This is an optimization exercise on Yosys and OpenROAD, whose aim is a short achievable clock period and few clock cycles, not a production implementation.
RTL that was checked went through simulation tests only; none was proved equivalent to the original.
The series may have gaps, and a smaller design here may also do less where the tests do not look.
For runs 2 and 4, only the layout was checked, not whether the RTL still works.
Power figures rest on the tool's default switching activity, not on a simulated workload.

`design/flow/run.sh`:
```
#!/bin/bash
# synth_recipe.tcl (not shown) runs the flow's synth.tcl, then flattens the netlist and writes it again
# the make line also repeats each setting of config.mk as NAME=value (left out here)
make -C /OpenROAD-flow-scripts/flow DESIGN_CONFIG=/design/flow/config.mk WORK_HOME=/design/flow/orfs CLKGATE_MAP_FILE= SYNTH_SCRIPT=/design/flow/synth_recipe.tcl finish
```
`design/flow/config.mk`:
```
export PLATFORM = sky130hd
export DESIGN_NAME = mips
export DESIGN_NICKNAME = mips
export VERILOG_FILES = /design/flow/design.v
export SDC_FILE = /design/flow/constraint.sdc
export NUM_CORES = 4
export LEC_CHECK = 0
export CAP_MARGIN = 20
export CORE_MARGIN = 2
export CORE_UTILIZATION = 40
export SLEW_MARGIN = 20
```
`design/flow/constraint.sdc`:
```
create_clock -name core_clock -period 23.0 [get_ports {clk}]
set_input_delay 4.6000 -clock core_clock [delete_from_list [all_inputs] [get_ports {clk}]]
set_output_delay 4.6000 -clock core_clock [all_outputs]
set_load 0.01 [all_outputs]
```
`design/flow/design.v`:
```
module ALU (
   input wire [2:0]  ALU_control,
   input wire [31:0] ScrA,
   input wire [31:0] ScrB,
   output reg [31:0] ALUResult,
   output reg        Zero
);
always @(*) 
    begin
        Zero=1'b0;
        case (ALU_control)
            3'b000:
                begin
                 ALUResult=ScrA&ScrB;
                 Zero=(ALUResult) ? 1'b0 :1'b1;
                end    
            3'b001:
                begin
                 ALUResult=ScrA|ScrB;
                 Zero=(ALUResult) ? 1'b0 :1'b1;
                end    
            3'b010:
                begin
                 ALUResult=ScrA+ScrB;
                end   
            3'b100:
                begin
                 ALUResult=ScrA-ScrB;
                 Zero=(ALUResult) ? 1'b0 :1'b1;
                end
            3'b101:
                begin
                 ALUResult=ScrA*ScrB;
                 Zero=(ALUResult) ? 1'b0 :1'b1;
                end
            3'b110:
                begin
                 ALUResult=(ScrA<ScrB) ? 32'b1 : 32'b0;
                end
            default: 
                begin
                 ALUResult=32'b0;
                 Zero=1'b0;
                end
        endcase
    end
endmodule
module Alu_decoder (
    input wire [5:0] funct,
    input wire [1:0] Alu_op,
    output reg [2:0] Alu_control
);
always @(*)
    begin
        case (Alu_op)
            2'b00: Alu_control=3'b010;
            2'b01: Alu_control=3'b100;
            2'b10:
                begin
                    case (funct)
                        6'b100000: Alu_control=3'b010;
                        6'b100010: Alu_control=3'b100;
                        6'b101010: Alu_control=3'b110;
                        6'b011100: Alu_control=3'b101;
                        default: Alu_control=3'b010;
                    endcase
                end
            default: Alu_control=3'b010;
        endcase
    end
endmodule
module Main_decoder (
    input wire [5:0] opcode,
    output reg       jmp,
    output reg       mem_to_reg,
    output reg       mem_write,
    output reg       branch,
    output reg       Alu_src,
    output reg       reg_dst,
    output reg       reg_write,
    output reg [1:0] Alu_op
);
always @(*)
    begin
        case (opcode)
            6'b100011:
                begin
                    jmp=1'b0;
                    Alu_op=2'b0;
                    mem_write=1'b0;
                    reg_write=1'b1;
                    reg_dst=1'b0;
                    Alu_src=1'b1;
                    mem_to_reg=1'b1;
                    branch=1'b0;
                end 
            6'b101011:
                begin
                    jmp=1'b0;
                    Alu_op=2'b0;
                    mem_write=1'b1;
                    reg_write=1'b0;
                    reg_dst=1'b0;
                    Alu_src=1'b1;
                    mem_to_reg=1'b1;
                    branch=1'b0;
                end
            6'b000000:
                begin
                    jmp=1'b0;
                    Alu_op=2'b10;
                    mem_write=1'b0;
                    reg_write=1'b1;
                    reg_dst=1'b1;
                    Alu_src=1'b0;
                    mem_to_reg=1'b0;
                    branch=1'b0;
                end
            6'b001000:
                begin
                    jmp=1'b0;
                    Alu_op=2'b0;
                    mem_write=1'b0;
                    reg_write=1'b1;
                    reg_dst=1'b0;
                    Alu_src=1'b1;
                    mem_to_reg=1'b0;
                    branch=1'b0;
                end
            6'b000100:
                begin
                    jmp=1'b0;
                    Alu_op=2'b01;
                    mem_write=1'b0;
                    reg_write=1'b0;
                    reg_dst=1'b0;
                    Alu_src=1'b0;
                    mem_to_reg=1'b0;
                    branch=1'b1;
                end
            6'b000010:
                begin
                    jmp=1'b1;
                    Alu_op=2'b0;
                    mem_write=1'b0;
                    reg_write=1'b0;
                    reg_dst=1'b0;
                    Alu_src=1'b0;
                    mem_to_reg=1'b0;
                    branch=1'b0;
                end
            default:
                begin
                    jmp=1'b0;
                    Alu_op=2'b0;
                    mem_write=1'b0;
                    reg_write=1'b0;
                    reg_dst=1'b0;
                    Alu_src=1'b0;
                    mem_to_reg=1'b0;
                    branch=1'b0;
                end
        endcase
    end 
endmodule
module control_unit (
    input wire [5:0] opcode,
    input wire [5:0] funct,
    output wire       jmp,
    output wire       mem_to_reg,
    output wire       mem_write,
    output wire       branch,
    output wire       Alu_src,
    output wire       reg_dst,
    output wire       reg_write,
    output wire [2:0] Alu_control
);
wire [1:0] alu_op;
Main_decoder dec (
    .opcode(opcode),
    .jmp(jmp),
    .mem_to_reg(mem_to_reg),
    .mem_write(mem_write),
    .branch(branch),
    .Alu_src(Alu_src),
    .reg_dst(reg_dst),
    .reg_write(reg_write),
    .Alu_op(alu_op)
);
Alu_decoder alu_dec (
    .funct(funct),
    .Alu_op(alu_op),
    .Alu_control(Alu_control)
);
endmodule
module PC (
    input wire [31:0] PC_i,
    input wire        clk,
    input wire        rst,
    output reg [31:0] PC_o
);
always @(posedge clk or negedge rst) 
    begin
        if (!rst) 
            begin
               PC_o<=32'b0;   
            end
        else 
            begin
                PC_o<=PC_i;
            end  
    end
endmodule
module adder (
    input wire [31:0] A,
    input wire [31:0] B,
    output wire [31:0] C
);
assign C=A+B;    
endmodule
module mux #(
    parameter Length_in=32,
    parameter Length_out=32
 )(
    input wire [Length_in-1:0] mux_i1,
    input wire [Length_in-1:0] mux_i2,
    input wire        sel,
    output reg [Length_out-1:0] mux_o
);
always @(*)
    begin
        if (!sel)
        begin
            mux_o=mux_i1;
        end
        else
            mux_o=mux_i2;
    end
endmodule
module register_file (
    input wire [4:0]  A1,
    input wire [4:0]  A2,
    input wire [4:0]  A3,
    input wire [31:0] wd3,
    input wire        clk,
    input wire        rst,
    input wire        we3,
    output wire [31:0] rd1,
    output wire [31:0] rd2
);
reg [31:0] reg_f [0:31];
integer i;
always @(posedge clk or negedge rst)
    begin
        if (!rst)
            begin
                for (i=0; i<32; i=i+1)
                    begin
                        reg_f [i] <= { (32) {1'b0} };
                    end
            end
        else if (we3)
            begin
                reg_f [A3] <= wd3;
            end
    end
assign rd1 = reg_f[A1];
assign rd2 = reg_f[A2];
endmodule
module shift_Lft_2 #(
    parameter IN_length=32,
    parameter Out_length=32
) ( 
    input wire [IN_length-1:0] shift_i,
    output wire [Out_length-1:0] shift_o
);
assign shift_o=shift_i<<2;   
endmodule
module sign_e (
    input wire [15:0] sign_i,
    output reg [31:0] sign_o
);
reg [15:0] extra;
always @(*)
    begin
        extra={16 {sign_i[15]}};
        sign_o={extra,sign_i};   
    end    
endmodule
module mips (
    input wire clk,
    input wire rst,
    output wire [31:0] imem_addr,
    input  wire [31:0] imem_rdata,
    output wire [31:0] dmem_addr,
    output wire [31:0] dmem_wdata,
    output wire        dmem_we,
    input  wire [31:0] dmem_rdata
);
wire [31:0] instr ;
wire sel_1 ;
wire sel_2 ;
wire sel_3 ;
wire sel_4 ;
wire sel_5 ;
wire [27:0] sh1_i;
wire [27:0] sh1_o;
wire [31:0] sh2_i;
wire [31:0] sh2_o;
wire [31:0] adr1_o;
wire [31:0] adr2_o;
wire [31:0] pc_ot;
wire [31:0] PCJump;
wire [4:0] mux1_o;  
wire [31:0] mux2_o;
wire [31:0] mux3_o;
wire [31:0] mux4_o;
wire [31:0] mux5_o;
wire [31:0] R_RD1;   
wire [31:0] R_RD2;
wire Memwrite_wire;
wire Branch_wire;
wire  [2:0] Alucontrol_wire;
wire RegWrite_wire;
wire zero_wire;
wire [31:0] alu_o_wire;
wire [31:0] ReadData;  
assign sh1_i=instr[25:0];
assign PCJump={adr2_o[31:28],sh1_o};
assign sel_4=Branch_wire&zero_wire;
control_unit CU(
    .opcode(instr[31:26]),
    .funct(instr[5:0]),
    .jmp(sel_3),
    .mem_to_reg(sel_5),
    .mem_write(Memwrite_wire),
    .branch(Branch_wire), 
    .Alu_src(sel_2),
    .reg_dst(sel_1),
    .reg_write(RegWrite_wire),
    .Alu_control(Alucontrol_wire)
);
register_file RF(
    .A1(instr[25:21]),
    .A2(instr[20:16]),
    .A3(mux1_o),
    .wd3(mux5_o),
    .clk(clk),
    .rst(rst),
    .we3(RegWrite_wire),
    .rd1(R_RD1),
    .rd2(R_RD2)
);
assign imem_addr = pc_ot;
assign instr     = imem_rdata;
mux #(.Length_in(5), .Length_out(5)) M1(
    .mux_i1(instr[20:16]),
    .mux_i2(instr[15:11]),
    .sel(sel_1),
    .mux_o(mux1_o)
);
sign_e si_ex(
    .sign_i(instr[15:0]),
    .sign_o(sh2_i)
);
shift_Lft_2 #(.IN_length(28), .Out_length(28)) shift_U1 (
   .shift_i(sh1_i),
   .shift_o(sh1_o)
);
shift_Lft_2 #(.IN_length(32), .Out_length(32)) shift_U2 (
    .shift_i(sh2_i),
    .shift_o(sh2_o)
);
adder adU1(
    .A(sh2_o),
    .B(adr2_o),
    .C(adr1_o)
);
adder adU2(
    .A(pc_ot),
    .B(32'd4),
    .C(adr2_o)
);
PC pc(
    .PC_i(mux3_o),
    .clk(clk),
    .rst(rst),
    .PC_o(pc_ot)
);
mux M3(
    .mux_i1(mux4_o),
    .mux_i2(PCJump),
    .sel(sel_3),
    .mux_o(mux3_o)
);
mux M4(
    .mux_i1(adr2_o),
    .mux_i2(adr1_o),
    .sel(sel_4),
    .mux_o(mux4_o)
);
mux M2(
    .mux_i1(R_RD2),
    .mux_i2(sh2_i),  
    .sel(sel_2),  
    .mux_o(mux2_o)
);
ALU alu(
    .ALU_control(Alucontrol_wire),
    .ScrA(R_RD1),
    .ScrB(mux2_o),
    .ALUResult(alu_o_wire),
    .Zero(zero_wire)
);
assign dmem_addr  = alu_o_wire;
assign dmem_wdata = R_RD2;
assign dmem_we    = Memwrite_wire;
assign ReadData   = dmem_rdata;
mux M5(
    .mux_i1(alu_o_wire),
    .mux_i2(ReadData),  
    .sel(sel_5),  
    .mux_o(mux5_o)
);
endmodule
```
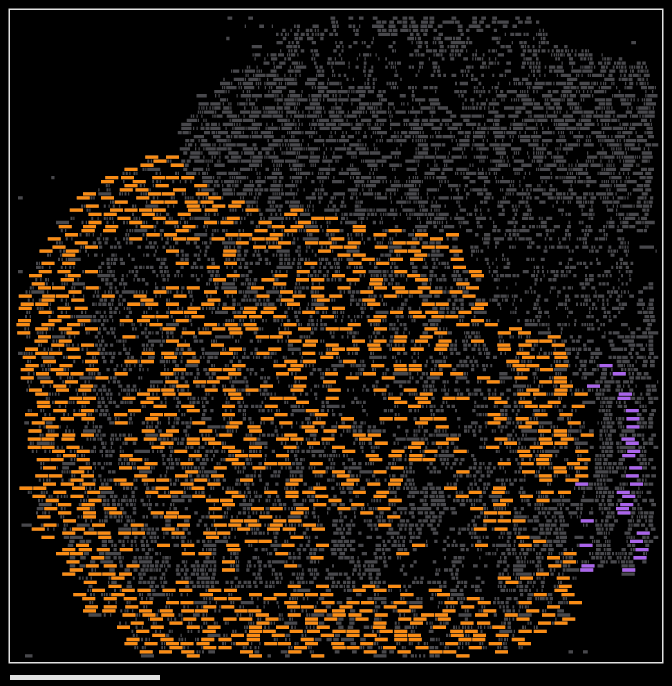
**Above:** run 1 (sequential cells grouped by signal name).
Scale bar: 100 um.
| signal | colour | flops |
|---|---|---|
| RF.reg_f | orange | 1024 |
| pc.PC_o | purple | 30 |
fin util: 45.6%
Seq. cell area: 0.0264 mm^2
Seq group: 1.93 mW
fraction of area in registers: 31.6%

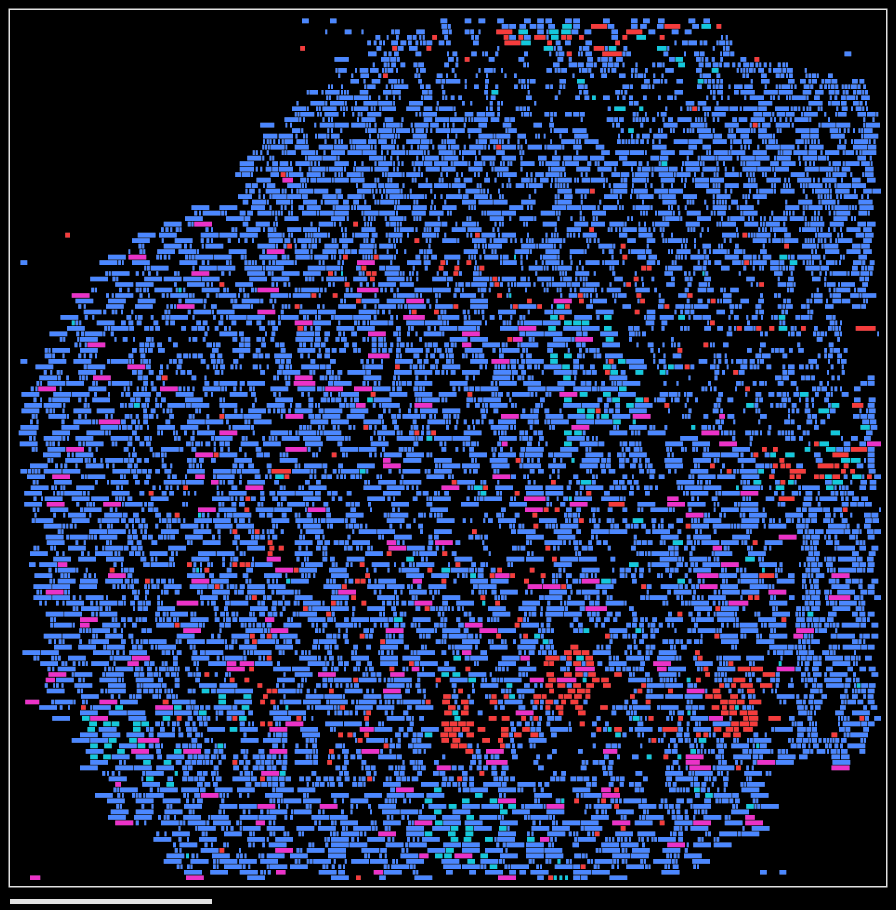
**Above:** run 1 (cells by drive strength).
Scale bar: 100 um.
| size | colour | cells | share |
|---|---|---|---|
| _0 and _1 cells | blue | 7762 | 90% |
| _3 and _4 cells | red | 420 | 4.9% |
| _6 and larger | magenta | 176 | 2.1% |
| _2 cells | cyan | 219 | 2.6% |

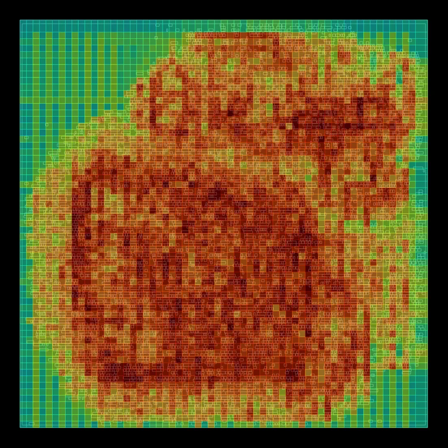
**Above:** run 1 (routing congestion).
Global Route met1 Usage: 56.3%
GRT Overall Usage: 43.3%
GRT busiest layer: met2

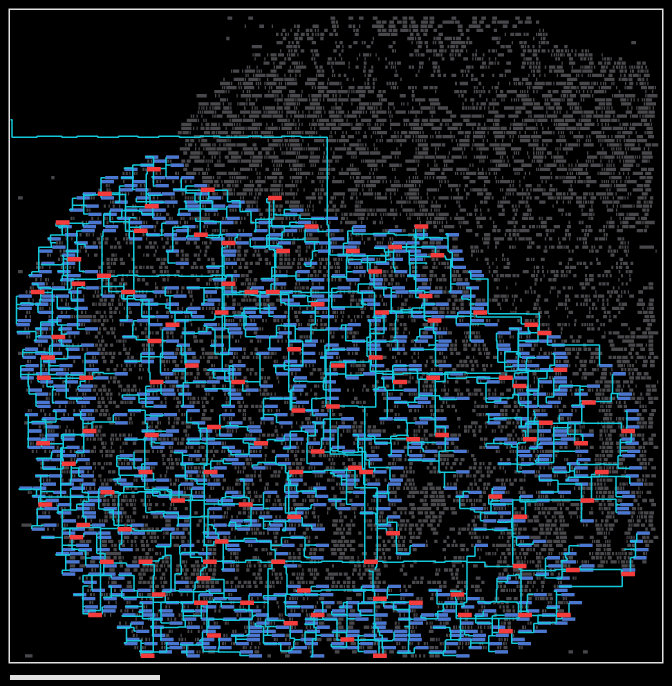
**Above:** run 1 (clock wires, drivers and flops).
Scale bar: 100 um.
[clock drivers] red | count: 111
[clock wires] cyan | length: 14900 um
[flip-flops] blue | count: 1054
routed clock nets: 112

==> run 1: cells by family (layout without fill, tap and decap cells) <==
logic type,Yosys count,in the layout,share of synthesized area (%)
AND/OR/NAND/NOR,2698,2698,15.6
AO/OA/AOI/OAI,2497,2497,21.7
buffers and inverters,1307,1334,6.96
flip-flops,1054,1054,35.7
adder cells (fa/ha/maj),661,661,15.4
multiplexers,177,177,2.61
XOR/XNOR,154,154,1.96
other,1,16,0.00508
==> run 1: layout by cell type, fill, tap and decap left out, drive strengths merged, types with 111 or more instances in the layout <==
master         count
mux2             111
nand4            111
nand3            133
buf              318
a22oi            732
a21oi            217
clkbuf           152
nor2             574
inv              646
clkdlybuf4s50    154
nand2           1515
fa               411
ha               250
o21ai           1044
dfrtp           1054
==> run 1: power by group through the flow <==
stage / clock network, mW / registers [mW] / logic (mW)
floorplan: 0 / 1.96 / 0.341
global placement: 0 / 1.96 / 0.652
detailed placement: 0 / 1.96 / 0.659
CTS: 1.97 / 1.93 / 0.662
global route: 2.05 / 1.93 / 0.726
finish: 1.98 / 1.93 / 0.694
==> run 1: worst max-delay path, delay by kind of cell <==
family / cells / cell delay, ns
AND/OR/NAND/NOR: 6 / 2.17
adder cells (fa/ha/maj): 9 / 4.25
XOR/XNOR: 1 / 0.30
AO/OA/AOI/OAI: 14 / 2.98
buffers and inverters: 9 / 2.18
multiplexers: 2 / 0.82
==> run 1: worst paths after layout <==
kind                            cells past startpoint             start               end  slack, ns
worst min-delay path                                2  RF.reg_f[19][29]  RF.reg_f[19][29]       0.51
worst max register to register                     40   RF.reg_f[6][11]       pc.PC_o[26]      10.48
worst min register to register                      2  RF.reg_f[19][29]  RF.reg_f[19][29]       0.51
worst max-delay path                               41    imem_rdata[18]     dmem_addr[30]       0.99
max in group asynchronous                           4               rst  RF.reg_f[10][23]      16.01
min in group asynchronous                           1               rst   RF.reg_f[8][12]       3.85
==> run 1: metal layers <==
layer / GRT usage, % / wire length (um)
met1: 56.3 / 154000
met2: 57.8 / 158000
met3: 18.8 / 64800
met4: 28.4 / 35400
met5: 0.442 / 232
==> run 1: area by class of cell <==
cell class	count	share of cell area [%]
inverter	660	2.97
antenna	14	0.0420
timing repair buffer	472	4.96
multi-input combinational	6189	52.1
clock inverter	50	0.850
clock buffer	152	3.81
tap	2464	3.69
sequential	1054	31.6
==> run 1: flip-flops by register name, summed over array words and instances (netlist names) <==
name,count
RF.reg_f,1024
pc.PC_o,30
==> run 1: metrics by stage <==
stage,hold slack (ns),cell area [um^2],cells
after floorplan,0.455,73900,8550
after global routing,0.526,83500,11000
after detailed placement,0.494,79400,10800
after CTS,0.508,83300,11000
final,0.507,83500,11100
after global placement,0.486,79400,10800
==> results_dict.tcl, run 1 <==
set metrics [dict create \
    status "complete, no violations" \
    max_cap_viol_count 0 \
    holdBufCountCts 0 \
    nets 9215 \
    ant_nets 0 \
    grt_max_degree 171 \
    pwr-share-seq_pct 42.0 \
    fmax_ghz 0.0454 \
    avgRoutedWirePerCell_um 37.3 \
    p_sw_share_pct 29.8 \
    grt_antenna_before_repair 21 \
    grt_pass1_wl_mm 570 \
    synth-async-reset-ratio_pct 100 \
    synth_common_cells "1514 x nand2_1, 1054 x dfrtp_1, 1030 x o21ai_0" \
    setup_slack_ns 0.992 \
    hold_path_class "reg -> reg" \
    ctsLongestPathBuffers 3 \
    synth_top_cell_by_area "dfrtp_1" \
    netlist_instances 8549 \
    firstDrtPassIters 15 \
    maxSlewViolCount 0 \
    htreeDepth 3 \
    num-fill-cells 17800 \
    worstSetupEndpointType "output pin" \
    leakage_nw 37.4 \
    multi_input_area_mm2 0.0435 \
    drc 0 \
    grt_pass1_vias 70800 \
    core_mm2 0.183 \
    dr_total_vias 74700 \
    cts_sinks 1054 \
    drive_above_1_share_pct 9.50 \
    ys.flop_type "dfrtp_1" \
    place_ws_ns 1.64 \
    synth-edff-count 0 \
    critPathKind "in -> out" \
    dieArea_mm2 0.188 \
    synth_area_mm2 0.0739 \
    crit_path_max_fanout 27 \
    cts_buffers 111 \
    maxSlewHeadroom_pct 14.6 \
    cts.repair.resized 0 \
    cts_tree "built" \
    clk_latency_ns 0.80 \
    area_growth_pct 13.0 \
    clkPwrFrac_pct 42.9 \
    dp_hpwl_mm 284 \
    timing.final.crit_share_pct 95.7 \
    worst_pin_slew_ns 1.28 \
    report.final.setup_viol 0 \
    synth.distinct_cells 102 \
    rsz0062_at_grt "false" \
    clock_skew_ns 0.0515 \
    comb_power_share_pct 15.1 \
    start_kind "primary input" \
    syn_avg_cell_area_um2 8.64 \
    dieWidth_um 434 \
    yosysTopAreaCellShare_pct 35.7 \
    cts_setup_buffers 0 \
    synth_most_common_cell "nand2_1" \
    num_rows 157 \
    viasPerCell 6.75 \
    cts_root_buf "clkbuf_16" \
    overflow 0 \
    wl_mm 413 \
    p_switching_mw 1.37 \
    initial_utilization_pct 40.3 \
    p_per_area_mw_per_mm2 55.1 \
    peakVddDrop_v 0.0000515 \
    fin_tns_setup_ns 0 \
    slowest_delay_ns 1.05 \
    arrival_ns 17.41 \
]
Testbench counts for the RTL of run 1, summed over its fixed seeds: cycles 35,409.
==> run 2: too many edits to list; what changed since run 1 <==
design/flow/design.v: 425 -> 2333 lines; modules unchanged: 8
  mul_cs: new, 1931 lines
  register_file: edited, 30 -> 28 lines
  mips: edited, 136 -> 162 lines
  removed: ALU
==> module register_file as of run 2 <==
module register_file (
    input wire [4:0]  A1,
    input wire [4:0]  A2,
    input wire [4:0]  A3,
    input wire [31:0] wd3,
    input wire        clk,
    input wire        rst,
    input wire        we3,
    output wire [31:0] rd1,
    output wire [31:0] rd2
);
reg [31:0] reg_f [0:31];
reg [31:0] wv;
always @(posedge clk)
    begin
        if (we3)
            reg_f [A3] <= wd3;
    end
always @(posedge clk or negedge rst)
    begin
        if (!rst)
            wv <= 32'd0;
        else if (we3)
            wv[A3] <= 1'b1;
    end
assign rd1 = wv[A1] ? reg_f[A1] : 32'd0;
assign rd2 = wv[A2] ? reg_f[A2] : 32'd0;
endmodule
==> module mips as of run 2 <==
module mips (
    input wire clk,
    input wire rst,
    output wire [31:0] imem_addr,
    input  wire [31:0] imem_rdata,
    output wire [31:0] dmem_addr,
    output wire [31:0] dmem_wdata,
    output wire        dmem_we,
    input  wire [31:0] dmem_rdata
);
reg  [31:0] pc_f;
wire [31:0] pc4_f = pc_f + 32'd4;
wire [31:0] inst_f = imem_rdata;
wire        j_f = (inst_f[31:26] == 6'b000010);
wire [31:0] jt_f = {pc4_f[31:28], inst_f[25:0], 2'b00};
assign imem_addr = pc_f;
reg         v_d;
reg  [31:0] ir_d;
reg  [31:0] pc4_d;
wire [5:0] op_d  = ir_d[31:26];
wire [4:0] rs_d  = ir_d[25:21];
wire [4:0] rt_d  = ir_d[20:16];
wire [4:0] rd_d  = ir_d[15:11];
wire [5:0] fn_d  = ir_d[5:0];
wire [31:0] imm_d = {{16{ir_d[15]}}, ir_d[15:0]};
wire is_r_d    = (op_d == 6'b000000);
wire is_addi_d = (op_d == 6'b001000);
wire is_lw_d   = (op_d == 6'b100011);
wire is_sw_d   = (op_d == 6'b101011);
wire is_beq_d  = (op_d == 6'b000100);
wire is_mul_d  = is_r_d & (fn_d == 6'b011100);
wire is_sub_d  = is_r_d & (fn_d == 6'b100010);
wire is_slt_d  = is_r_d & (fn_d == 6'b101010);
wire wr_d      = is_r_d | is_addi_d | is_lw_d;
wire [4:0] wdst_d = is_r_d ? rd_d : rt_d;
wire use_rs_d  = is_r_d | is_addi_d | is_lw_d | is_sw_d | is_beq_d;
wire use_rt_d  = is_r_d | is_sw_d | is_beq_d;
wire isel_d    = is_addi_d | is_lw_d | is_sw_d;
reg         wr_e, ld_e, mul_e, sw_e, sub_e, slt_e;
reg  [4:0]  wdst_e;
reg  [31:0] a_e, b_e, st_e, ma_e, mb_e;
wire [31:0] alu_e;
reg         wr_m, ld_m, mul_m, we_m;
reg  [4:0]  wdst_m;
reg  [31:0] res_m, std_m, s_m, c_m;
wire [31:0] val_m;
reg         wr_w;
reg  [4:0]  wdst_w;
reg  [31:0] res_w;
wire [31:0] rf_rs, rf_rt;
register_file RF (
    .A1(rs_d), .A2(rt_d), .A3(wdst_w), .wd3(res_w),
    .clk(clk), .rst(rst), .we3(wr_w),
    .rd1(rf_rs), .rd2(rf_rt)
);
wire he_rs = wr_e & (wdst_e == rs_d);
wire hm_rs = wr_m & (wdst_m == rs_d);
wire hw_rs = wr_w & (wdst_w == rs_d);
wire he_rt = wr_e & (wdst_e == rt_d);
wire hm_rt = wr_m & (wdst_m == rt_d);
wire hw_rt = wr_w & (wdst_w == rt_d);
wire [31:0] fwd_rs = he_rs ? alu_e : hm_rs ? val_m : hw_rs ? res_w : rf_rs;
wire [31:0] fwd_rt = he_rt ? alu_e : hm_rt ? val_m : hw_rt ? res_w : rf_rt;
wire late_e = ld_e | mul_e;
wire late_m = ld_m | mul_m;
wire stall_d = v_d & (
      (use_rs_d & he_rs & late_e)
    | (use_rt_d & he_rt & late_e)
    | (is_beq_d & ~he_rs & hm_rs & late_m)
    | (is_beq_d & ~he_rt & hm_rt & late_m));
wire [31:0] cmp_rs = he_rs ? alu_e : hm_rs ? res_m : hw_rs ? res_w : rf_rs;
wire [31:0] cmp_rt = he_rt ? alu_e : hm_rt ? res_m : hw_rt ? res_w : rf_rt;
wire        taken_d = v_d & is_beq_d & ~stall_d & (cmp_rs == cmp_rt);
wire [31:0] bt_d    = pc4_d + {imm_d[29:0], 2'b00};
wire go_d = v_d & ~stall_d;
always @(posedge clk or negedge rst) begin
    if (!rst) begin
        pc_f <= 32'd0;
        v_d  <= 1'b0;
    end else begin
        if (taken_d)
            pc_f <= bt_d;
        else if (!stall_d)
            pc_f <= j_f ? jt_f : pc4_f;
        if (!stall_d)
            v_d <= ~taken_d;
    end
end
always @(posedge clk) begin
    if (!stall_d) begin
        ir_d  <= inst_f;
        pc4_d <= pc4_f;
    end
end
always @(posedge clk or negedge rst) begin
    if (!rst) begin
        wr_e  <= 1'b0;
        ld_e  <= 1'b0;
        mul_e <= 1'b0;
        sw_e  <= 1'b0;
    end else begin
        wr_e  <= go_d & wr_d;
        ld_e  <= go_d & is_lw_d;
        mul_e <= go_d & is_mul_d;
        sw_e  <= go_d & is_sw_d;
    end
end
always @(posedge clk) begin
    wdst_e <= wdst_d;
    sub_e  <= is_sub_d;
    slt_e  <= is_slt_d;
    a_e    <= fwd_rs;
    b_e    <= isel_d ? imm_d : fwd_rt;
    st_e   <= fwd_rt;
    if (go_d & is_mul_d) begin
        ma_e <= fwd_rs;
        mb_e <= fwd_rt;
    end
end
wire [31:0] add_e = a_e + b_e;
wire [32:0] sub_e33 = {1'b0, a_e} - {1'b0, b_e};
assign alu_e = slt_e ? {31'd0, sub_e33[32]} : sub_e ? sub_e33[31:0] : add_e;
wire [31:0] ms_e, mc_e;
mul_cs MUL (.a(ma_e), .b(mb_e), .s(ms_e), .c(mc_e));
always @(posedge clk or negedge rst) begin
    if (!rst) begin
        wr_m <= 1'b0;
        ld_m <= 1'b0;
        mul_m <= 1'b0;
        we_m <= 1'b0;
    end else begin
        wr_m <= wr_e;
        ld_m <= ld_e;
        mul_m <= mul_e;
        we_m <= sw_e;
    end
end
always @(posedge clk) begin
    wdst_m <= wdst_e;
    res_m  <= alu_e;
    std_m  <= st_e;
    if (mul_e) begin
        s_m <= ms_e;
        c_m <= mc_e;
    end
end
assign dmem_addr  = res_m;
assign dmem_wdata = std_m;
assign dmem_we    = we_m;
wire [31:0] mulsum_m = s_m + c_m;
assign val_m = ld_m ? dmem_rdata : mul_m ? mulsum_m : res_m;
always @(posedge clk or negedge rst) begin
    if (!rst)
        wr_w <= 1'b0;
    else
        wr_w <= wr_m;
end
always @(posedge clk) begin
    wdst_w <= wdst_m;
    res_w  <= val_m;
end
endmodule
==> design/flow/flow/run.sh (new file) <==
#!/bin/bash
set -euo pipefail
MARGIN=${MARGIN:-17}
sed -e "s|CLKGATE_MAP_FILE= |CLKGATE_MAP_FILE= SETUP_SLACK_MARGIN=${MARGIN} |" standard.sh > standard_margin.sh
bash standard_margin.sh > make_flow.log 2>&1 || { tail -50 make_flow.log; exit 1; }
tail -5 make_flow.log
==> design/flow/standard.sh (new file) <==
#!/bin/bash
# synth_recipe.tcl (not shown) runs the flow's synth.tcl, then flattens the netlist and writes it again
# the make line also repeats each setting of config.mk as NAME=value (left out here)
make -C /OpenROAD-flow-scripts/flow DESIGN_CONFIG=/design/flow/config.mk WORK_HOME=/design/flow/orfs CLKGATE_MAP_FILE= SYNTH_SCRIPT=/design/flow/synth_recipe.tcl "${@:-finish}"
removed: design/flow/run.sh
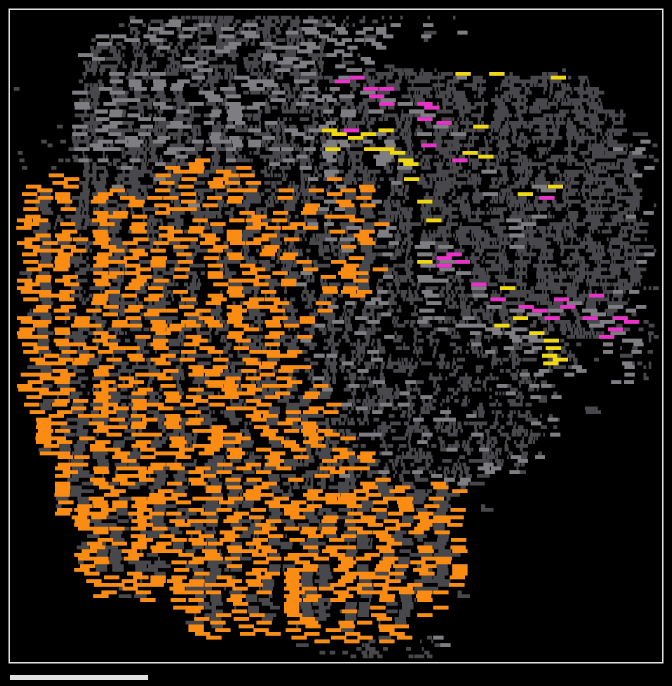
**Above:** run 2 (sequential cells grouped by signal name).
Scale bar: 100 um.
| signal | colour | flops |
|---|---|---|
| mb_e | yellow | 32 |
| RF.reg_f | orange | 1024 |
| c_m | magenta | 31 |
not coloured: 421

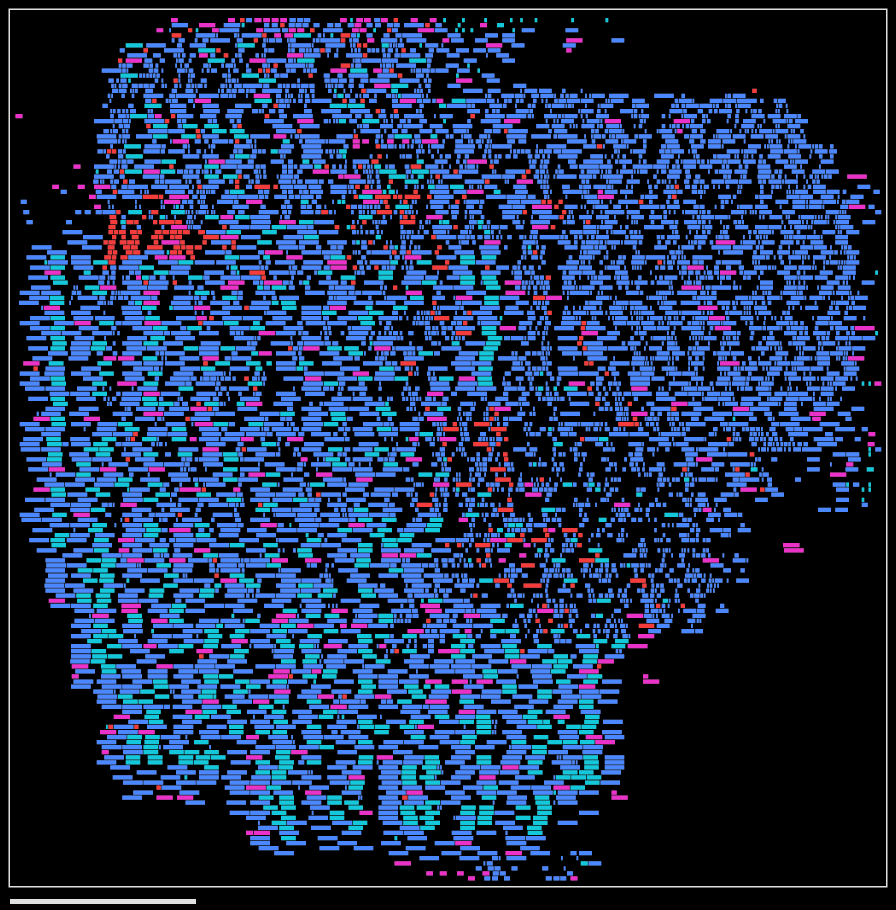
**Above:** run 2 (cells by drive strength).
Scale bar: 100 um.
| size | colour | cells | share |
|---|---|---|---|
| _3 and _4 cells | red | 325 | 4.7% |
| _0 and _1 cells | blue | 5629 | 81% |
| _6 and larger | magenta | 295 | 4.2% |
| _2 cells | cyan | 731 | 10% |
Signal buffers: 422
P&R area growth vs syn: 13.8%
Final Instance Area: 0.0997 mm^2
Final Worst Setup Slack: 16.92 ns

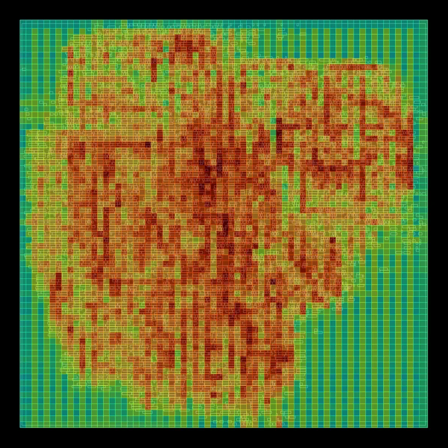
**Above:** run 2 (routing congestion).
DR WL/cell: 32.2 um
fin util: 45.8%
met3 usage: 5.95%
Global Route met1 Usage: 36.7%

==> results_dict.tcl, run 2 <==
set metrics [dict create \
    clk_latency_ns 0.86 \
    overflow 0 \
    ant_nets 0 \
    hold_path_end "std_m[17]" \
    yosysTopAreaCellShare_pct 41.7 \
    arrival_ns 6.79 \
    synth_compound_area_share_pct 7.96 \
    worst_pin_slew_ns 1.20 \
    reg2reg_to "pc_f[23]" \
    p_per_area_mw_per_mm2 70.1 \
    core_mm2 0.217 \
    muxShareOfSynthArea_pct 16.6 \
    synth.distinct_cells 88 \
    ctsLongestPathBuffers 3 \
    grt_max_degree 71 \
    r2r_setup_slack_ns 16.92 \
    max_cap_viol_count 0 \
    num_rows 171 \
    gp_congestion 0.966 \
    ys.flop_type "edfxtp_1" \
    rsz0062_at_grt "true" \
    fin_tns_setup_ns 0 \
    cts_tree "built" \
    drc 0 \
    cts_sinks 1508 \
    netlist_instances 6639 \
    crit_path_max_fanout 58 \
    viasPerCell 6.19 \
    holdPathStages 0 \
    final_cells 9842 \
    synth_top_family_by_area "multiplexers" \
    cp.required_ns 23.71 \
    wl_mm 317 \
    synth_xor_area_share_pct 2.00 \
    worstSetupEndpointType "flop" \
    synth_common_cells "1215 x edfxtp_1, 541 x inv_1, 538 x nand2_1" \
    status "complete, no violations" \
    timing.final.crit_share_pct 26.4 \
    largest_reg_flops 1024 \
    critPathKind "reg -> reg" \
    synth-async-reset-ratio_pct 4.91 \
    synth-edff-count 1215 \
    placed_cells 9427 \
    io_buffers 162 \
    final-hold-violation-count 0 \
    dieArea_mm2 0.223 \
    regMostFlops "RF.reg_f" \
    cpMostUsedCell "nand4_1" \
    gr-usage-all-layers_pct 28.1 \
    ios 163 \
    cts_buffers 170 \
    power.total_mw 6.98 \
    synth_area_mm2 0.0876 \
    slowest_delay_ns 0.91 \
    report.final.setup_viol 0 \
    drive_above_1_share_pct 19.4 \
    ys_warn_count 2 \
    final_common_cell "edfxtp_1" \
    dieWidth_um 472 \
    peakVddDrop_v 0.0000781 \
    num-fill-cells 19200 \
    htreeDepth 4 \
    synthTopCellsByArea "edfxtp_1 42%, mux4_2 13%, fa_1 9.4%" \
    cts_root_buf "clkbuf_16" \
    synth-adder-area-share_pct 11.6 \
    synth_top_cell_by_area "edfxtp_1" \
    nets 7465 \
    synth_most_common_cell "edfxtp_1" \
    yosys.area_share.simple_pct 8.78 \
    maxSlewViolCount 0 \
    clk_pin_slew_ns 0.06 \
    dr_total_vias 61000 \
    cp_slowest_cell "dfxtp_4" \
    ys_seq_area_share_pct 48.8 \
    syn_avg_cell_area_um2 13.2 \
    hp-start "st_e[17]" \
    hold_path_class "reg -> reg" \
    start_kind "flop" \
    fmax_ghz 0.164 \
    grt_antenna_before_repair 18 \
    final_cell_mix "1215 x edfxtp_1, 540 x inv_1, 537 x nand2_1" \
    dpl_cell_area_mm2 0.0928 \
    finalWorstPathRequiredPeriod_ns 6.08 \
    cp_cell_sequence "buf_16 -> mux2_2 -> o211ai_1 -> nand4_1 -> and3_1 -> o211a_1 -> or4_1 -> nor4_2 -> and4b_1 -> and4_1 -> nand4_1 -> a2111oi_4 -> nand4_4 -> buf_6 -> mux2_4" \
    dp_hpwl_mm 204 \
    grt_pass1_wl_mm 449 \
    firstDrtPassIters 6 \
    grt_pass1_vias 61300 \
    holdBufCountCts 0 \
    maxSlewHeadroom_pct 19.9 \
    initial_utilization_pct 40.3 \
    leakage_nw 37.3 \
    rr_worst_depth 15 \
    clock_skew_ns 0.0634 \
]
run 2: changes by cell type after synthesis, sizes merged, moves of 272 or more:
cell	change
a22oi	-689
and2	+345
dfrtp	-980
edfxtp	+1215
mux4	+516
nand2	-977
nor2	-272
o21ai	-840
run 2: worst max-delay path: cells and delay by family, from the launching register on:
family | cells | cell delay [ns]
AND/OR/NAND/NOR | 8 | 2.59
flip-flops | 1 | 0.91
AO/OA/AOI/OAI | 3 | 0.85
multiplexers | 2 | 0.78
buffers and inverters | 2 | 0.61
run 2: cell families (layout without fill, tap and decap cells):
logic type / Yosys count / count (layout)
muxes: 800 / 800
and+or+nand+nor: 1580 / 1580
AOI/OAI and AO/OA: 1035 / 1035
xor gates and xnor gates: 200 / 200
DFF: 1508 / 1508
adders and majority gates: 567 / 567
buffers and inverters: 949 / 1290
other: 0 / 8
run 2: cell type report:
cell class / instances / area (um^2) / area share (%)
antenna: 8 / 20.0 / 0.0201
clock buffer: 218 / 4540 / 4.55
clock inverter: 102 / 1200 / 1.20
inverter: 548 / 2070 / 2.08
multi-input combinational: 4182 / 41500 / 41.6
sequential: 1508 / 42900 / 43.1
tap: 2854 / 3570 / 3.58
timing repair buffer: 422 / 3860 / 3.87
run 2: power by group:
group	switching (mW)	internal (mW)	total [mW]	leakage (nW)
clock	1.23	1.57	2.80	2.75
sequential	0.131	3.08	3.21	14.0
combinational	0.563	0.411	0.975	20.5
total	1.92	5.06	6.98	37.3
run 2: timing repair:
action / in CTS / in global routing
setup buffers: 59 / 23
pin swaps: 0 / 2
endpoints found under the setup margin: 133 / 72
cloned: 4 / 0
resized for setup: 575 / 27
run 2: through the flow:
stage          setup slack (ns)  hold WS (ns)
2_1_floorplan             17.01         0.310
3_3_place_gp              15.17         0.312
3_5_place_dp              15.11         0.312
4_1_cts                   16.90         0.326
5_1_grt                   16.93         0.330
6_report                  16.92         0.325
run 2: how the worst max path moves through the flow:
stage,cells after the start,start,end,slack [ns]
floorplan,7,imem_rdata[29],pc_f[2],17.01
global placement,18,flop,pc_f[23],15.17
detailed placement,18,flop,pc_f[23],15.11
CTS,1,pc_f[10],imem_addr[10],16.90
global route,1,pc_f[4],imem_addr[4],16.93
finish,15,flop,pc_f[23],16.92
run 2: layer usage:
| layer | track usage, % | routed length, um | up-vias |
|---|---|---|---|
| met2 | 42.6 | 141000 | 3758 |
| met3 | 5.95 | 31900 | 936 |
| li1 | - | - | 24900 |
| met4 | 18.3 | 24300 | 10 |
| met1 | 36.7 | 120000 | 31400 |
| met5 | 0.346 | 159 | - |
==> run 3: changes to the inputs <==
--- a/design/flow/design.v
+++ b/design/flow/design.v
@@ -2184,6 +2184,14 @@
 wire [31:0] inst_f = imem_rdata;
 wire        j_f = (inst_f[31:26] == 6'b000010);
 wire [31:0] jt_f = {pc4_f[31:28], inst_f[25:0], 2'b00};
+wire        bs_f = (inst_f[31:26] == 6'b000100) & (inst_f[25:21] == inst_f[20:16]);
+wire [16:0] blo_f = {1'b0, pc4_f[17:2]} + {1'b0, inst_f[15:0]};
+wire [13:0] bhi0_f = pc4_f[31:18];
+wire [13:0] bhip_f = pc4_f[31:18] + 14'd1;
+wire [13:0] bhim_f = pc4_f[31:18] - 14'd1;
+wire [13:0] bhi_f  = (inst_f[15] == blo_f[16]) ? bhi0_f : blo_f[16] ? bhip_f : bhim_f;
+wire [31:0] bt_f = {bhi_f, blo_f[15:0], 2'b00};
+wire [31:0] pcn_f = j_f ? jt_f : bs_f ? bt_f : pc4_f;
 assign imem_addr = pc_f;
 reg         v_d;
 reg  [31:0] ir_d;
@@ -2198,7 +2206,7 @@
 wire is_addi_d = (op_d == 6'b001000);
 wire is_lw_d   = (op_d == 6'b100011);
 wire is_sw_d   = (op_d == 6'b101011);
-wire is_beq_d  = (op_d == 6'b000100);
+wire is_beq_d  = (op_d == 6'b000100) & (rs_d != rt_d);    
 wire is_mul_d  = is_r_d & (fn_d == 6'b011100);
 wire is_sub_d  = is_r_d & (fn_d == 6'b100010);
 wire is_slt_d  = is_r_d & (fn_d == 6'b101010);
@@ -2252,7 +2260,7 @@
         if (taken_d)
             pc_f <= bt_d;
         else if (!stall_d)
-            pc_f <= j_f ? jt_f : pc4_f;
+            pc_f <= pcn_f;
         if (!stall_d)
             v_d <= ~taken_d;
     end
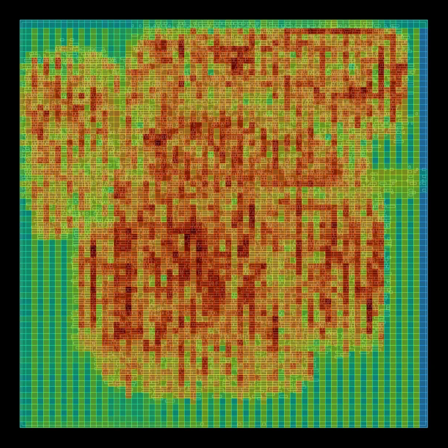
**Above:** run 3 (routing congestion).
met3 usage: 6.14%
Global Route met1 Usage: 37.7%
DR WL/cell: 31.2 um

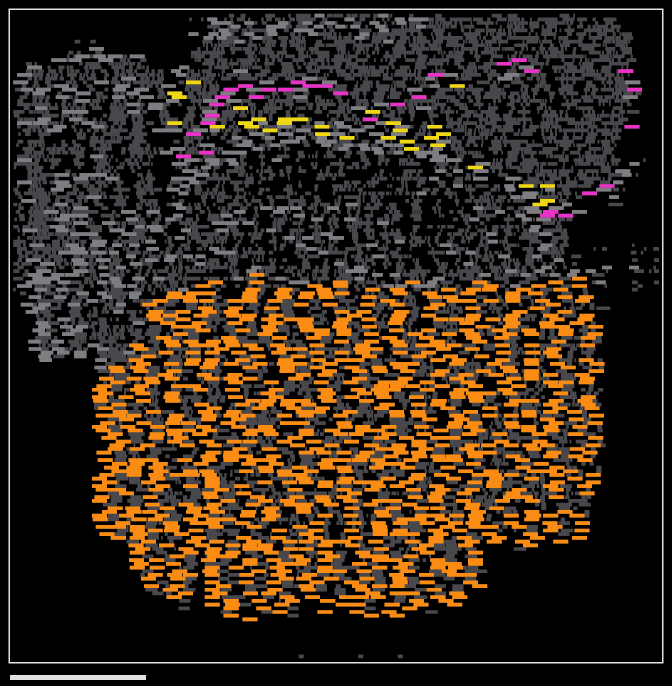
**Above:** run 3 (sequential cells grouped by signal name).
Scale bar: 100 um.
| signal | colour | flops |
|---|---|---|
| c_m | magenta | 31 |
| RF.reg_f | orange | 1024 |
| mb_e | yellow | 32 |
not coloured: 421
Seq. cell area: 0.0429 mm^2
fraction of area in registers: 41.6%
Seq group: 3.28 mW
fin util: 46.0%

==> results_dict.tcl, run 3 <==
set metrics [dict create \
    status "complete, no violations" \
    internal-power_mw 5.45 \
    synth_top_cell_by_area "edfxtp_1" \
    ctsLongestPathBuffers 3 \
    overflow 0 \
    critPathKind "in -> reg" \
    fmax_ghz 0.126 \
    wl_mm 328 \
    cp.required_ns 23.69 \
    cp_slowest_cell "clkdlybuf4s50_1" \
    io_buffers 162 \
    worst_pin_slew_ns 1.20 \
    p_sw_share_pct 30.0 \
    final-hold-violation-count 0 \
    firstDrtPassIters 6 \
    maxSlewViolCount 0 \
    ys_warn_count 2 \
    clk_pin_slew_ns 0.06 \
    dieArea_mm2 0.229 \
    cts_buffers 169 \
    p_per_area_mw_per_mm2 75.4 \
    cts_tree "built" \
    power.total_mw 7.79 \
    regMostFlops "RF.reg_f" \
    fin_tns_setup_ns 0 \
    htreeDepth 4 \
    rsz0062_at_grt "true" \
    pwr-share-seq_pct 42.1 \
    clk_latency_ns 0.85 \
    comb_power_share_pct 22.3 \
    peakVddDrop_v 0.0000628 \
    synth_area_mm2 0.0902 \
    met2_usage_pct 43.0 \
    ys_seq_area_share_pct 47.4 \
    arrival_ns 8.61 \
    grt_antenna_before_repair 16 \
    synthTopCellsByArea "edfxtp_1 40%, mux4_2 10%, fa_1 9.1%" \
    yosysTopAreaCellShare_pct 40.5 \
    leakage_nw 39.1 \
    netlist_instances 7156 \
    setup_slack_ns 15.08 \
    drc 0 \
    final_cell_mix "1215 x edfxtp_1, 604 x inv_1, 502 x nand2_1" \
    area_growth_pct 14.5 \
    ys.flop_type "edfxtp_1" \
    finalWorstPathRequiredPeriod_ns 7.92 \
    initial_utilization_pct 40.2 \
    largest_reg_flops 1024 \
    grt-busiest-layer "met2" \
    synth-async-reset-ratio_pct 4.91 \
    num_rows 174 \
    ios 163 \
    start_kind "primary input" \
    hold_path_class "reg -> reg" \
    synth.distinct_cells 92 \
    nets 8044 \
    worst-path-buf-inv 3 \
]
Testbench counts for the RTL of run 3, summed over its fixed seeds: cycles 36,772.
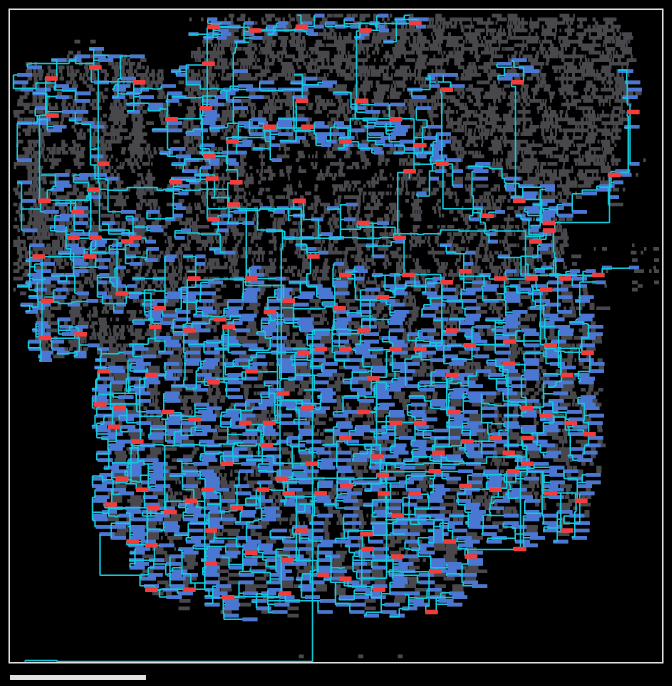
**Above:** run 3 (clock wires, drivers and flops).
Scale bar: 100 um.
[clock wires] cyan | length: 20.5 mm
[clock drivers] red | count: 169
[flip-flops] blue | count: 1508
routed clock nets: 170

==> run 3: cell count changes after synthesis, moves of 24 or more <==
cell / delta
inv_1: +67
nand2_1: -33
nand3_1: +43
a22oi_1: +43
mux2i_1: +140
a221oi_1: +42
mux4_2: -98
clkbuf_1: +24
and2_1: +58
==> run 3: cell type report <==
cell class / instances / area [um^2]
flip-flops and latches: 1508 / 42900
inverters: 612 / 2310
clock inverters: 102 / 1070
repair buffers: 487 / 4420
multi-input cells: 4609 / 44200
well taps: 2992 / 3740
diodes: 5 / 12.5
clock buffers: 209 / 4510
fillers: 19900 / 121000
==> run 3: stage by stage <==
stage | instance area (um^2) | hold WS (ns)
detailed placement | 95700 | 0.314
floorplan | 90400 | 0.310
global placement | 95700 | 0.315
global route | 103000 | 0.331
CTS | 102000 | 0.327
finish | 103000 | 0.326
==> run 3: path summary, 6_finish.rpt <==
kind / cells past startpoint / slack (ns) / start / to
max in group asynchronous: 2 / 18.19 / rst / ld_m
hold reg to reg: 0 / 0.33 / st_e[0] / std_m[0]
setup / recovery: 19 / 15.08 / imem_rdata[11] / pc_f[30]
min in group asynchronous: 1 / 3.71 / rst / pc_f[8]
hold / removal: 0 / 0.33 / st_e[0] / std_m[0]
setup reg to reg: 16 / 16.91 / b_e[10] / pc_f[17]
==> run 3: power by group through the flow <==
stage / Sequential, mW / Clock [mW] / Combinational (mW)
after floorplan: 3.30 / 0 / 0.938
after global placement: 3.35 / 0 / 1.44
after detailed placement: 3.36 / 0 / 1.45
final: 3.28 / 2.77 / 1.74
after global routing: 3.29 / 2.90 / 1.85
after CTS: 3.28 / 2.79 / 1.63
==> run 3: routing by layer <==
metal	routed length (um)	up-vias	share of wire [%]
met5	44	-	0.013
met3	34900	753	11
met2	147000	3975	45
met4	18600	6	5.7
li1	-	26900	-
met1	128000	33600	39
==> run 3: cells by family after synthesis <==
family,count (synthesis),share of synthesized area [%]
buffers and inverters,1039,4.56
adder cells (fa/ha/maj),591,11.6
flip-flops,1508,47.4
AO/OA/AOI/OAI,1227,9.44
AND/OR/NAND/NOR,1724,9.60
multiplexers,842,15.2
XOR/XNOR,225,2.19
==> run 3: repair_timing <==
action	in CTS	in global routing
setup buffers	91	49
endpoints found under the setup margin	131	76
gates cloned	1	2
endpoints found under the hold margin	0	0
hold buffers	0	0
pin swaps	41	24
resized for setup	661	82
==> run 4: changes to the inputs <==
--- a/design/flow/design.v
+++ b/design/flow/design.v
@@ -2192,7 +2192,8 @@
 wire [13:0] bhi_f  = (inst_f[15] == blo_f[16]) ? bhi0_f : blo_f[16] ? bhip_f : bhim_f;
 wire [31:0] bt_f = {bhi_f, blo_f[15:0], 2'b00};
 wire [31:0] pcn_f = j_f ? jt_f : bs_f ? bt_f : pc4_f;
-assign imem_addr = pc_f;
+reg  [31:0] pc_o;
+assign imem_addr = pc_o;
 reg         v_d;
 reg  [31:0] ir_d;
 reg  [31:0] pc4_d;
@@ -2221,7 +2222,7 @@
 wire [31:0] alu_e;
 reg         wr_m, ld_m, mul_m, we_m;
 reg  [4:0]  wdst_m;
-reg  [31:0] res_m, std_m, s_m, c_m;
+reg  [31:0] res_m, std_m, s_m, c_m, da_m;
 wire [31:0] val_m;
 reg         wr_w;
 reg  [4:0]  wdst_w;
@@ -2241,32 +2242,32 @@
 wire [31:0] fwd_rs = he_rs ? alu_e : hm_rs ? val_m : hw_rs ? res_w : rf_rs;
 wire [31:0] fwd_rt = he_rt ? alu_e : hm_rt ? val_m : hw_rt ? res_w : rf_rt;
 wire late_e = ld_e | mul_e;
-wire late_m = ld_m | mul_m;
 wire stall_d = v_d & (
       (use_rs_d & he_rs & late_e)
-    | (use_rt_d & he_rt & late_e)
-    | (is_beq_d & ~he_rs & hm_rs & late_m)
-    | (is_beq_d & ~he_rt & hm_rt & late_m));
-wire [31:0] cmp_rs = he_rs ? alu_e : hm_rs ? res_m : hw_rs ? res_w : rf_rs;
-wire [31:0] cmp_rt = he_rt ? alu_e : hm_rt ? res_m : hw_rt ? res_w : rf_rt;
-wire        taken_d = v_d & is_beq_d & ~stall_d & (cmp_rs == cmp_rt);
+    | (use_rt_d & he_rt & late_e));
+reg         beq_e;
+reg  [31:0] bt_e;
+wire        taken_e = beq_e & (a_e == b_e);
 wire [31:0] bt_d    = pc4_d + {imm_d[29:0], 2'b00};
-wire go_d = v_d & ~stall_d;
+wire stall_f = stall_d & ~taken_e;
+wire go_d = v_d & ~stall_d & ~taken_e;
+wire [31:0] pcx_f = taken_e ? bt_e : stall_d ? pc_f : pcn_f;
 always @(posedge clk or negedge rst) begin
     if (!rst) begin
         pc_f <= 32'd0;
         v_d  <= 1'b0;
     end else begin
-        if (taken_d)
-            pc_f <= bt_d;
+        pc_f <= pcx_f;
+        if (taken_e)
+            v_d <= 1'b0;
         else if (!stall_d)
-            pc_f <= pcn_f;
-        if (!stall_d)
-            v_d <= ~taken_d;
+            v_d <= 1'b1;
     end
 end
+always @(posedge clk)
+    pc_o <= rst ? pcx_f : 32'd0;
 always @(posedge clk) begin
-    if (!stall_d) begin
+    if (!stall_f) begin
         ir_d  <= inst_f;
         pc4_d <= pc4_f;
     end
@@ -2277,7 +2278,9 @@
         ld_e  <= 1'b0;
         mul_e <= 1'b0;
         sw_e  <= 1'b0;
+        beq_e <= 1'b0;
     end else begin
+        beq_e <= go_d & is_beq_d;
         wr_e  <= go_d & wr_d;
         ld_e  <= go_d & is_lw_d;
         mul_e <= go_d & is_mul_d;
@@ -2286,6 +2289,7 @@
 end
 always @(posedge clk) begin
     wdst_e <= wdst_d;
+    bt_e   <= bt_d;
     sub_e  <= is_sub_d;
     slt_e  <= is_slt_d;
     a_e    <= fwd_rs;
@@ -2317,13 +2321,16 @@
 always @(posedge clk) begin
     wdst_m <= wdst_e;
     res_m  <= alu_e;
-    std_m  <= st_e;
+    if (ld_e | sw_e)
+        da_m <= alu_e;
+    if (sw_e)
+        std_m <= st_e;
     if (mul_e) begin
         s_m <= ms_e;
         c_m <= mc_e;
     end
 end
-assign dmem_addr  = res_m;
+assign dmem_addr  = da_m;
 assign dmem_wdata = std_m;
 assign dmem_we    = we_m;
 wire [31:0] mulsum_m = s_m + c_m;
==> results_dict.tcl, run 4 <==
set metrics [dict create \
    status "complete, no violations" \
    finalWorstPathRequiredPeriod_ns 7.81 \
    viasPerCell 5.90 \
    clock_skew_ns 0.0477 \
    htreeDepth 4 \
    initial_utilization_pct 40.3 \
    clk_latency_ns 0.84 \
    dieArea_mm2 0.228 \
    p_per_area_mw_per_mm2 76.2 \
    fmax_ghz 0.128 \
    avgRoutedWirePerCell_um 30.1 \
    netlist_instances 6334 \
    yosysTopAreaCellShare_pct 42.8 \
    leakage_nw 37.5 \
    num_rows 173 \
    drc 0 \
    final_cell_mix "1279 x edfxtp_1, 660 x mux4_2, 618 x inv_1" \
    hold_path_class "reg -> reg" \
    ys_warn_count 2 \
    synth_top_cell_by_area "edfxtp_1" \
    synthTopCellsByArea "edfxtp_1 43%, mux4_2 17%, fa_1 9.2%" \
    synth-async-reset-ratio_pct 4.67 \
    cts_tree "built" \
    maxSlewViolCount 0 \
    peakVddDrop_v 0.0000774 \
    cts_buffers 173 \
    clk_pin_slew_ns 0.06 \
    fin_tns_setup_ns 0 \
    grt_antenna_before_repair 10 \
    wl_mm 290 \
    io_buffers 162 \
    ys.flop_type "edfxtp_1" \
    firstDrtPassIters 6 \
    ctsLongestPathBuffers 3 \
    placed_cells 9237 \
    area_growth_pct 13.1 \
    nets 7153 \
    cts_root_buf "clkbuf_16" \
    start_kind "primary input" \
    synth_area_mm2 0.0897 \
    rsz0062_at_grt "true" \
    ios 163 \
    regMostFlops "RF.reg_f" \
    critPathKind "in -> reg" \
    final-hold-violation-count 0 \
    num-fill-cells 19700 \
    drive_above_1_share_pct 22.2 \
    ys_seq_area_share_pct 50.5 \
    power.total_mw 7.74 \
    worst_pin_slew_ns 1.31 \
    largest_reg_flops 1024 \
    overflow 0 \
]
-- run 4: area by class of cell --
class,count,area (um^2),share of cell area [%]
diodes,8,20.0,0.0197
clock buffers,223,4650,4.58
clock inverters,96,966,0.951
inverters,621,2340,2.31
multi-input cells,3745,41700,41.1
flip-flops and latches,1605,45400,44.7
well taps,2975,3720,3.67
repair buffers,350,2670,2.63
-- run 4: per-stage QoR --
| step | worst slack (ns) | hold WS [ns] | util, % | area [um^2] |
|---|---|---|---|---|
| floorplan | 14.74 | 0.323 | - | 90000 |
| detailed placement | 13.17 | 0.330 | 42.8 | 95200 |
| finish | 15.19 | 0.334 | 45.6 | 102000 |
| global placement | 13.16 | 0.326 | 42.8 | 95200 |
| global route | 15.12 | 0.343 | 45.6 | 102000 |
| CTS | 15.27 | 0.335 | 45.4 | 101000 |
-- run 4: repair_timing --
action,4_1_cts,5_1_grt
hold buffers,0,0
buffers inserted,28,31
pin swaps,49,59
gates resized for setup,535,80
setup endpoints to repair,166,89
-- run 4: final timing paths --
path | from | to | slack (ns) | cells after the start
worst min-delay path | pc4_d[1] | bt_e[1] | 0.33 | 0
worst max register to register | mb_e[2] | c_m[31] | 17.27 | 19
min in group asynchronous | rst | pc_f[1] | 3.69 | 1
max in group asynchronous | rst | mul_e | 18.03 | 2
worst max-delay path | imem_rdata[0] | pc_o[25] | 15.19 | 23
worst min register to register | pc4_d[1] | bt_e[1] | 0.33 | 0
-- run 4: layer usage --
layer / GRT usage (%) / part of all wire [%]
met1: 32.9 / 39
met2: 41.2 / 48
met4: 11.6 / 4.9
met3: 4.44 / 7.3
met5: 0 / 0.017
-- run 4: worst max-delay path: stages --
cell,delay (ns)
buf_8,0.08
ha_4,0.13
inv_2,0.03
fa_2,0.33
nand2b_4,0.16
a21oi_4,0.22
o2111ai_4,0.16
o21a_4,0.25
nor2_4,0.22
clkinv_8,0.11
ha_4,0.25
and2_4,0.15
o41a_1,0.10
a211o_1,0.31
a31oi_4,0.23
buf_6,0.14
a21oi_2,0.03
a32o_2,0.26
and3_4,0.15
o311ai_2,0.23
o21ai_1,0.10
o21ai_1,0.19
and2_1,0.15
-- run 4: report_power, final --
| group | total, mW | switching (mW) | internal [mW] |
|---|---|---|---|
| Combinational | 1.40 | 0.781 | 0.624 |
| Clock | 2.81 | 1.20 | 1.61 |
| Sequential | 3.52 | 0.187 | 3.34 |
| Total | 7.74 | 2.16 | 5.57 |
-- run 4: kinds of logic (layout without fill, tap and decap cells) --
group                      count (synthesis)  in the layout  synth area share [%]
muxes                                    770            770                  17.8
other                                      0              8                     0
DFF                                     1605           1605                  50.5
and+or+nand+nor                         1324           1324                  7.51
adders and majority gates                592            592                  11.7
buffers and inverters                    984           1290                  4.19
AOI/OAI and AO/OA                        841            841                  6.14
xor gates and xnor gates                 218            218                  2.14
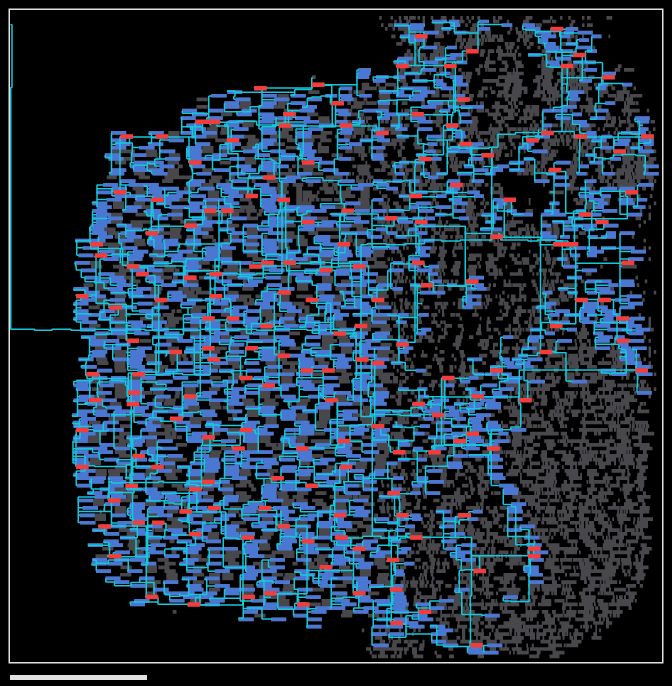
**Above:** run 4 (clock wires, drivers and flops).
Scale bar: 100 um.
[clock drivers] red | count: 173
[clock wires] cyan | length: 20.8 mm
[flip-flops] blue | count: 1605
routed clock nets: 174
flops lie: widely spread

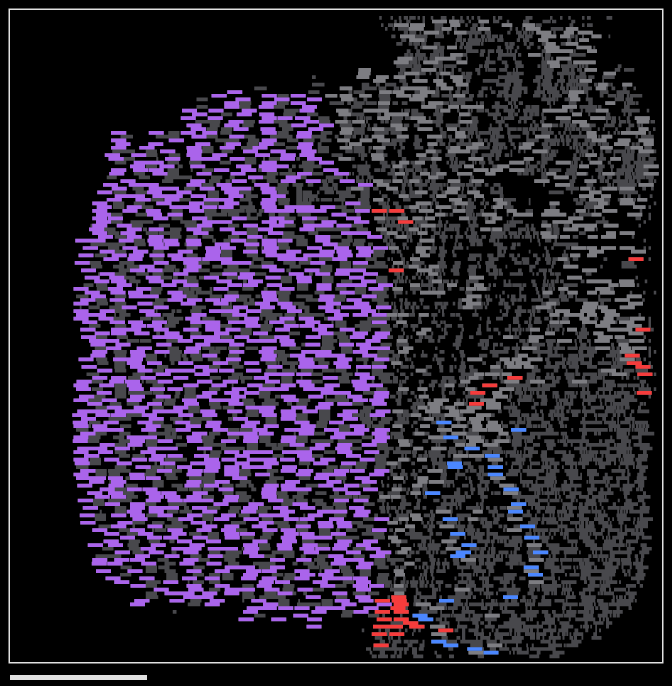
**Above:** run 4 (sequential cells grouped by signal name).
Scale bar: 100 um.
| signal | colour | flops |
|---|---|---|
| c_m | blue | 31 |
| RF.reg_f | purple | 1024 |
| da_m | red | 32 |
not coloured: 518

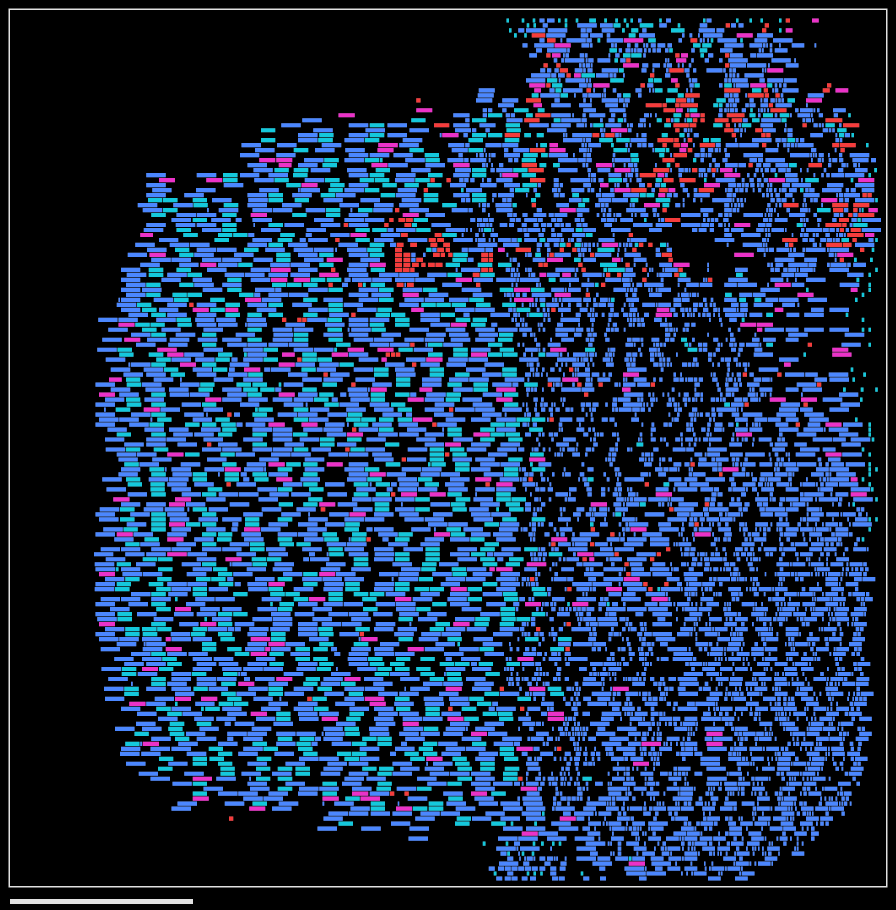
**Above:** run 4 (cells by drive strength).
Scale bar: 100 um.
| size | colour | cells | share |
|---|---|---|---|
| _3 and _4 cells | red | 276 | 4.2% |
| _6 and larger | magenta | 238 | 3.6% |
| _0 and _1 cells | blue | 5169 | 78% |
| _2 cells | cyan | 957 | 14% |

==> run 5: changes to the inputs <==
--- a/design/flow/design.v
+++ b/design/flow/design.v
@@ -2077,23 +2077,51 @@
     .Alu_control(Alu_control)
 );
 endmodule
-module PC (
-    input wire [31:0] PC_i,
-    input wire        clk,
-    input wire        rst,
-    output reg [31:0] PC_o
+module fetch_next (
+    input  wire [31:0] inst,    
+    input  wire [31:0] pc4,     
+    input  wire [23:0] hip,     
+    input  wire [23:0] him,     
+    input  wire [31:0] pcs,     
+    input  wire        hold,    
+    output wire [31:0] pcx
 );
-always @(posedge clk or negedge rst) 
-    begin
-        if (!rst) 
-            begin
-               PC_o<=32'b0;   
-            end
-        else 
-            begin
-                PC_o<=PC_i;
-            end  
-    end
+wire j  = (inst[31:26] == 6'b000010);
+wire bs = (inst[31:26] == 6'b000100) & (inst[25:21] == inst[20:16])
+        & ((inst[15:5] == {11{1'b0}}) | (inst[15:5] == {11{1'b1}}));
+wire [5:0] a = pc4[7:2];
+wire [5:0] b = inst[5:0];
+wire [5:0] p0 = a ^ b;
+wire [5:0] g0 = a & b;
+wire g1_1 = g0[1] | (p0[1] & g0[0]);
+wire g1_2 = g0[2] | (p0[2] & g0[1]);
+wire p1_2 = p0[2] & p0[1];
+wire g1_3 = g0[3] | (p0[3] & g0[2]);
+wire p1_3 = p0[3] & p0[2];
+wire g1_4 = g0[4] | (p0[4] & g0[3]);
+wire p1_4 = p0[4] & p0[3];
+wire g1_5 = g0[5] | (p0[5] & g0[4]);
+wire p1_5 = p0[5] & p0[4];
+wire g2_2 = g1_2 | (p1_2 & g0[0]);
+wire g2_3 = g1_3 | (p1_3 & g1_1);
+wire g2_4 = g1_4 | (p1_4 & g1_2);
+wire p2_4 = p1_4 & p1_2;
+wire g2_5 = g1_5 | (p1_5 & g1_3);
+wire p2_5 = p1_5 & p1_3;
+wire g3_4 = g2_4 | (p2_4 & g0[0]);
+wire g3_5 = g2_5 | (p2_5 & g1_1);
+wire [5:0] lo;
+assign lo[0] = p0[0];
+assign lo[1] = p0[1] ^ g0[0];
+assign lo[2] = p0[2] ^ g1_1;
+assign lo[3] = p0[3] ^ g2_2;
+assign lo[4] = p0[4] ^ g2_3;
+assign lo[5] = p0[5] ^ g3_4;
+wire co = g3_5;
+wire [23:0] hi = (b[5] == co) ? pc4[31:8] : co ? hip : him;
+wire [31:0] bt = {hi, lo, 2'b00};
+wire [31:0] jt = {pc4[31:28], inst[25:0], 2'b00};
+assign pcx = (j & ~hold) ? jt : (bs & ~hold) ? bt : pcs;
 endmodule
 module adder (
     input wire [31:0] A,
@@ -2182,16 +2210,6 @@
 reg  [31:0] pc_f;
 wire [31:0] pc4_f = pc_f + 32'd4;
 wire [31:0] inst_f = imem_rdata;
-wire        j_f = (inst_f[31:26] == 6'b000010);
-wire [31:0] jt_f = {pc4_f[31:28], inst_f[25:0], 2'b00};
-wire        bs_f = (inst_f[31:26] == 6'b000100) & (inst_f[25:21] == inst_f[20:16]);
-wire [16:0] blo_f = {1'b0, pc4_f[17:2]} + {1'b0, inst_f[15:0]};
-wire [13:0] bhi0_f = pc4_f[31:18];
-wire [13:0] bhip_f = pc4_f[31:18] + 14'd1;
-wire [13:0] bhim_f = pc4_f[31:18] - 14'd1;
-wire [13:0] bhi_f  = (inst_f[15] == blo_f[16]) ? bhi0_f : blo_f[16] ? bhip_f : bhim_f;
-wire [31:0] bt_f = {bhi_f, blo_f[15:0], 2'b00};
-wire [31:0] pcn_f = j_f ? jt_f : bs_f ? bt_f : pc4_f;
 reg  [31:0] pc_o;
 assign imem_addr = pc_o;
 reg         v_d;
@@ -2207,7 +2225,9 @@
 wire is_addi_d = (op_d == 6'b001000);
 wire is_lw_d   = (op_d == 6'b100011);
 wire is_sw_d   = (op_d == 6'b101011);
-wire is_beq_d  = (op_d == 6'b000100) & (rs_d != rt_d);    
+wire is_beq_d  = (op_d == 6'b000100) & (rs_d != rt_d);
+wire bsl_d     = (op_d == 6'b000100) & (rs_d == rt_d)
+               & ~((ir_d[15:5] == 11'd0) | (ir_d[15:5] == 11'h7FF));
 wire is_mul_d  = is_r_d & (fn_d == 6'b011100);
 wire is_sub_d  = is_r_d & (fn_d == 6'b100010);
 wire is_slt_d  = is_r_d & (fn_d == 6'b101010);
@@ -2251,14 +2271,22 @@
 wire [31:0] bt_d    = pc4_d + {imm_d[29:0], 2'b00};
 wire stall_f = stall_d & ~taken_e;
 wire go_d = v_d & ~stall_d & ~taken_e;
-wire [31:0] pcx_f = taken_e ? bt_e : stall_d ? pc_f : pcn_f;
+wire        tkd_d  = v_d & bsl_d;
+wire        hold_f = taken_e | tkd_d | stall_d;
+wire [31:0] pcs_f  = taken_e ? bt_e : tkd_d ? bt_d : stall_d ? pc_f : pc4_f;
+wire [31:0] pcx_f;
+fetch_next FN (
+    .inst(inst_f), .pc4(pc4_f),
+    .hip(pc4_f[31:8] + 24'd1), .him(pc4_f[31:8] - 24'd1),
+    .pcs(pcs_f), .hold(hold_f), .pcx(pcx_f)
+);
 always @(posedge clk or negedge rst) begin
     if (!rst) begin
         pc_f <= 32'd0;
         v_d  <= 1'b0;
     end else begin
         pc_f <= pcx_f;
-        if (taken_e)
+        if (taken_e | tkd_d)
             v_d <= 1'b0;
         else if (!stall_d)
             v_d <= 1'b1;
@@ -2310,21 +2338,19 @@
         wr_m <= 1'b0;
         ld_m <= 1'b0;
         mul_m <= 1'b0;
-        we_m <= 1'b0;
     end else begin
         wr_m <= wr_e;
         ld_m <= ld_e;
         mul_m <= mul_e;
-        we_m <= sw_e;
     end
 end
+always @(posedge clk)
+    we_m <= sw_e;
 always @(posedge clk) begin
     wdst_m <= wdst_e;
     res_m  <= alu_e;
-    if (ld_e | sw_e)
-        da_m <= alu_e;
-    if (sw_e)
-        std_m <= st_e;
+    da_m   <= add_e;
+    std_m  <= st_e;
     if (mul_e) begin
         s_m <= ms_e;
         c_m <= mc_e;
==> design/flow/flow/run.sh (replaced) <==
#!/bin/bash
set -euo pipefail
MARGIN=${MARGIN:-17}
sed -e "s|CLKGATE_MAP_FILE= |CLKGATE_MAP_FILE= SETUP_SLACK_MARGIN=${MARGIN} 'BUFFER_PORTS_ARGS=-buffer_cell sky130_fd_sc_hd__buf_4' |" standard.sh > standard_margin.sh
bash standard_margin.sh > make_flow.log 2>&1 || { tail -50 make_flow.log; exit 1; }
tail -5 make_flow.log
--- a/design/flow/config.mk
+++ b/design/flow/config.mk
@@ -9,3 +9,4 @@
 export CORE_MARGIN = 2
 export CORE_UTILIZATION = 40
 export SLEW_MARGIN = 20
+export SYNTH_HIERARCHICAL = 1
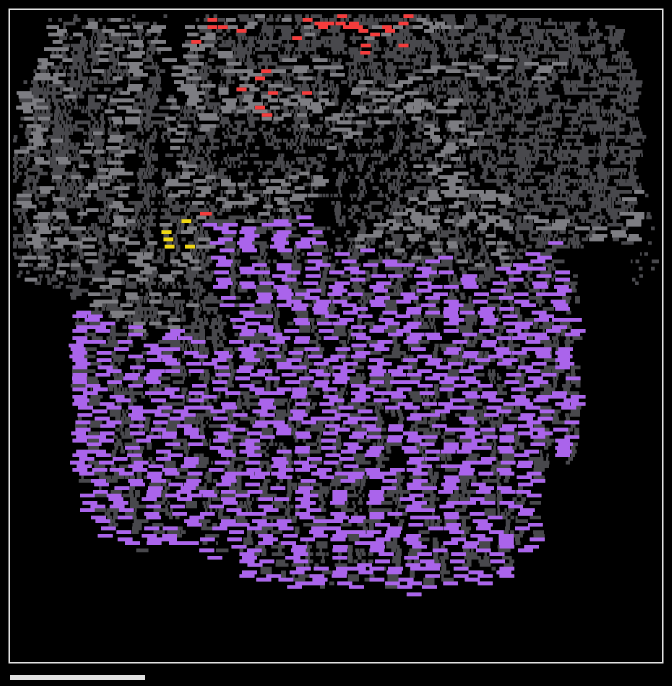
**Above:** run 5 (sequential cells grouped by signal name).
Scale bar: 100 um.
| signal | colour | flops |
|---|---|---|
| RF.reg_f | purple | 1024 |
| wdst_e | yellow | 5 |
| da_m | red | 32 |
not coloured: 535
fin util: 44.7%
Seq. cell area: 0.0445 mm^2
Seq group: 3.42 mW
fraction of area in registers: 43.4%

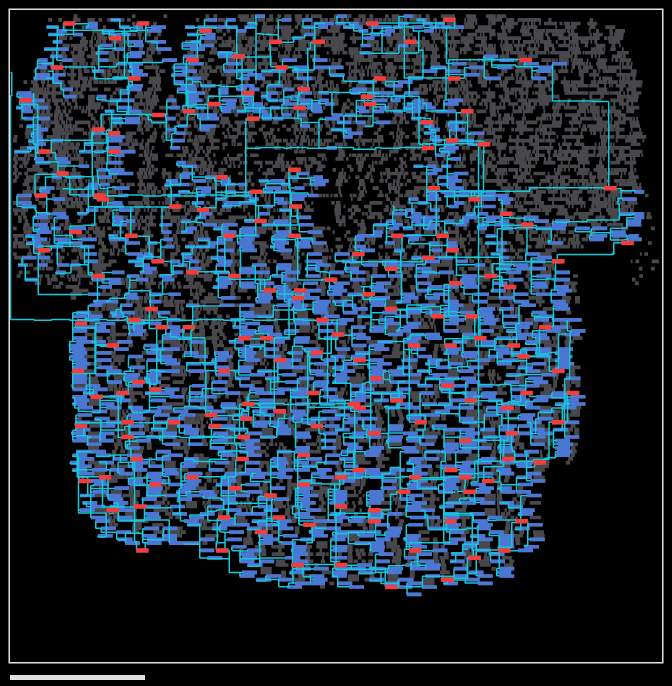
**Above:** run 5 (clock wires, drivers and flops).
Scale bar: 100 um.
[flip-flops] blue | count: 1596
[clock wires] cyan | length: 21.0 mm
[clock drivers] red | count: 172
routed clock nets: 173
Worst Skew: 0.0517 ns
Clock Latency Late Sink: 0.84 ns
P_clk: 2.78 mW
clock share of power: 37.4%

==> results_dict.tcl, run 5 <==
set metrics [dict create \
    overflow 0 \
    avgRoutedWirePerCell_um 29.7 \
    dp_hpwl_mm 200 \
    start_kind "primary input" \
    peakVddDrop_v 0.0000845 \
    ys_seq_area_share_pct 48.1 \
    critPathKind "in -> reg" \
    initial_utilization_pct 40.2 \
    wl_mm 317 \
    rsz0062_at_grt "true" \
    internal-power_mw 5.33 \
    fmax_ghz 0.163 \
    ys_warn_count 8 \
    regMostFlops "RF.reg_f" \
    synth_top_cell_by_area "edfxtp_1" \
    r2r_setup_slack_ns 17.21 \
    synth-async-reset-ratio_pct 4.64 \
    ctsLongestPathBuffers 3 \
    drc 0 \
    reg2reg_to "c_m[31]" \
    io_buffers 162 \
    dpl_cell_area_mm2 0.0964 \
    htreeDepth 4 \
    nets 8143 \
    cts_buffers 172 \
    largest_reg_flops 1024 \
    holdBufCountCts 0 \
    maxSlewHeadroom_pct 24.7 \
    startpoint "imem_rdata[31]" \
    status "complete, no violations" \
    synth_area_mm2 0.0924 \
    hp-start "sw_e" \
    p_switching_mw 2.11 \
    final_cell_mix "1216 x edfxtp_1, 610 x mux2i_1, 530 x inv_1" \
    leakage_nw 38.8 \
    gr-usage-all-layers_pct 26.3 \
    cts_root_buf "clkbuf_16" \
    p_per_area_mw_per_mm2 72.5 \
    ios 163 \
    drive_above_1_share_pct 14.6 \
    highest_layer "met5" \
    ys.flop_type "edfxtp_1" \
    maxSlewViolCount 0 \
    rr_worst_depth 14 \
    place_ws_ns 15.75 \
    clk_pin_slew_ns 0.06 \
    hold_path_class "reg -> reg" \
    netlist_instances 7489 \
    wl_met2_mm 142 \
    power.total_mw 7.44 \
    grt_pass1_vias 65600 \
    firstDrtPassIters 5 \
    finalWorstPathRequiredPeriod_ns 6.13 \
    pwr-share-seq_pct 45.9 \
]
Testbench counts for the RTL of run 5, summed over its fixed seeds: cycles 37,594.
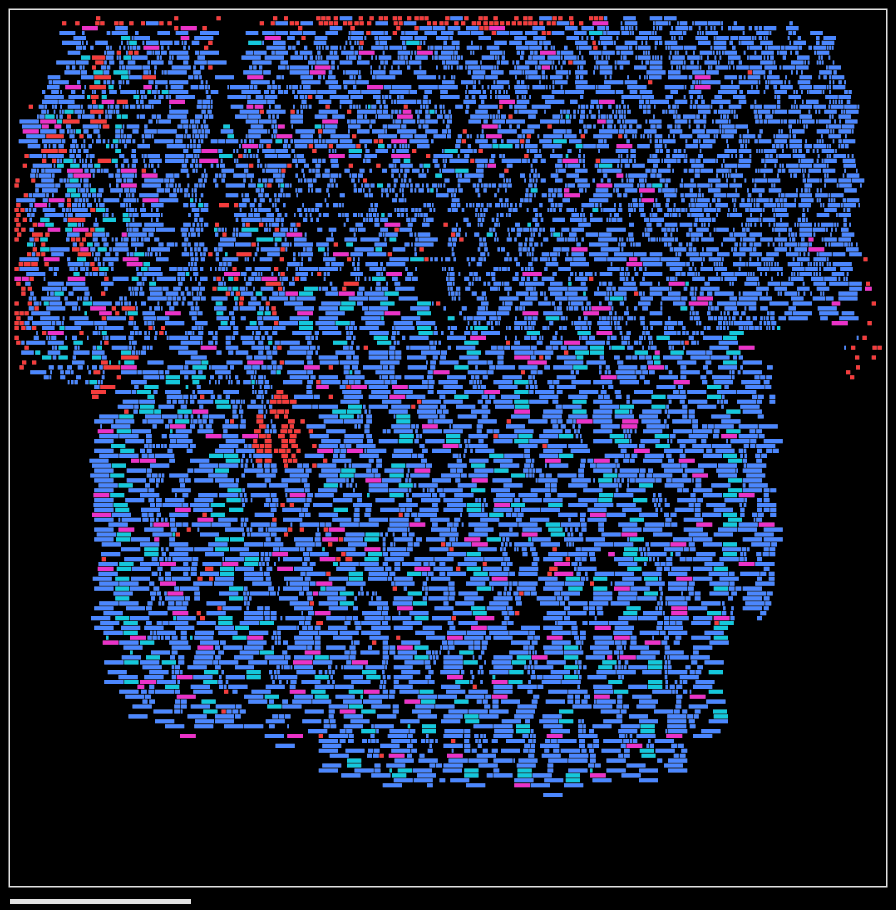
**Above:** run 5 (cells by drive strength).
Scale bar: 100 um.
| size | colour | cells | share |
|---|---|---|---|
| _6 and larger | magenta | 230 | 3.0% |
| _2 cells | cyan | 450 | 5.9% |
| _0 and _1 cells | blue | 6520 | 85% |
| _3 and _4 cells | red | 439 | 5.7% |
Final Instance Area: 0.103 mm^2
P&R area growth vs syn: 11.1%
Signal buffers: 373
Final Worst Setup Slack: 16.87 ns

==> run 5: cell count changes after synthesis, moves of 93 or more <==
cell	delta
o21ai_0	+125
nor2_1	+93
nand2_1	+113
mux4_2	-392
a221oi_1	+275
mux2i_1	+528
==> run 5: cell type report <==
type,instances,area (um^2)
Fill cell,20900,127000
Sequential cell,1596,44500
Multi-Input combinational cell,4820,43800
Clock buffer,233,4810
Tap cell,3026,3790
Timing Repair Buffer,373,2970
Inverter,538,2020
Clock inverter,79,716
Antenna cell,3,7.51
==> run 5: timing repair <==
action                                 CTS  global route
buffers inserted                        10            15
pin swaps                                9            14
setup endpoints to repair               65            64
gates resized for setup                 38            48
cloned                                   4             5
endpoints found under the hold margin    0             0
==> run 5: kinds of logic after synthesis <==
logic type	synth area share, %
flops	48.1
other cells	0.00406
simple gates	9.29
mux	13.6
compound gates	9.74
buf+inv	5.28
xor+xnor	2.84
fa+ha+maj	11.1
==> run 5: critical path: stages <==
cell,delay (ns)
buf_6,0.09
or4_4,0.52
or4_4,0.55
a211o_4,0.42
buf_12,0.18
o41ai_4,0.38
buf_4,0.17
==> run 5: worst min path at each step <==
| stage | slack, ns | to | cells after the start |
|---|---|---|---|
| 2_1_floorplan | 0.31 | std_m[0] | 0 |
| 3_3_place_gp | 0.32 | std_m[16] | 0 |
| 3_5_place_dp | 0.31 | std_m[18] | 0 |
| 4_1_cts | 0.33 | we_m | 0 |
| 5_1_grt | 0.33 | we_m | 0 |
| 6_report | 0.33 | we_m | 0 |
==> run 5: metrics by stage <==
step                      instances  hold slack [ns]
after floorplan                7489            0.310
after global placement        10300            0.318
after detailed placement      10300            0.314
after CTS                     10600            0.329
after global routing          10700            0.333
final                         10700            0.327
==> run 5: layer usage <==
layer / vias up / GRT usage (%)
met1: 33700 / 36.0
li1: 27500 / -
met3: 789 / 4.68
met4: 2 / 13.2
met5: - / 0.102
met2: 3492 / 40.3
==> run 5: per-module statistics from Yosys, one instance, submodules excluded <==
module / area, um^2 / times used / flops+latches
fetch_next: 1440 / 1 / 0
mips: 26900 / 1 / 540
register_file: 50100 / 1 / 1056
mul_cs: 14000 / 1 / 0
==> run 5: power groups by stage <==
stage	combinational, mW	sequential [mW]	clock, mW
6_report	1.24	3.42	2.78
5_1_grt	1.32	3.43	2.92
4_1_cts	1.15	3.42	2.81
3_5_place_dp	1.11	3.48	0
3_3_place_gp	1.10	3.47	0
2_1_floorplan	0.751	3.44	0
==> run 6: changes to the inputs <==
--- a/design/flow/design.v
+++ b/design/flow/design.v
@@ -2,7 +2,8 @@
     input  wire [31:0] a,
     input  wire [31:0] b,
     output wire [31:0] s,
-    output wire [31:0] c
+    output wire [31:0] c,
+    output wire [31:0] d
 );
 wire w1;
 wire w2;
@@ -874,66 +875,6 @@
 wire w868;
 wire w869;
 wire w870;
-wire w871;
-wire w872;
-wire w873;
-wire w874;
-wire w875;
-wire w876;
-wire w877;
-wire w878;
-wire w879;
-wire w880;
-wire w881;
-wire w882;
-wire w883;
-wire w884;
-wire w885;
-wire w886;
-wire w887;
-wire w888;
-wire w889;
-wire w890;
-wire w891;
-wire w892;
-wire w893;
-wire w894;
-wire w895;
-wire w896;
-wire w897;
-wire w898;
-wire w899;
-wire w900;
-wire w901;
-wire w902;
-wire w903;
-wire w904;
-wire w905;
-wire w906;
-wire w907;
-wire w908;
-wire w909;
-wire w910;
-wire w911;
-wire w912;
-wire w913;
-wire w914;
-wire w915;
-wire w916;
-wire w917;
-wire w918;
-wire w919;
-wire w920;
-wire w921;
-wire w922;
-wire w923;
-wire w924;
-wire w925;
-wire w926;
-wire w927;
-wire w928;
-wire w929;
-wire w930;
 assign w1 = (a[28]&b[0]) ^ (a[27]&b[1]);
 assign w2 = (a[28]&b[0]) & (a[27]&b[1]);
 assign w3 = (a[29]&b[0]) ^ (a[28]&b[1]) ^ (a[27]&b[2]);
@@ -1804,130 +1745,102 @@
 assign w868 = (w802 & w804) | (w802 & w805) | (w804 & w805);
 assign w869 = w806 ^ w808 ^ w809;
 assign w870 = (w806 & w808) | (w806 & w809) | (w808 & w809);
-assign w871 = (a[2]&b[0]) ^ (a[1]&b[1]);
-assign w872 = (a[2]&b[0]) & (a[1]&b[1]);
-assign w873 = w813 ^ (a[1]&b[2]) ^ (a[0]&b[3]);
-assign w874 = (w813 & (a[1]&b[2])) | (w813 & (a[0]&b[3])) | ((a[1]&b[2]) & (a[0]&b[3]));
-assign w875 = w814 ^ w815 ^ (a[0]&b[4]);
-assign w876 = (w814 & w815) | (w814 & (a[0]&b[4])) | (w815 & (a[0]&b[4]));
-assign w877 = w816 ^ w817 ^ (a[0]&b[5]);
-assign w878 = (w816 & w817) | (w816 & (a[0]&b[5])) | (w817 & (a[0]&b[5]));
-assign w879 = w818 ^ w819 ^ w711;
-assign w880 = (w818 & w819) | (w818 & w711) | (w819 & w711);
-assign w881 = w820 ^ w821 ^ w715;
-assign w882 = (w820 & w821) | (w820 & w715) | (w821 & w715);
-assign w883 = w822 ^ w823 ^ w719;
-assign w884 = (w822 & w823) | (w822 & w719) | (w823 & w719);
-assign w885 = w824 ^ w825 ^ w723;
-assign w886 = (w824 & w825) | (w824 & w723) | (w825 & w723);
-assign w887 = w826 ^ w827 ^ w727;
-assign w888 = (w826 & w827) | (w826 & w727) | (w827 & w727);
-assign w889 = w828 ^ w829 ^ w731;
-assign w890 = (w828 & w829) | (w828 & w731) | (w829 & w731);
-assign w891 = w830 ^ w831 ^ w735;
-assign w892 = (w830 & w831) | (w830 & w735) | (w831 & w735);
-assign w893 = w832 ^ w833 ^ w739;
-assign w894 = (w832 & w833) | (w832 & w739) | (w833 & w739);
-assign w895 = w834 ^ w835 ^ w743;
-assign w896 = (w834 & w835) | (w834 & w743) | (w835 & w743);
-assign w897 = w836 ^ w837 ^ w747;
-assign w898 = (w836 & w837) | (w836 & w747) | (w837 & w747);
-assign w899 = w838 ^ w839 ^ w751;
-assign w900 = (w838 & w839) | (w838 & w751) | (w839 & w751);
-assign w901 = w840 ^ w841 ^ w755;
-assign w902 = (w840 & w841) | (w840 & w755) | (w841 & w755);
-assign w903 = w842 ^ w843 ^ w759;
-assign w904 = (w842 & w843) | (w842 & w759) | (w843 & w759);
-assign w905 = w844 ^ w845 ^ w763;
-assign w906 = (w844 & w845) | (w844 & w763) | (w845 & w763);
-assign w907 = w846 ^ w847 ^ w767;
-assign w908 = (w846 & w847) | (w846 & w767) | (w847 & w767);
-assign w909 = w848 ^ w849 ^ w771;
-assign w910 = (w848 & w849) | (w848 & w771) | (w849 & w771);
-assign w911 = w850 ^ w851 ^ w775;
-assign w912 = (w850 & w851) | (w850 & w775) | (w851 & w775);
-assign w913 = w852 ^ w853 ^ w779;
-assign w914 = (w852 & w853) | (w852 & w779) | (w853 & w779);
-assign w915 = w854 ^ w855 ^ w783;
-assign w916 = (w854 & w855) | (w854 & w783) | (w855 & w783);
-assign w917 = w856 ^ w857 ^ w787;
-assign w918 = (w856 & w857) | (w856 & w787) | (w857 & w787);
-assign w919 = w858 ^ w859 ^ w791;
-assign w920 = (w858 & w859) | (w858 & w791) | (w859 & w791);
-assign w921 = w860 ^ w861 ^ w795;
-assign w922 = (w860 & w861) | (w860 & w795) | (w861 & w795);
-assign w923 = w862 ^ w863 ^ w799;
-assign w924 = (w862 & w863) | (w862 & w799) | (w863 & w799);
-assign w925 = w864 ^ w865 ^ w803;
-assign w926 = (w864 & w865) | (w864 & w803) | (w865 & w803);
-assign w927 = w866 ^ w867 ^ w807;
-assign w928 = (w866 & w867) | (w866 & w807) | (w867 & w807);
-assign w929 = w868 ^ w869 ^ w811;
-assign w930 = (w868 & w869) | (w868 & w811) | (w869 & w811);
 assign s[0] = (a[0]&b[0]);
 assign c[0] = 1'b0;
+assign d[0] = 1'b0;
 assign s[1] = (a[1]&b[0]);
 assign c[1] = (a[0]&b[1]);
-assign s[2] = w871;
-assign c[2] = (a[0]&b[2]);
-assign s[3] = w872;
-assign c[3] = w873;
-assign s[4] = w874;
-assign c[4] = w875;
-assign s[5] = w876;
-assign c[5] = w877;
-assign s[6] = w878;
-assign c[6] = w879;
-assign s[7] = w880;
-assign c[7] = w881;
-assign s[8] = w882;
-assign c[8] = w883;
-assign s[9] = w884;
-assign c[9] = w885;
-assign s[10] = w886;
-assign c[10] = w887;
-assign s[11] = w888;
-assign c[11] = w889;
-assign s[12] = w890;
-assign c[12] = w891;
-assign s[13] = w892;
-assign c[13] = w893;
-assign s[14] = w894;
-assign c[14] = w895;
-assign s[15] = w896;
-assign c[15] = w897;
-assign s[16] = w898;
-assign c[16] = w899;
-assign s[17] = w900;
-assign c[17] = w901;
-assign s[18] = w902;
-assign c[18] = w903;
-assign s[19] = w904;
-assign c[19] = w905;
-assign s[20] = w906;
-assign c[20] = w907;
-assign s[21] = w908;
-assign c[21] = w909;
-assign s[22] = w910;
-assign c[22] = w911;
-assign s[23] = w912;
-assign c[23] = w913;
-assign s[24] = w914;
-assign c[24] = w915;
-assign s[25] = w916;
-assign c[25] = w917;
-assign s[26] = w918;
-assign c[26] = w919;
-assign s[27] = w920;
-assign c[27] = w921;
-assign s[28] = w922;
-assign c[28] = w923;
-assign s[29] = w924;
-assign c[29] = w925;
-assign s[30] = w926;
-assign c[30] = w927;
-assign s[31] = w928;
-assign c[31] = w929;
+assign d[1] = 1'b0;
+assign s[2] = (a[2]&b[0]);
+assign c[2] = (a[1]&b[1]);
+assign d[2] = (a[0]&b[2]);
+assign s[3] = w813;
+assign c[3] = (a[1]&b[2]);
+assign d[3] = (a[0]&b[3]);
+assign s[4] = w814;
+assign c[4] = w815;
+assign d[4] = (a[0]&b[4]);
+assign s[5] = w816;
+assign c[5] = w817;
+assign d[5] = (a[0]&b[5]);
+assign s[6] = w818;
+assign c[6] = w819;
+assign d[6] = w711;
+assign s[7] = w820;
+assign c[7] = w821;
+assign d[7] = w715;
+assign s[8] = w822;
+assign c[8] = w823;
+assign d[8] = w719;
+assign s[9] = w824;
+assign c[9] = w825;
+assign d[9] = w723;
+assign s[10] = w826;
+assign c[10] = w827;
+assign d[10] = w727;
+assign s[11] = w828;
+assign c[11] = w829;
+assign d[11] = w731;
+assign s[12] = w830;
+assign c[12] = w831;
+assign d[12] = w735;
+assign s[13] = w832;
+assign c[13] = w833;
+assign d[13] = w739;
+assign s[14] = w834;
+assign c[14] = w835;
+assign d[14] = w743;
+assign s[15] = w836;
+assign c[15] = w837;
+assign d[15] = w747;
+assign s[16] = w838;
+assign c[16] = w839;
+assign d[16] = w751;
+assign s[17] = w840;
+assign c[17] = w841;
+assign d[17] = w755;
+assign s[18] = w842;
+assign c[18] = w843;
+assign d[18] = w759;
+assign s[19] = w844;
+assign c[19] = w845;
+assign d[19] = w763;
+assign s[20] = w846;
+assign c[20] = w847;
+assign d[20] = w767;
+assign s[21] = w848;
+assign c[21] = w849;
+assign d[21] = w771;
+assign s[22] = w850;
+assign c[22] = w851;
+assign d[22] = w775;
+assign s[23] = w852;
+assign c[23] = w853;
+assign d[23] = w779;
+assign s[24] = w854;
+assign c[24] = w855;
+assign d[24] = w783;
+assign s[25] = w856;
+assign c[25] = w857;
+assign d[25] = w787;
+assign s[26] = w858;
+assign c[26] = w859;
+assign d[26] = w791;
+assign s[27] = w860;
+assign c[27] = w861;
+assign d[27] = w795;
+assign s[28] = w862;
+assign c[28] = w863;
+assign d[28] = w799;
+assign s[29] = w864;
+assign c[29] = w865;
+assign d[29] = w803;
+assign s[30] = w866;
+assign c[30] = w867;
+assign d[30] = w807;
+assign s[31] = w868;
+assign c[31] = w869;
+assign d[31] = w811;
 endmodule
 module Alu_decoder (
     input wire [5:0] funct,
@@ -2118,7 +2031,9 @@
 assign lo[4] = p0[4] ^ g2_3;
 assign lo[5] = p0[5] ^ g3_4;
 wire co = g3_5;
-wire [23:0] hi = (b[5] == co) ? pc4[31:8] : co ? hip : him;
+wire [23:0] hi1 = b[5] ? pc4[31:8] : hip;
+wire [23:0] hi0 = b[5] ? him : pc4[31:8];
+wire [23:0] hi = co ? hi1 : hi0;
 wire [31:0] bt = {hi, lo, 2'b00};
 wire [31:0] jt = {pc4[31:28], inst[25:0], 2'b00};
 assign pcx = (j & ~hold) ? jt : (bs & ~hold) ? bt : pcs;
@@ -2242,7 +2157,7 @@
 wire [31:0] alu_e;
 reg         wr_m, ld_m, mul_m, we_m;
 reg  [4:0]  wdst_m;
-reg  [31:0] res_m, std_m, s_m, c_m, da_m;
+reg  [31:0] res_m, std_m, s_m, c_m, d_m, da_m;
 wire [31:0] val_m;
 reg         wr_w;
 reg  [4:0]  wdst_w;
@@ -2272,8 +2187,9 @@
 wire stall_f = stall_d & ~taken_e;
 wire go_d = v_d & ~stall_d & ~taken_e;
 wire        tkd_d  = v_d & bsl_d;
-wire        hold_f = taken_e | tkd_d | stall_d;
-wire [31:0] pcs_f  = taken_e ? bt_e : tkd_d ? bt_d : stall_d ? pc_f : pc4_f;
+reg         booted;
+wire        hold_f = taken_e | tkd_d | stall_d | ~booted;
+wire [31:0] pcs_f  = ~booted ? 32'd0 : taken_e ? bt_e : tkd_d ? bt_d : stall_d ? pc_f : pc4_f;
 wire [31:0] pcx_f;
 fetch_next FN (
     .inst(inst_f), .pc4(pc4_f),
@@ -2282,18 +2198,20 @@
 );
 always @(posedge clk or negedge rst) begin
     if (!rst) begin
-        pc_f <= 32'd0;
-        v_d  <= 1'b0;
+        pc_f   <= 32'd0;
+        v_d    <= 1'b0;
+        booted <= 1'b0;
     end else begin
+        booted <= 1'b1;
         pc_f <= pcx_f;
-        if (taken_e | tkd_d)
+        if (taken_e | tkd_d | ~booted)
             v_d <= 1'b0;
         else if (!stall_d)
             v_d <= 1'b1;
     end
 end
 always @(posedge clk)
-    pc_o <= rst ? pcx_f : 32'd0;
+    pc_o <= pcx_f;
 always @(posedge clk) begin
     if (!stall_f) begin
         ir_d  <= inst_f;
@@ -2331,8 +2249,8 @@
 wire [31:0] add_e = a_e + b_e;
 wire [32:0] sub_e33 = {1'b0, a_e} - {1'b0, b_e};
 assign alu_e = slt_e ? {31'd0, sub_e33[32]} : sub_e ? sub_e33[31:0] : add_e;
-wire [31:0] ms_e, mc_e;
-mul_cs MUL (.a(ma_e), .b(mb_e), .s(ms_e), .c(mc_e));
+wire [31:0] ms_e, mc_e, md_e;
+mul_cs MUL (.a(ma_e), .b(mb_e), .s(ms_e), .c(mc_e), .d(md_e));
 always @(posedge clk or negedge rst) begin
     if (!rst) begin
         wr_m <= 1'b0;
@@ -2354,12 +2272,15 @@
     if (mul_e) begin
         s_m <= ms_e;
         c_m <= mc_e;
+        d_m <= md_e;
     end
 end
 assign dmem_addr  = da_m;
 assign dmem_wdata = std_m;
 assign dmem_we    = we_m;
-wire [31:0] mulsum_m = s_m + c_m;
+wire [31:0] mx_m = s_m ^ c_m ^ d_m;
+wire [31:0] my_m = (s_m & c_m) | (s_m & d_m) | (c_m & d_m);
+wire [31:0] mulsum_m = mx_m + {my_m[30:0], 1'b0};
 assign val_m = ld_m ? dmem_rdata : mul_m ? mulsum_m : res_m;
 always @(posedge clk or negedge rst) begin
     if (!rst)
==> design/flow/flow/run.sh (replaced) <==
#!/bin/bash
set -euo pipefail
MARGIN=${MARGIN:-17.4}
sed -e "s|CLKGATE_MAP_FILE= |CLKGATE_MAP_FILE= SETUP_SLACK_MARGIN=${MARGIN} 'BUFFER_PORTS_ARGS=-buffer_cell sky130_fd_sc_hd__buf_4' |" standard.sh > standard_margin.sh
bash standard_margin.sh > make_flow.log 2>&1 || { tail -50 make_flow.log; exit 1; }
tail -5 make_flow.log
--- a/design/flow/config.mk
+++ b/design/flow/config.mk
@@ -7,6 +7,8 @@
 export LEC_CHECK = 0
 export CAP_MARGIN = 20
 export CORE_MARGIN = 2
-export CORE_UTILIZATION = 40
+export CORE_UTILIZATION = 60
+export CTS_CLUSTER_DIAMETER = 100
+export CTS_CLUSTER_SIZE = 25
 export SLEW_MARGIN = 20
 export SYNTH_HIERARCHICAL = 1
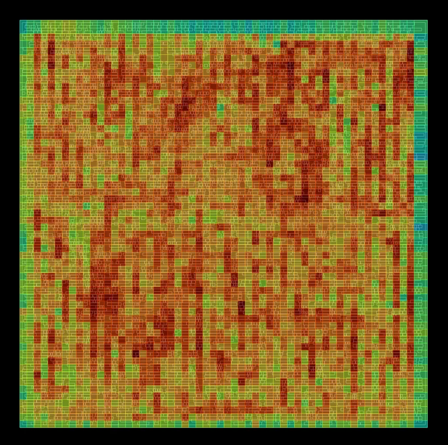
**Above:** run 6 (routing congestion).
Global Route met1 Usage: 54.6%
met3 usage: 7.84%
fin util: 64.4%

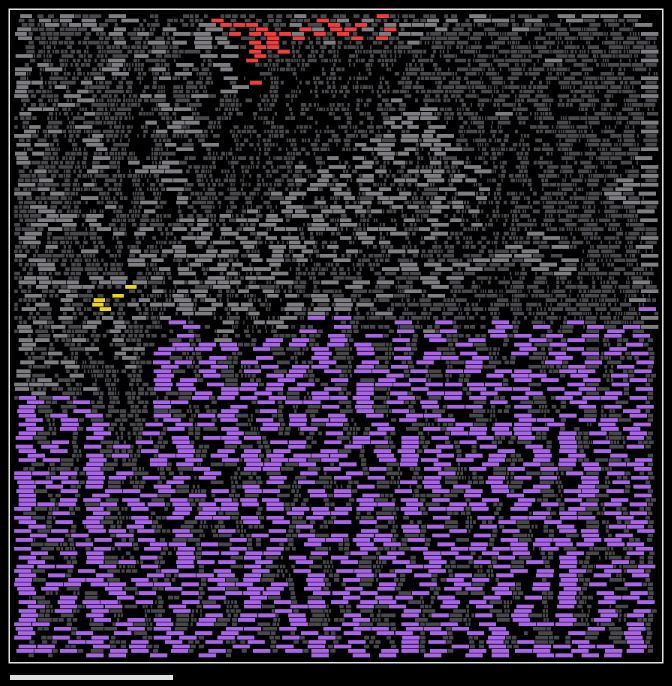
**Above:** run 6 (sequential cells grouped by signal name).
Scale bar: 100 um.
| signal | colour | flops |
|---|---|---|
| da_m | red | 32 |
| RF.reg_f | purple | 1024 |
| wdst_e | yellow | 5 |
not coloured: 568
fraction of area in registers: 45.4%
Seq group: 3.34 mW
Seq. cell area: 0.0456 mm^2

==> results_dict.tcl, run 6 <==
set metrics [dict create \
    clk_pin_slew_ns 0.11 \
    cp_cell_sequence "buf_6 -> or4_4 -> nor4_4 -> o2111ai_4 -> buf_12 -> buf_12 -> or3_1 -> o211ai_1" \
    avgRoutedWirePerCell_um 32.7 \
    report.final.setup_viol 0 \
    io_buffers 162 \
    ys_warn_count 8 \
    largest_reg_flops 1024 \
    yosysTopAreaCellShare_pct 39.9 \
    ctsLongestPathBuffers 3 \
    grt_pass1_vias 65000 \
    synth_most_common_cell "edfxtp_1" \
    holdBufCountCts 0 \
    ys_seq_area_share_pct 48.5 \
    hold_path_class "reg -> reg" \
    synth-edff-count 1248 \
    wl_mm 311 \
    synth_area_mm2 0.0938 \
    crit_path_max_fanout 7 \
    final_cell_mix "1248 x edfxtp_1, 652 x mux2i_1, 508 x inv_1" \
    yosys_register_bits 1629 \
    clk_latency_ns 0.76 \
    worstSetupEndpointType "flop" \
    critPathKind "in -> reg" \
    gp_congestion 0.956 \
    crit_cells 8 \
    placed_cells 9344 \
    cts_sinks 1629 \
    dieArea_mm2 0.160 \
    arrival_ns 6.55 \
    final_cells 9515 \
    synth.distinct_cells 114 \
    maxSlewViolCount 0 \
    netlist_instances 7543 \
    viasPerCell 6.90 \
    grt_pass1_wl_mm 446 \
    ios 163 \
    htreeDepth 3 \
    nets 8054 \
    num-fill-cells 11900 \
    start_kind "primary input" \
    rsz0062_at_grt "true" \
    multi_input_area_mm2 0.0443 \
    regMostFlops "RF.reg_f" \
    gr-usage-all-layers_pct 38.8 \
    grt_max_degree 112 \
    cts_root_buf "clkbuf_16" \
    core_mm2 0.156 \
    ant_nets 0 \
    drive_above_1_share_pct 14.1 \
    final_common_cell "edfxtp_1" \
    slowest_delay_ns 0.56 \
    max_cap_viol_count 0 \
    dr_total_vias 65600 \
    drc 0 \
    crit_family "simple AND/OR/NAND/NOR gates" \
    timing.final.crit_share_pct 25.7 \
    p_per_area_mw_per_mm2 56.2 \
    cts_buffers 78 \
    firstDrtPassIters 8 \
    grt_antenna_before_repair 11 \
    status "complete, no violations" \
    syn_avg_cell_area_um2 12.4 \
    cpMostUsedCell "buf_12" \
    clock_skew_ns 0.0521 \
    synth_common_cells "1248 x edfxtp_1, 652 x mux2i_1, 511 x inv_1" \
    initial_utilization_pct 60.2 \
    cts_tree "built" \
    finalWorstPathRequiredPeriod_ns 5.92 \
    cp.required_ns 23.63 \
    drt_iter0_markers 8637 \
    rr_worst_depth 18 \
    fmax_ghz 0.169 \
    worst-path-buf-inv 3 \
    holdPathStages 0 \
    final-hold-violation-count 0 \
    synthTopCellsByArea "edfxtp_1 40%, fa_1 8.8%, mux2i_1 7.0%" \
    cp_slowest_cell "or4_4" \
    overflow 0 \
    synth_top_cell_by_area "edfxtp_1" \
    fin_tns_setup_ns 0 \
    dieWidth_um 399 \
    maxSlewHeadroom_pct 17.2 \
    synth-async-reset-ratio_pct 4.60 \
    worst_pin_slew_ns 1.24 \
    peakVddDrop_v 0.0000675 \
    dp_hpwl_mm 194 \
    die_h_um 399 \
    ys.flop_type "edfxtp_1" \
    leakage_nw 38.4 \
    num_rows 145 \
]
Testbench counts for the RTL of run 6, summed over its fixed seeds: cycles 37,690.
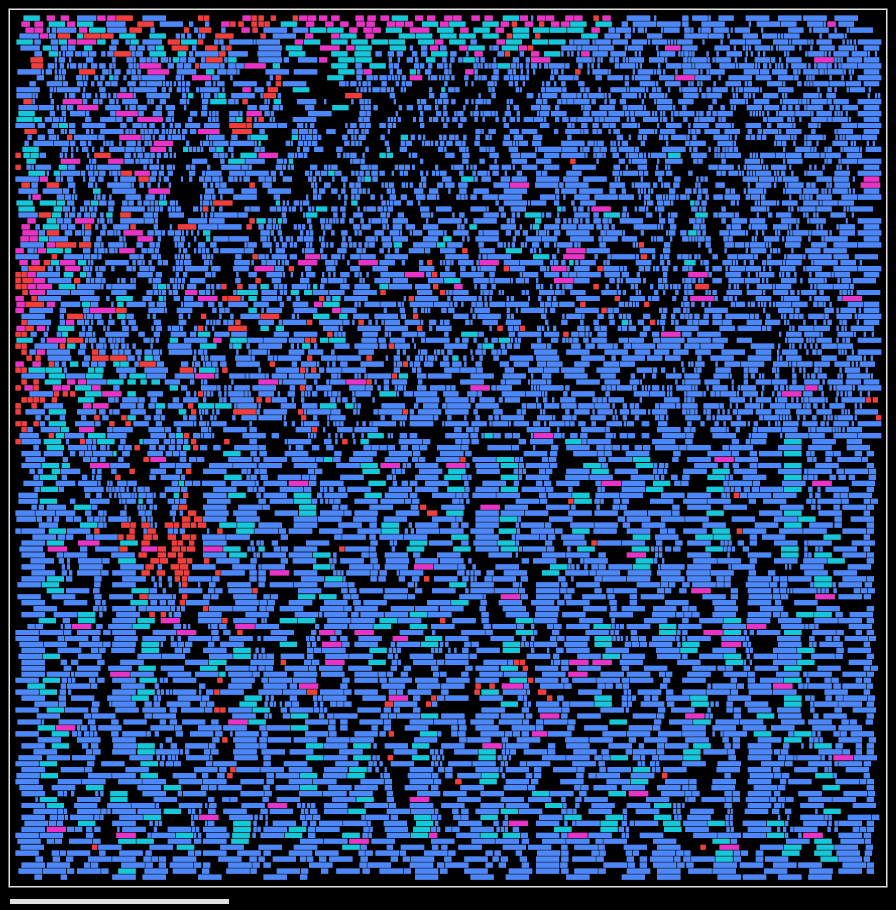
**Above:** run 6 (cells by drive strength).
Scale bar: 100 um.
| size | colour | cells | share |
|---|---|---|---|
| _0 and _1 cells | blue | 6396 | 86% |
| _3 and _4 cells | red | 311 | 4.2% |
| _6 and larger | magenta | 232 | 3.1% |
| _2 cells | cyan | 511 | 6.9% |
P&R area growth vs syn: 7.01%
Final Worst Setup Slack: 17.08 ns
Final Instance Area: 0.100 mm^2
Signal buffers: 357

## run 6: cell types whose count changed after synthesis, sizes merged, moves of 13 or more
cell	previous run	this run
o2bb2ai	24	2
mux2i	611	652
mux2	35	55
and3	88	107
inv	534	511
a31oi	34	48
buf	247	275
edfxtp	1216	1248
nand3	134	147
nor3	121	106
a221oi	281	261
a21oi	253	271
nor2	322	291
nand2	498	481
## run 6: report_power, final
part,internal [mW],switching (mW)
Sequential,3.26,0.0808
Combinational,0.241,0.410
Clock,0.667,0.981
Total,4.17,1.47
## run 6: routing by layer
metal  track usage, %  share of wire (%)
met1             54.6                 39
met2             59.0                 45
met3             7.84                 11
met4             16.8                5.0
met5                0              0.012
## run 6: layout make-up
| cell class | instances | area share [%] |
|---|---|---|
| Antenna cell | 7 | 0.0174 |
| Clock buffer | 108 | 2.12 |
| Clock inverter | 11 | 0.179 |
| Inverter | 513 | 1.92 |
| Multi-Input combinational cell | 4832 | 44.1 |
| Sequential cell | 1629 | 45.4 |
| Tap cell | 2058 | 2.56 |
| Timing Repair Buffer | 357 | 3.64 |
## run 6: Yosys stat by module (local to each module, per instance)
module         flip-flops and latches  copies in the design  cell area (um^2)
mips                              573                     1             28500
mul_cs                              0                     1             13500
register_file                    1056                     1             50100
fetch_next                          0                     1              1760
## run 6: final timing paths
check                             to  slack (ns)            from
max                          pc_o[3]       17.08  imem_rdata[31]
min                        std_m[15]        0.33        st_e[15]
max reg2reg                 pc_f[21]       17.49        ir_d[22]
min reg2reg                std_m[15]        0.33        st_e[15]
max in group asynchronous      mul_e       18.03             rst
min in group asynchronous   pc_f[23]        3.77             rst
## run 6: what timing repair did
item                                    CTS  global route
buffers inserted                         18             7
gates cloned                             14             5
resized for setup                       272            52
endpoints found under the hold margin     0             0
pin swaps                                19            20
endpoints found under the setup margin  176           174
## run 6: metrics by stage
| step | setup WS, ns | cell area, um^2 | utilization, % | power [mW] | hold slack (ns) |
|---|---|---|---|---|---|
| 2_1_floorplan | 16.75 | 93900 | - | 3.77 | 0.310 |
| 3_3_place_gp | 15.13 | 96200 | 61.7 | 4.01 | 0.312 |
| 3_5_place_dp | 15.19 | 96200 | 61.7 | 4.02 | 0.312 |
| 4_1_cts | 17.12 | 100000 | 64.2 | 5.63 | 0.332 |
| 5_1_grt | 17.07 | 100000 | 64.4 | 5.78 | 0.342 |
| 6_report | 17.08 | 100000 | 64.4 | 5.64 | 0.332 |
## run 6: cells by family after synthesis
group,synth area share (%)
DFF,48.5
buffers and inverters,5.33
xor gates and xnor gates,2.79
muxes,14.0
AOI/OAI and AO/OA,9.45
adders and majority gates,11.0
and+or+nand+nor,8.91
other,0.00800
==> run 7: changes to the inputs <==
--- a/design/flow/config.mk
+++ b/design/flow/config.mk
@@ -7,7 +7,7 @@
 export LEC_CHECK = 0
 export CAP_MARGIN = 20
 export CORE_MARGIN = 2
-export CORE_UTILIZATION = 60
+export CORE_UTILIZATION = 70
 export CTS_CLUSTER_DIAMETER = 100
 export CTS_CLUSTER_SIZE = 25
 export SLEW_MARGIN = 20
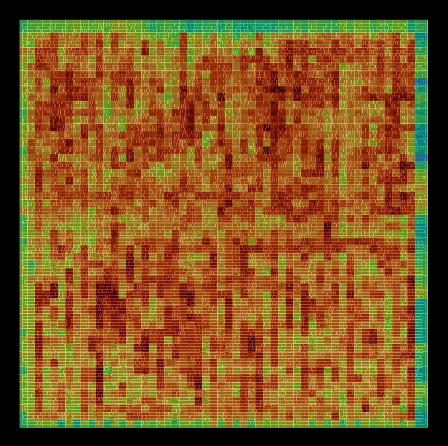
**Above:** run 7 (routing congestion).
Global Route met2 Usage: 64.8%
DR WL/cell: 32.4 um

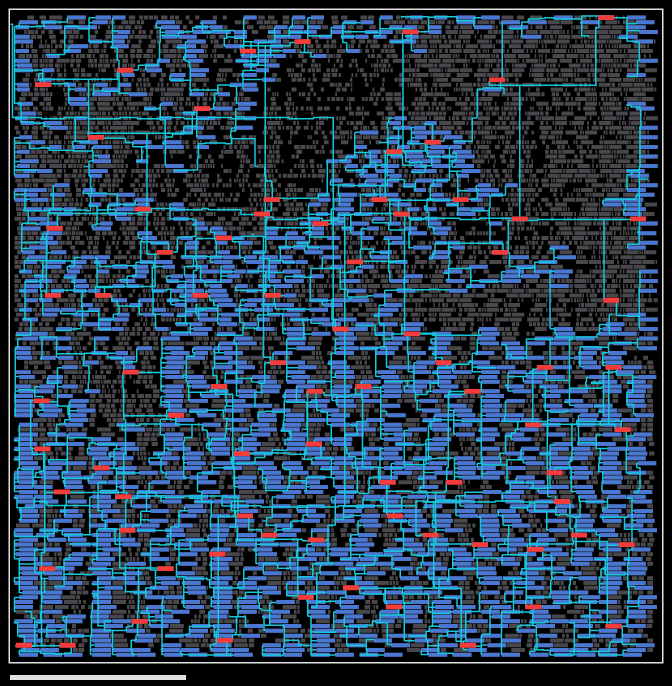
**Above:** run 7 (clock wires, drivers and flops).
Scale bar: 100 um.
[clock drivers] red | count: 78
[clock wires] cyan | length: 17000 um
[flip-flops] blue | count: 1629
routed clock nets: 79

==> results_dict.tcl, run 7 <==
set metrics [dict create \
    clkPwrFrac_pct 29.0 \
    drt_iter0_markers 10300 \
    overflow 0 \
    crit_path_max_fanout 5 \
    ys.flop_type "edfxtp_1" \
    synthTopCellsByArea "edfxtp_1 40%, fa_1 8.8%, mux2i_1 7.0%" \
    maxSlewViolCount 0 \
    final_cell_mix "1248 x edfxtp_1, 652 x mux2i_1, 508 x inv_1" \
    hold_ws_ns 0.371 \
    wl_met1_mm 104 \
    largest_reg_flops 1024 \
    rsz0062_at_grt "true" \
    final-hold-violation-count 0 \
    comb_power_share_pct 11.3 \
    dp_hpwl_mm 188 \
    wl_met3_mm 42.7 \
    dr_total_vias 66800 \
    drc 0 \
    die_h_um 370 \
    syn_avg_cell_area_um2 12.4 \
    ctsLongestPathBuffers 3 \
    status "complete, no violations" \
    grt_pass1_wl_mm 434 \
    nets 8045 \
    clk_latency_ns 0.76 \
    area_growth_pct 6.25 \
    synth_top_cell_by_area "edfxtp_1" \
    grt_max_degree 111 \
    drive_above_1_share_pct 13.8 \
    netlist_instances 7543 \
    timing.final.crit_share_pct 25.8 \
    holdBufCountCts 0 \
    io_buffers 162 \
    clk_pin_slew_ns 0.10 \
    worstSetupEndpointType "flop" \
    maxSlewHeadroom_pct 25.2 \
    internal-power_mw 4.16 \
    gp_congestion 0.981 \
    finalWorstPathRequiredPeriod_ns 5.93 \
    synth-edff-count 1248 \
    p_switching_mw 1.46 \
    peakVddDrop_v 0.0000972 \
    viasPerCell 7.25 \
    ant_nets 0 \
    synth_most_common_cell "edfxtp_1" \
    start_kind "primary input" \
    report.final.setup_viol 0 \
    pwr-share-seq_pct 59.7 \
    yosys_register_bits 1629 \
    initial_utilization_pct 70.4 \
    cp.required_ns 23.58 \
    hold_path_class "reg -> reg" \
    wl_mm 299 \
    critPathKind "in -> reg" \
    dpl_cell_area_mm2 0.0958 \
    power.total_mw 5.62 \
    fin_tns_setup_ns 0 \
    cts_root_buf "clkbuf_16" \
    arrival_ns 6.51 \
    p_per_area_mw_per_mm2 56.3 \
    worst_pin_slew_ns 1.12 \
    ios 163 \
    synth.distinct_cells 114 \
    ys_warn_count 8 \
    utilization_pct 74.8 \
    firstDrtPassIters 6 \
    synth_area_mm2 0.0938 \
    grt_antenna_before_repair 8 \
    ys_seq_area_share_pct 48.5 \
    num_rows 134 \
    p_sw_share_pct 26.0 \
    fmax_ghz 0.169 \
    clock_skew_ns 0.0605 \
]
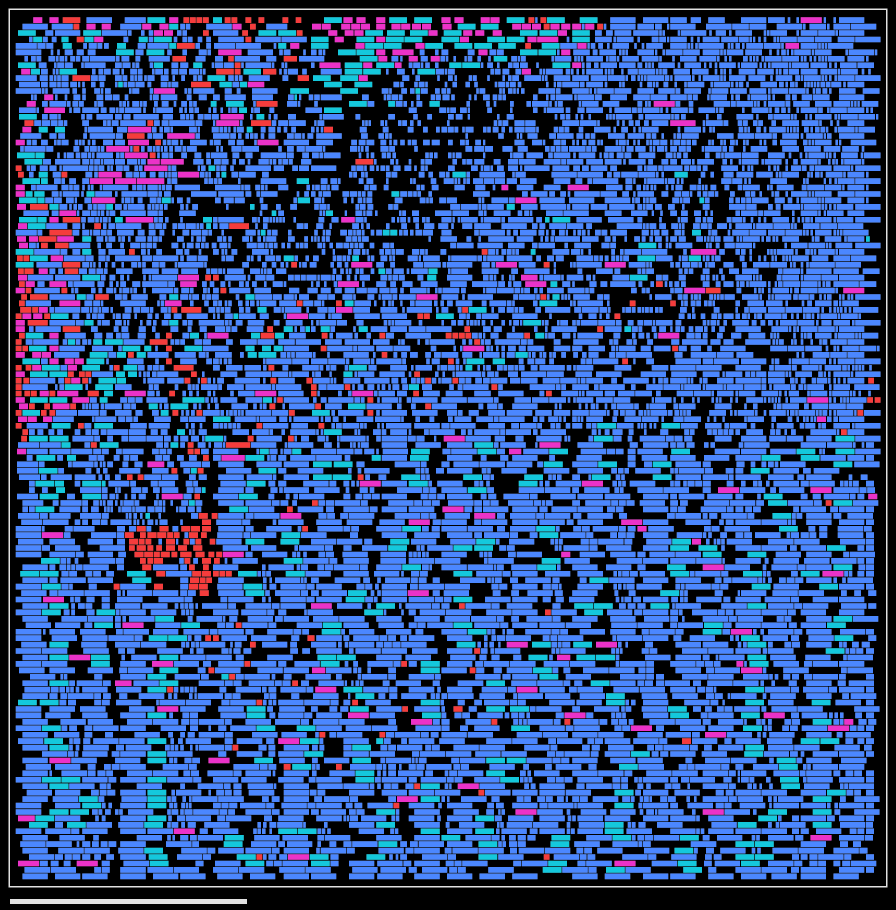
**Above:** run 7 (cells by drive strength).
Scale bar: 100 um.
| size | colour | cells | share |
|---|---|---|---|
| _3 and _4 cells | red | 291 | 3.9% |
| _0 and _1 cells | blue | 6422 | 86% |
| _6 and larger | magenta | 230 | 3.1% |
| _2 cells | cyan | 508 | 6.8% |
Final Instance Area: 0.0997 mm^2
Signal buffers: 352
Final Worst Setup Slack: 17.07 ns

-- run 7: cell count changes in the layout (fill, tap and decap cells not counted), moves of 5 or more --
cell	before	now
dfxtp_2	106	111
buf_12	19	9
a31oi_1	30	38
dfxtp_1	196	190
o21ai_4	10	3
clkbuf_1	27	35
a31oi_2	6	1
o21ai_1	28	40
-- run 7: final cells by class --
type | instances | area, um^2
antenna | 4 | 10.0
clock buffer | 113 | 2080
clock inverter | 16 | 251
fill | 8553 | 33600
inverter | 513 | 1930
multi-input combinational | 4828 | 44000
sequential | 1629 | 45600
tap | 1768 | 2210
timing repair buffer | 352 | 3550
-- run 7: metrics by stage --
stage                     setup WS (ns)  cells
after floorplan                   16.75   7545
after global placement            15.62   9053
after detailed placement          15.56   9053
after CTS                         17.12   9209
after global routing              17.07   9219
final                             17.07   9223
-- run 7: path summary, 6_finish.rpt --
check / start / endpoint / slack, ns / cells past startpoint
setup reg to reg: ir_d[16] / pc_o[4] / 17.31 / 18
min in group asynchronous: rst / pc_f[6] / 3.77 / 1
max in group asynchronous: rst / mul_e / 18.03 / 2
setup / recovery: imem_rdata[31] / pc_o[4] / 17.07 / 8
hold reg to reg: sw_e / we_m / 0.37 / 0
hold / removal: sw_e / we_m / 0.37 / 0
-- run 7: kinds of logic after synthesis --
| kind of cell | count (synthesis) | synth area share (%) |
|---|---|---|
| buf+inv | 1089 | 5.33 |
| flops | 1629 | 48.5 |
| mux | 975 | 14.0 |
| other cells | 2 | 0.00800 |
| compound gates | 1304 | 9.45 |
| fa+ha+maj | 577 | 11.0 |
| xor+xnor | 296 | 2.79 |
| simple gates | 1671 | 8.91 |
-- run 7: power by group through the flow --
| stage | Clock, mW | Combinational [mW] | Sequential, mW |
|---|---|---|---|
| after floorplan | 0 | 0.388 | 3.38 |
| after global placement | 0 | 0.588 | 3.41 |
| after detailed placement | 0 | 0.596 | 3.41 |
| after CTS | 1.63 | 0.611 | 3.35 |
| after global routing | 1.72 | 0.664 | 3.36 |
| final | 1.63 | 0.635 | 3.35 |
-- run 7: timing repair --
item                                   4_1_cts  5_1_grt
gates cloned                                14        3
resized for setup                          251       31
endpoints found under the hold margin        0        0
setup endpoints to repair                  202      177
pin swaps                                    7        3
setup buffers                               13        6
-- run 7: critical path: stages --
cell	delay [ns]
buf_6	0.09
or4_4	0.56
buf_6	0.14
or4b_4	0.56
buf_8	0.19
clkbuf_16	0.18
nand3_1	0.07
o211ai_1	0.10
-- run 7: modules after synthesis (local to each module, per instance) --
module / cells / cell area [um^2] / flip-flops and latches
mips: 2768 / 28500 / 573
mul_cs: 1526 / 13500 / 0
register_file: 3014 / 50100 / 1056
fetch_next: 235 / 1760 / 0
-- run 7: routing by layer --
| layer | up-vias | track usage (%) |
|---|---|---|
| met1 | 33200 | 59.0 |
| met2 | 5347 | 64.8 |
| li1 | 27200 | - |
| met3 | 1108 | 11.7 |
| met4 | 4 | 24.2 |
| met5 | - | 0 |

==> static timing again, ports no longer ideal <==
No port has a modelled driver above. Below, the same layouts with a new extraction and two added sets of constraints. Step 1 sets driving cells, clkbuf_16 on the clock port and buf_2 on the other inputs (assumed; they add their load-dependent delay and slew). Step 2 adds t to the input delays and takes it off the output delays; t is the mean of the earliest and latest rising clock arrival at the registers after step 1. Input paths then give back, and output paths get back, about the clock's delay inside the block. a / b / c = no drivers / after step 1 / after step 2; a / b = the first two.
| run | t (ns) | setup WS [ns] | clock arrival spread, ns | slew at the worst register clock pin (ns) |
|---|---|---|---|---|
| run 1 | 0.867 | 0.992 / 0.940 / 0.940 | 0.051 / 0.052 | 0.08 / 0.08 |
| run 2 | 0.925 | 16.918 / 16.866 / 16.139 | 0.064 / 0.064 | 0.07 / 0.07 |
| run 3 | 0.916 | 15.079 / 15.146 / 14.230 | 0.045 / 0.046 | 0.07 / 0.07 |
| run 4 | 0.907 | 15.189 / 15.218 / 14.311 | 0.048 / 0.048 | 0.07 / 0.07 |
| run 5 | 0.902 | 16.866 / 16.906 / 16.015 | 0.063 / 0.064 | 0.09 / 0.09 |
| run 6 | 0.815 | 17.080 / 17.055 / 16.319 | 0.064 / 0.063 | 0.12 / 0.12 |
| run 7 | 0.817 | 17.073 / 17.043 / 16.315 | 0.062 / 0.062 | 0.11 / 0.11 |
After both steps every run listed still meets setup and hold. The setup slack of run 4, which loses most, moves by +0.029 ns with the drivers and by -0.878 ns with both steps.
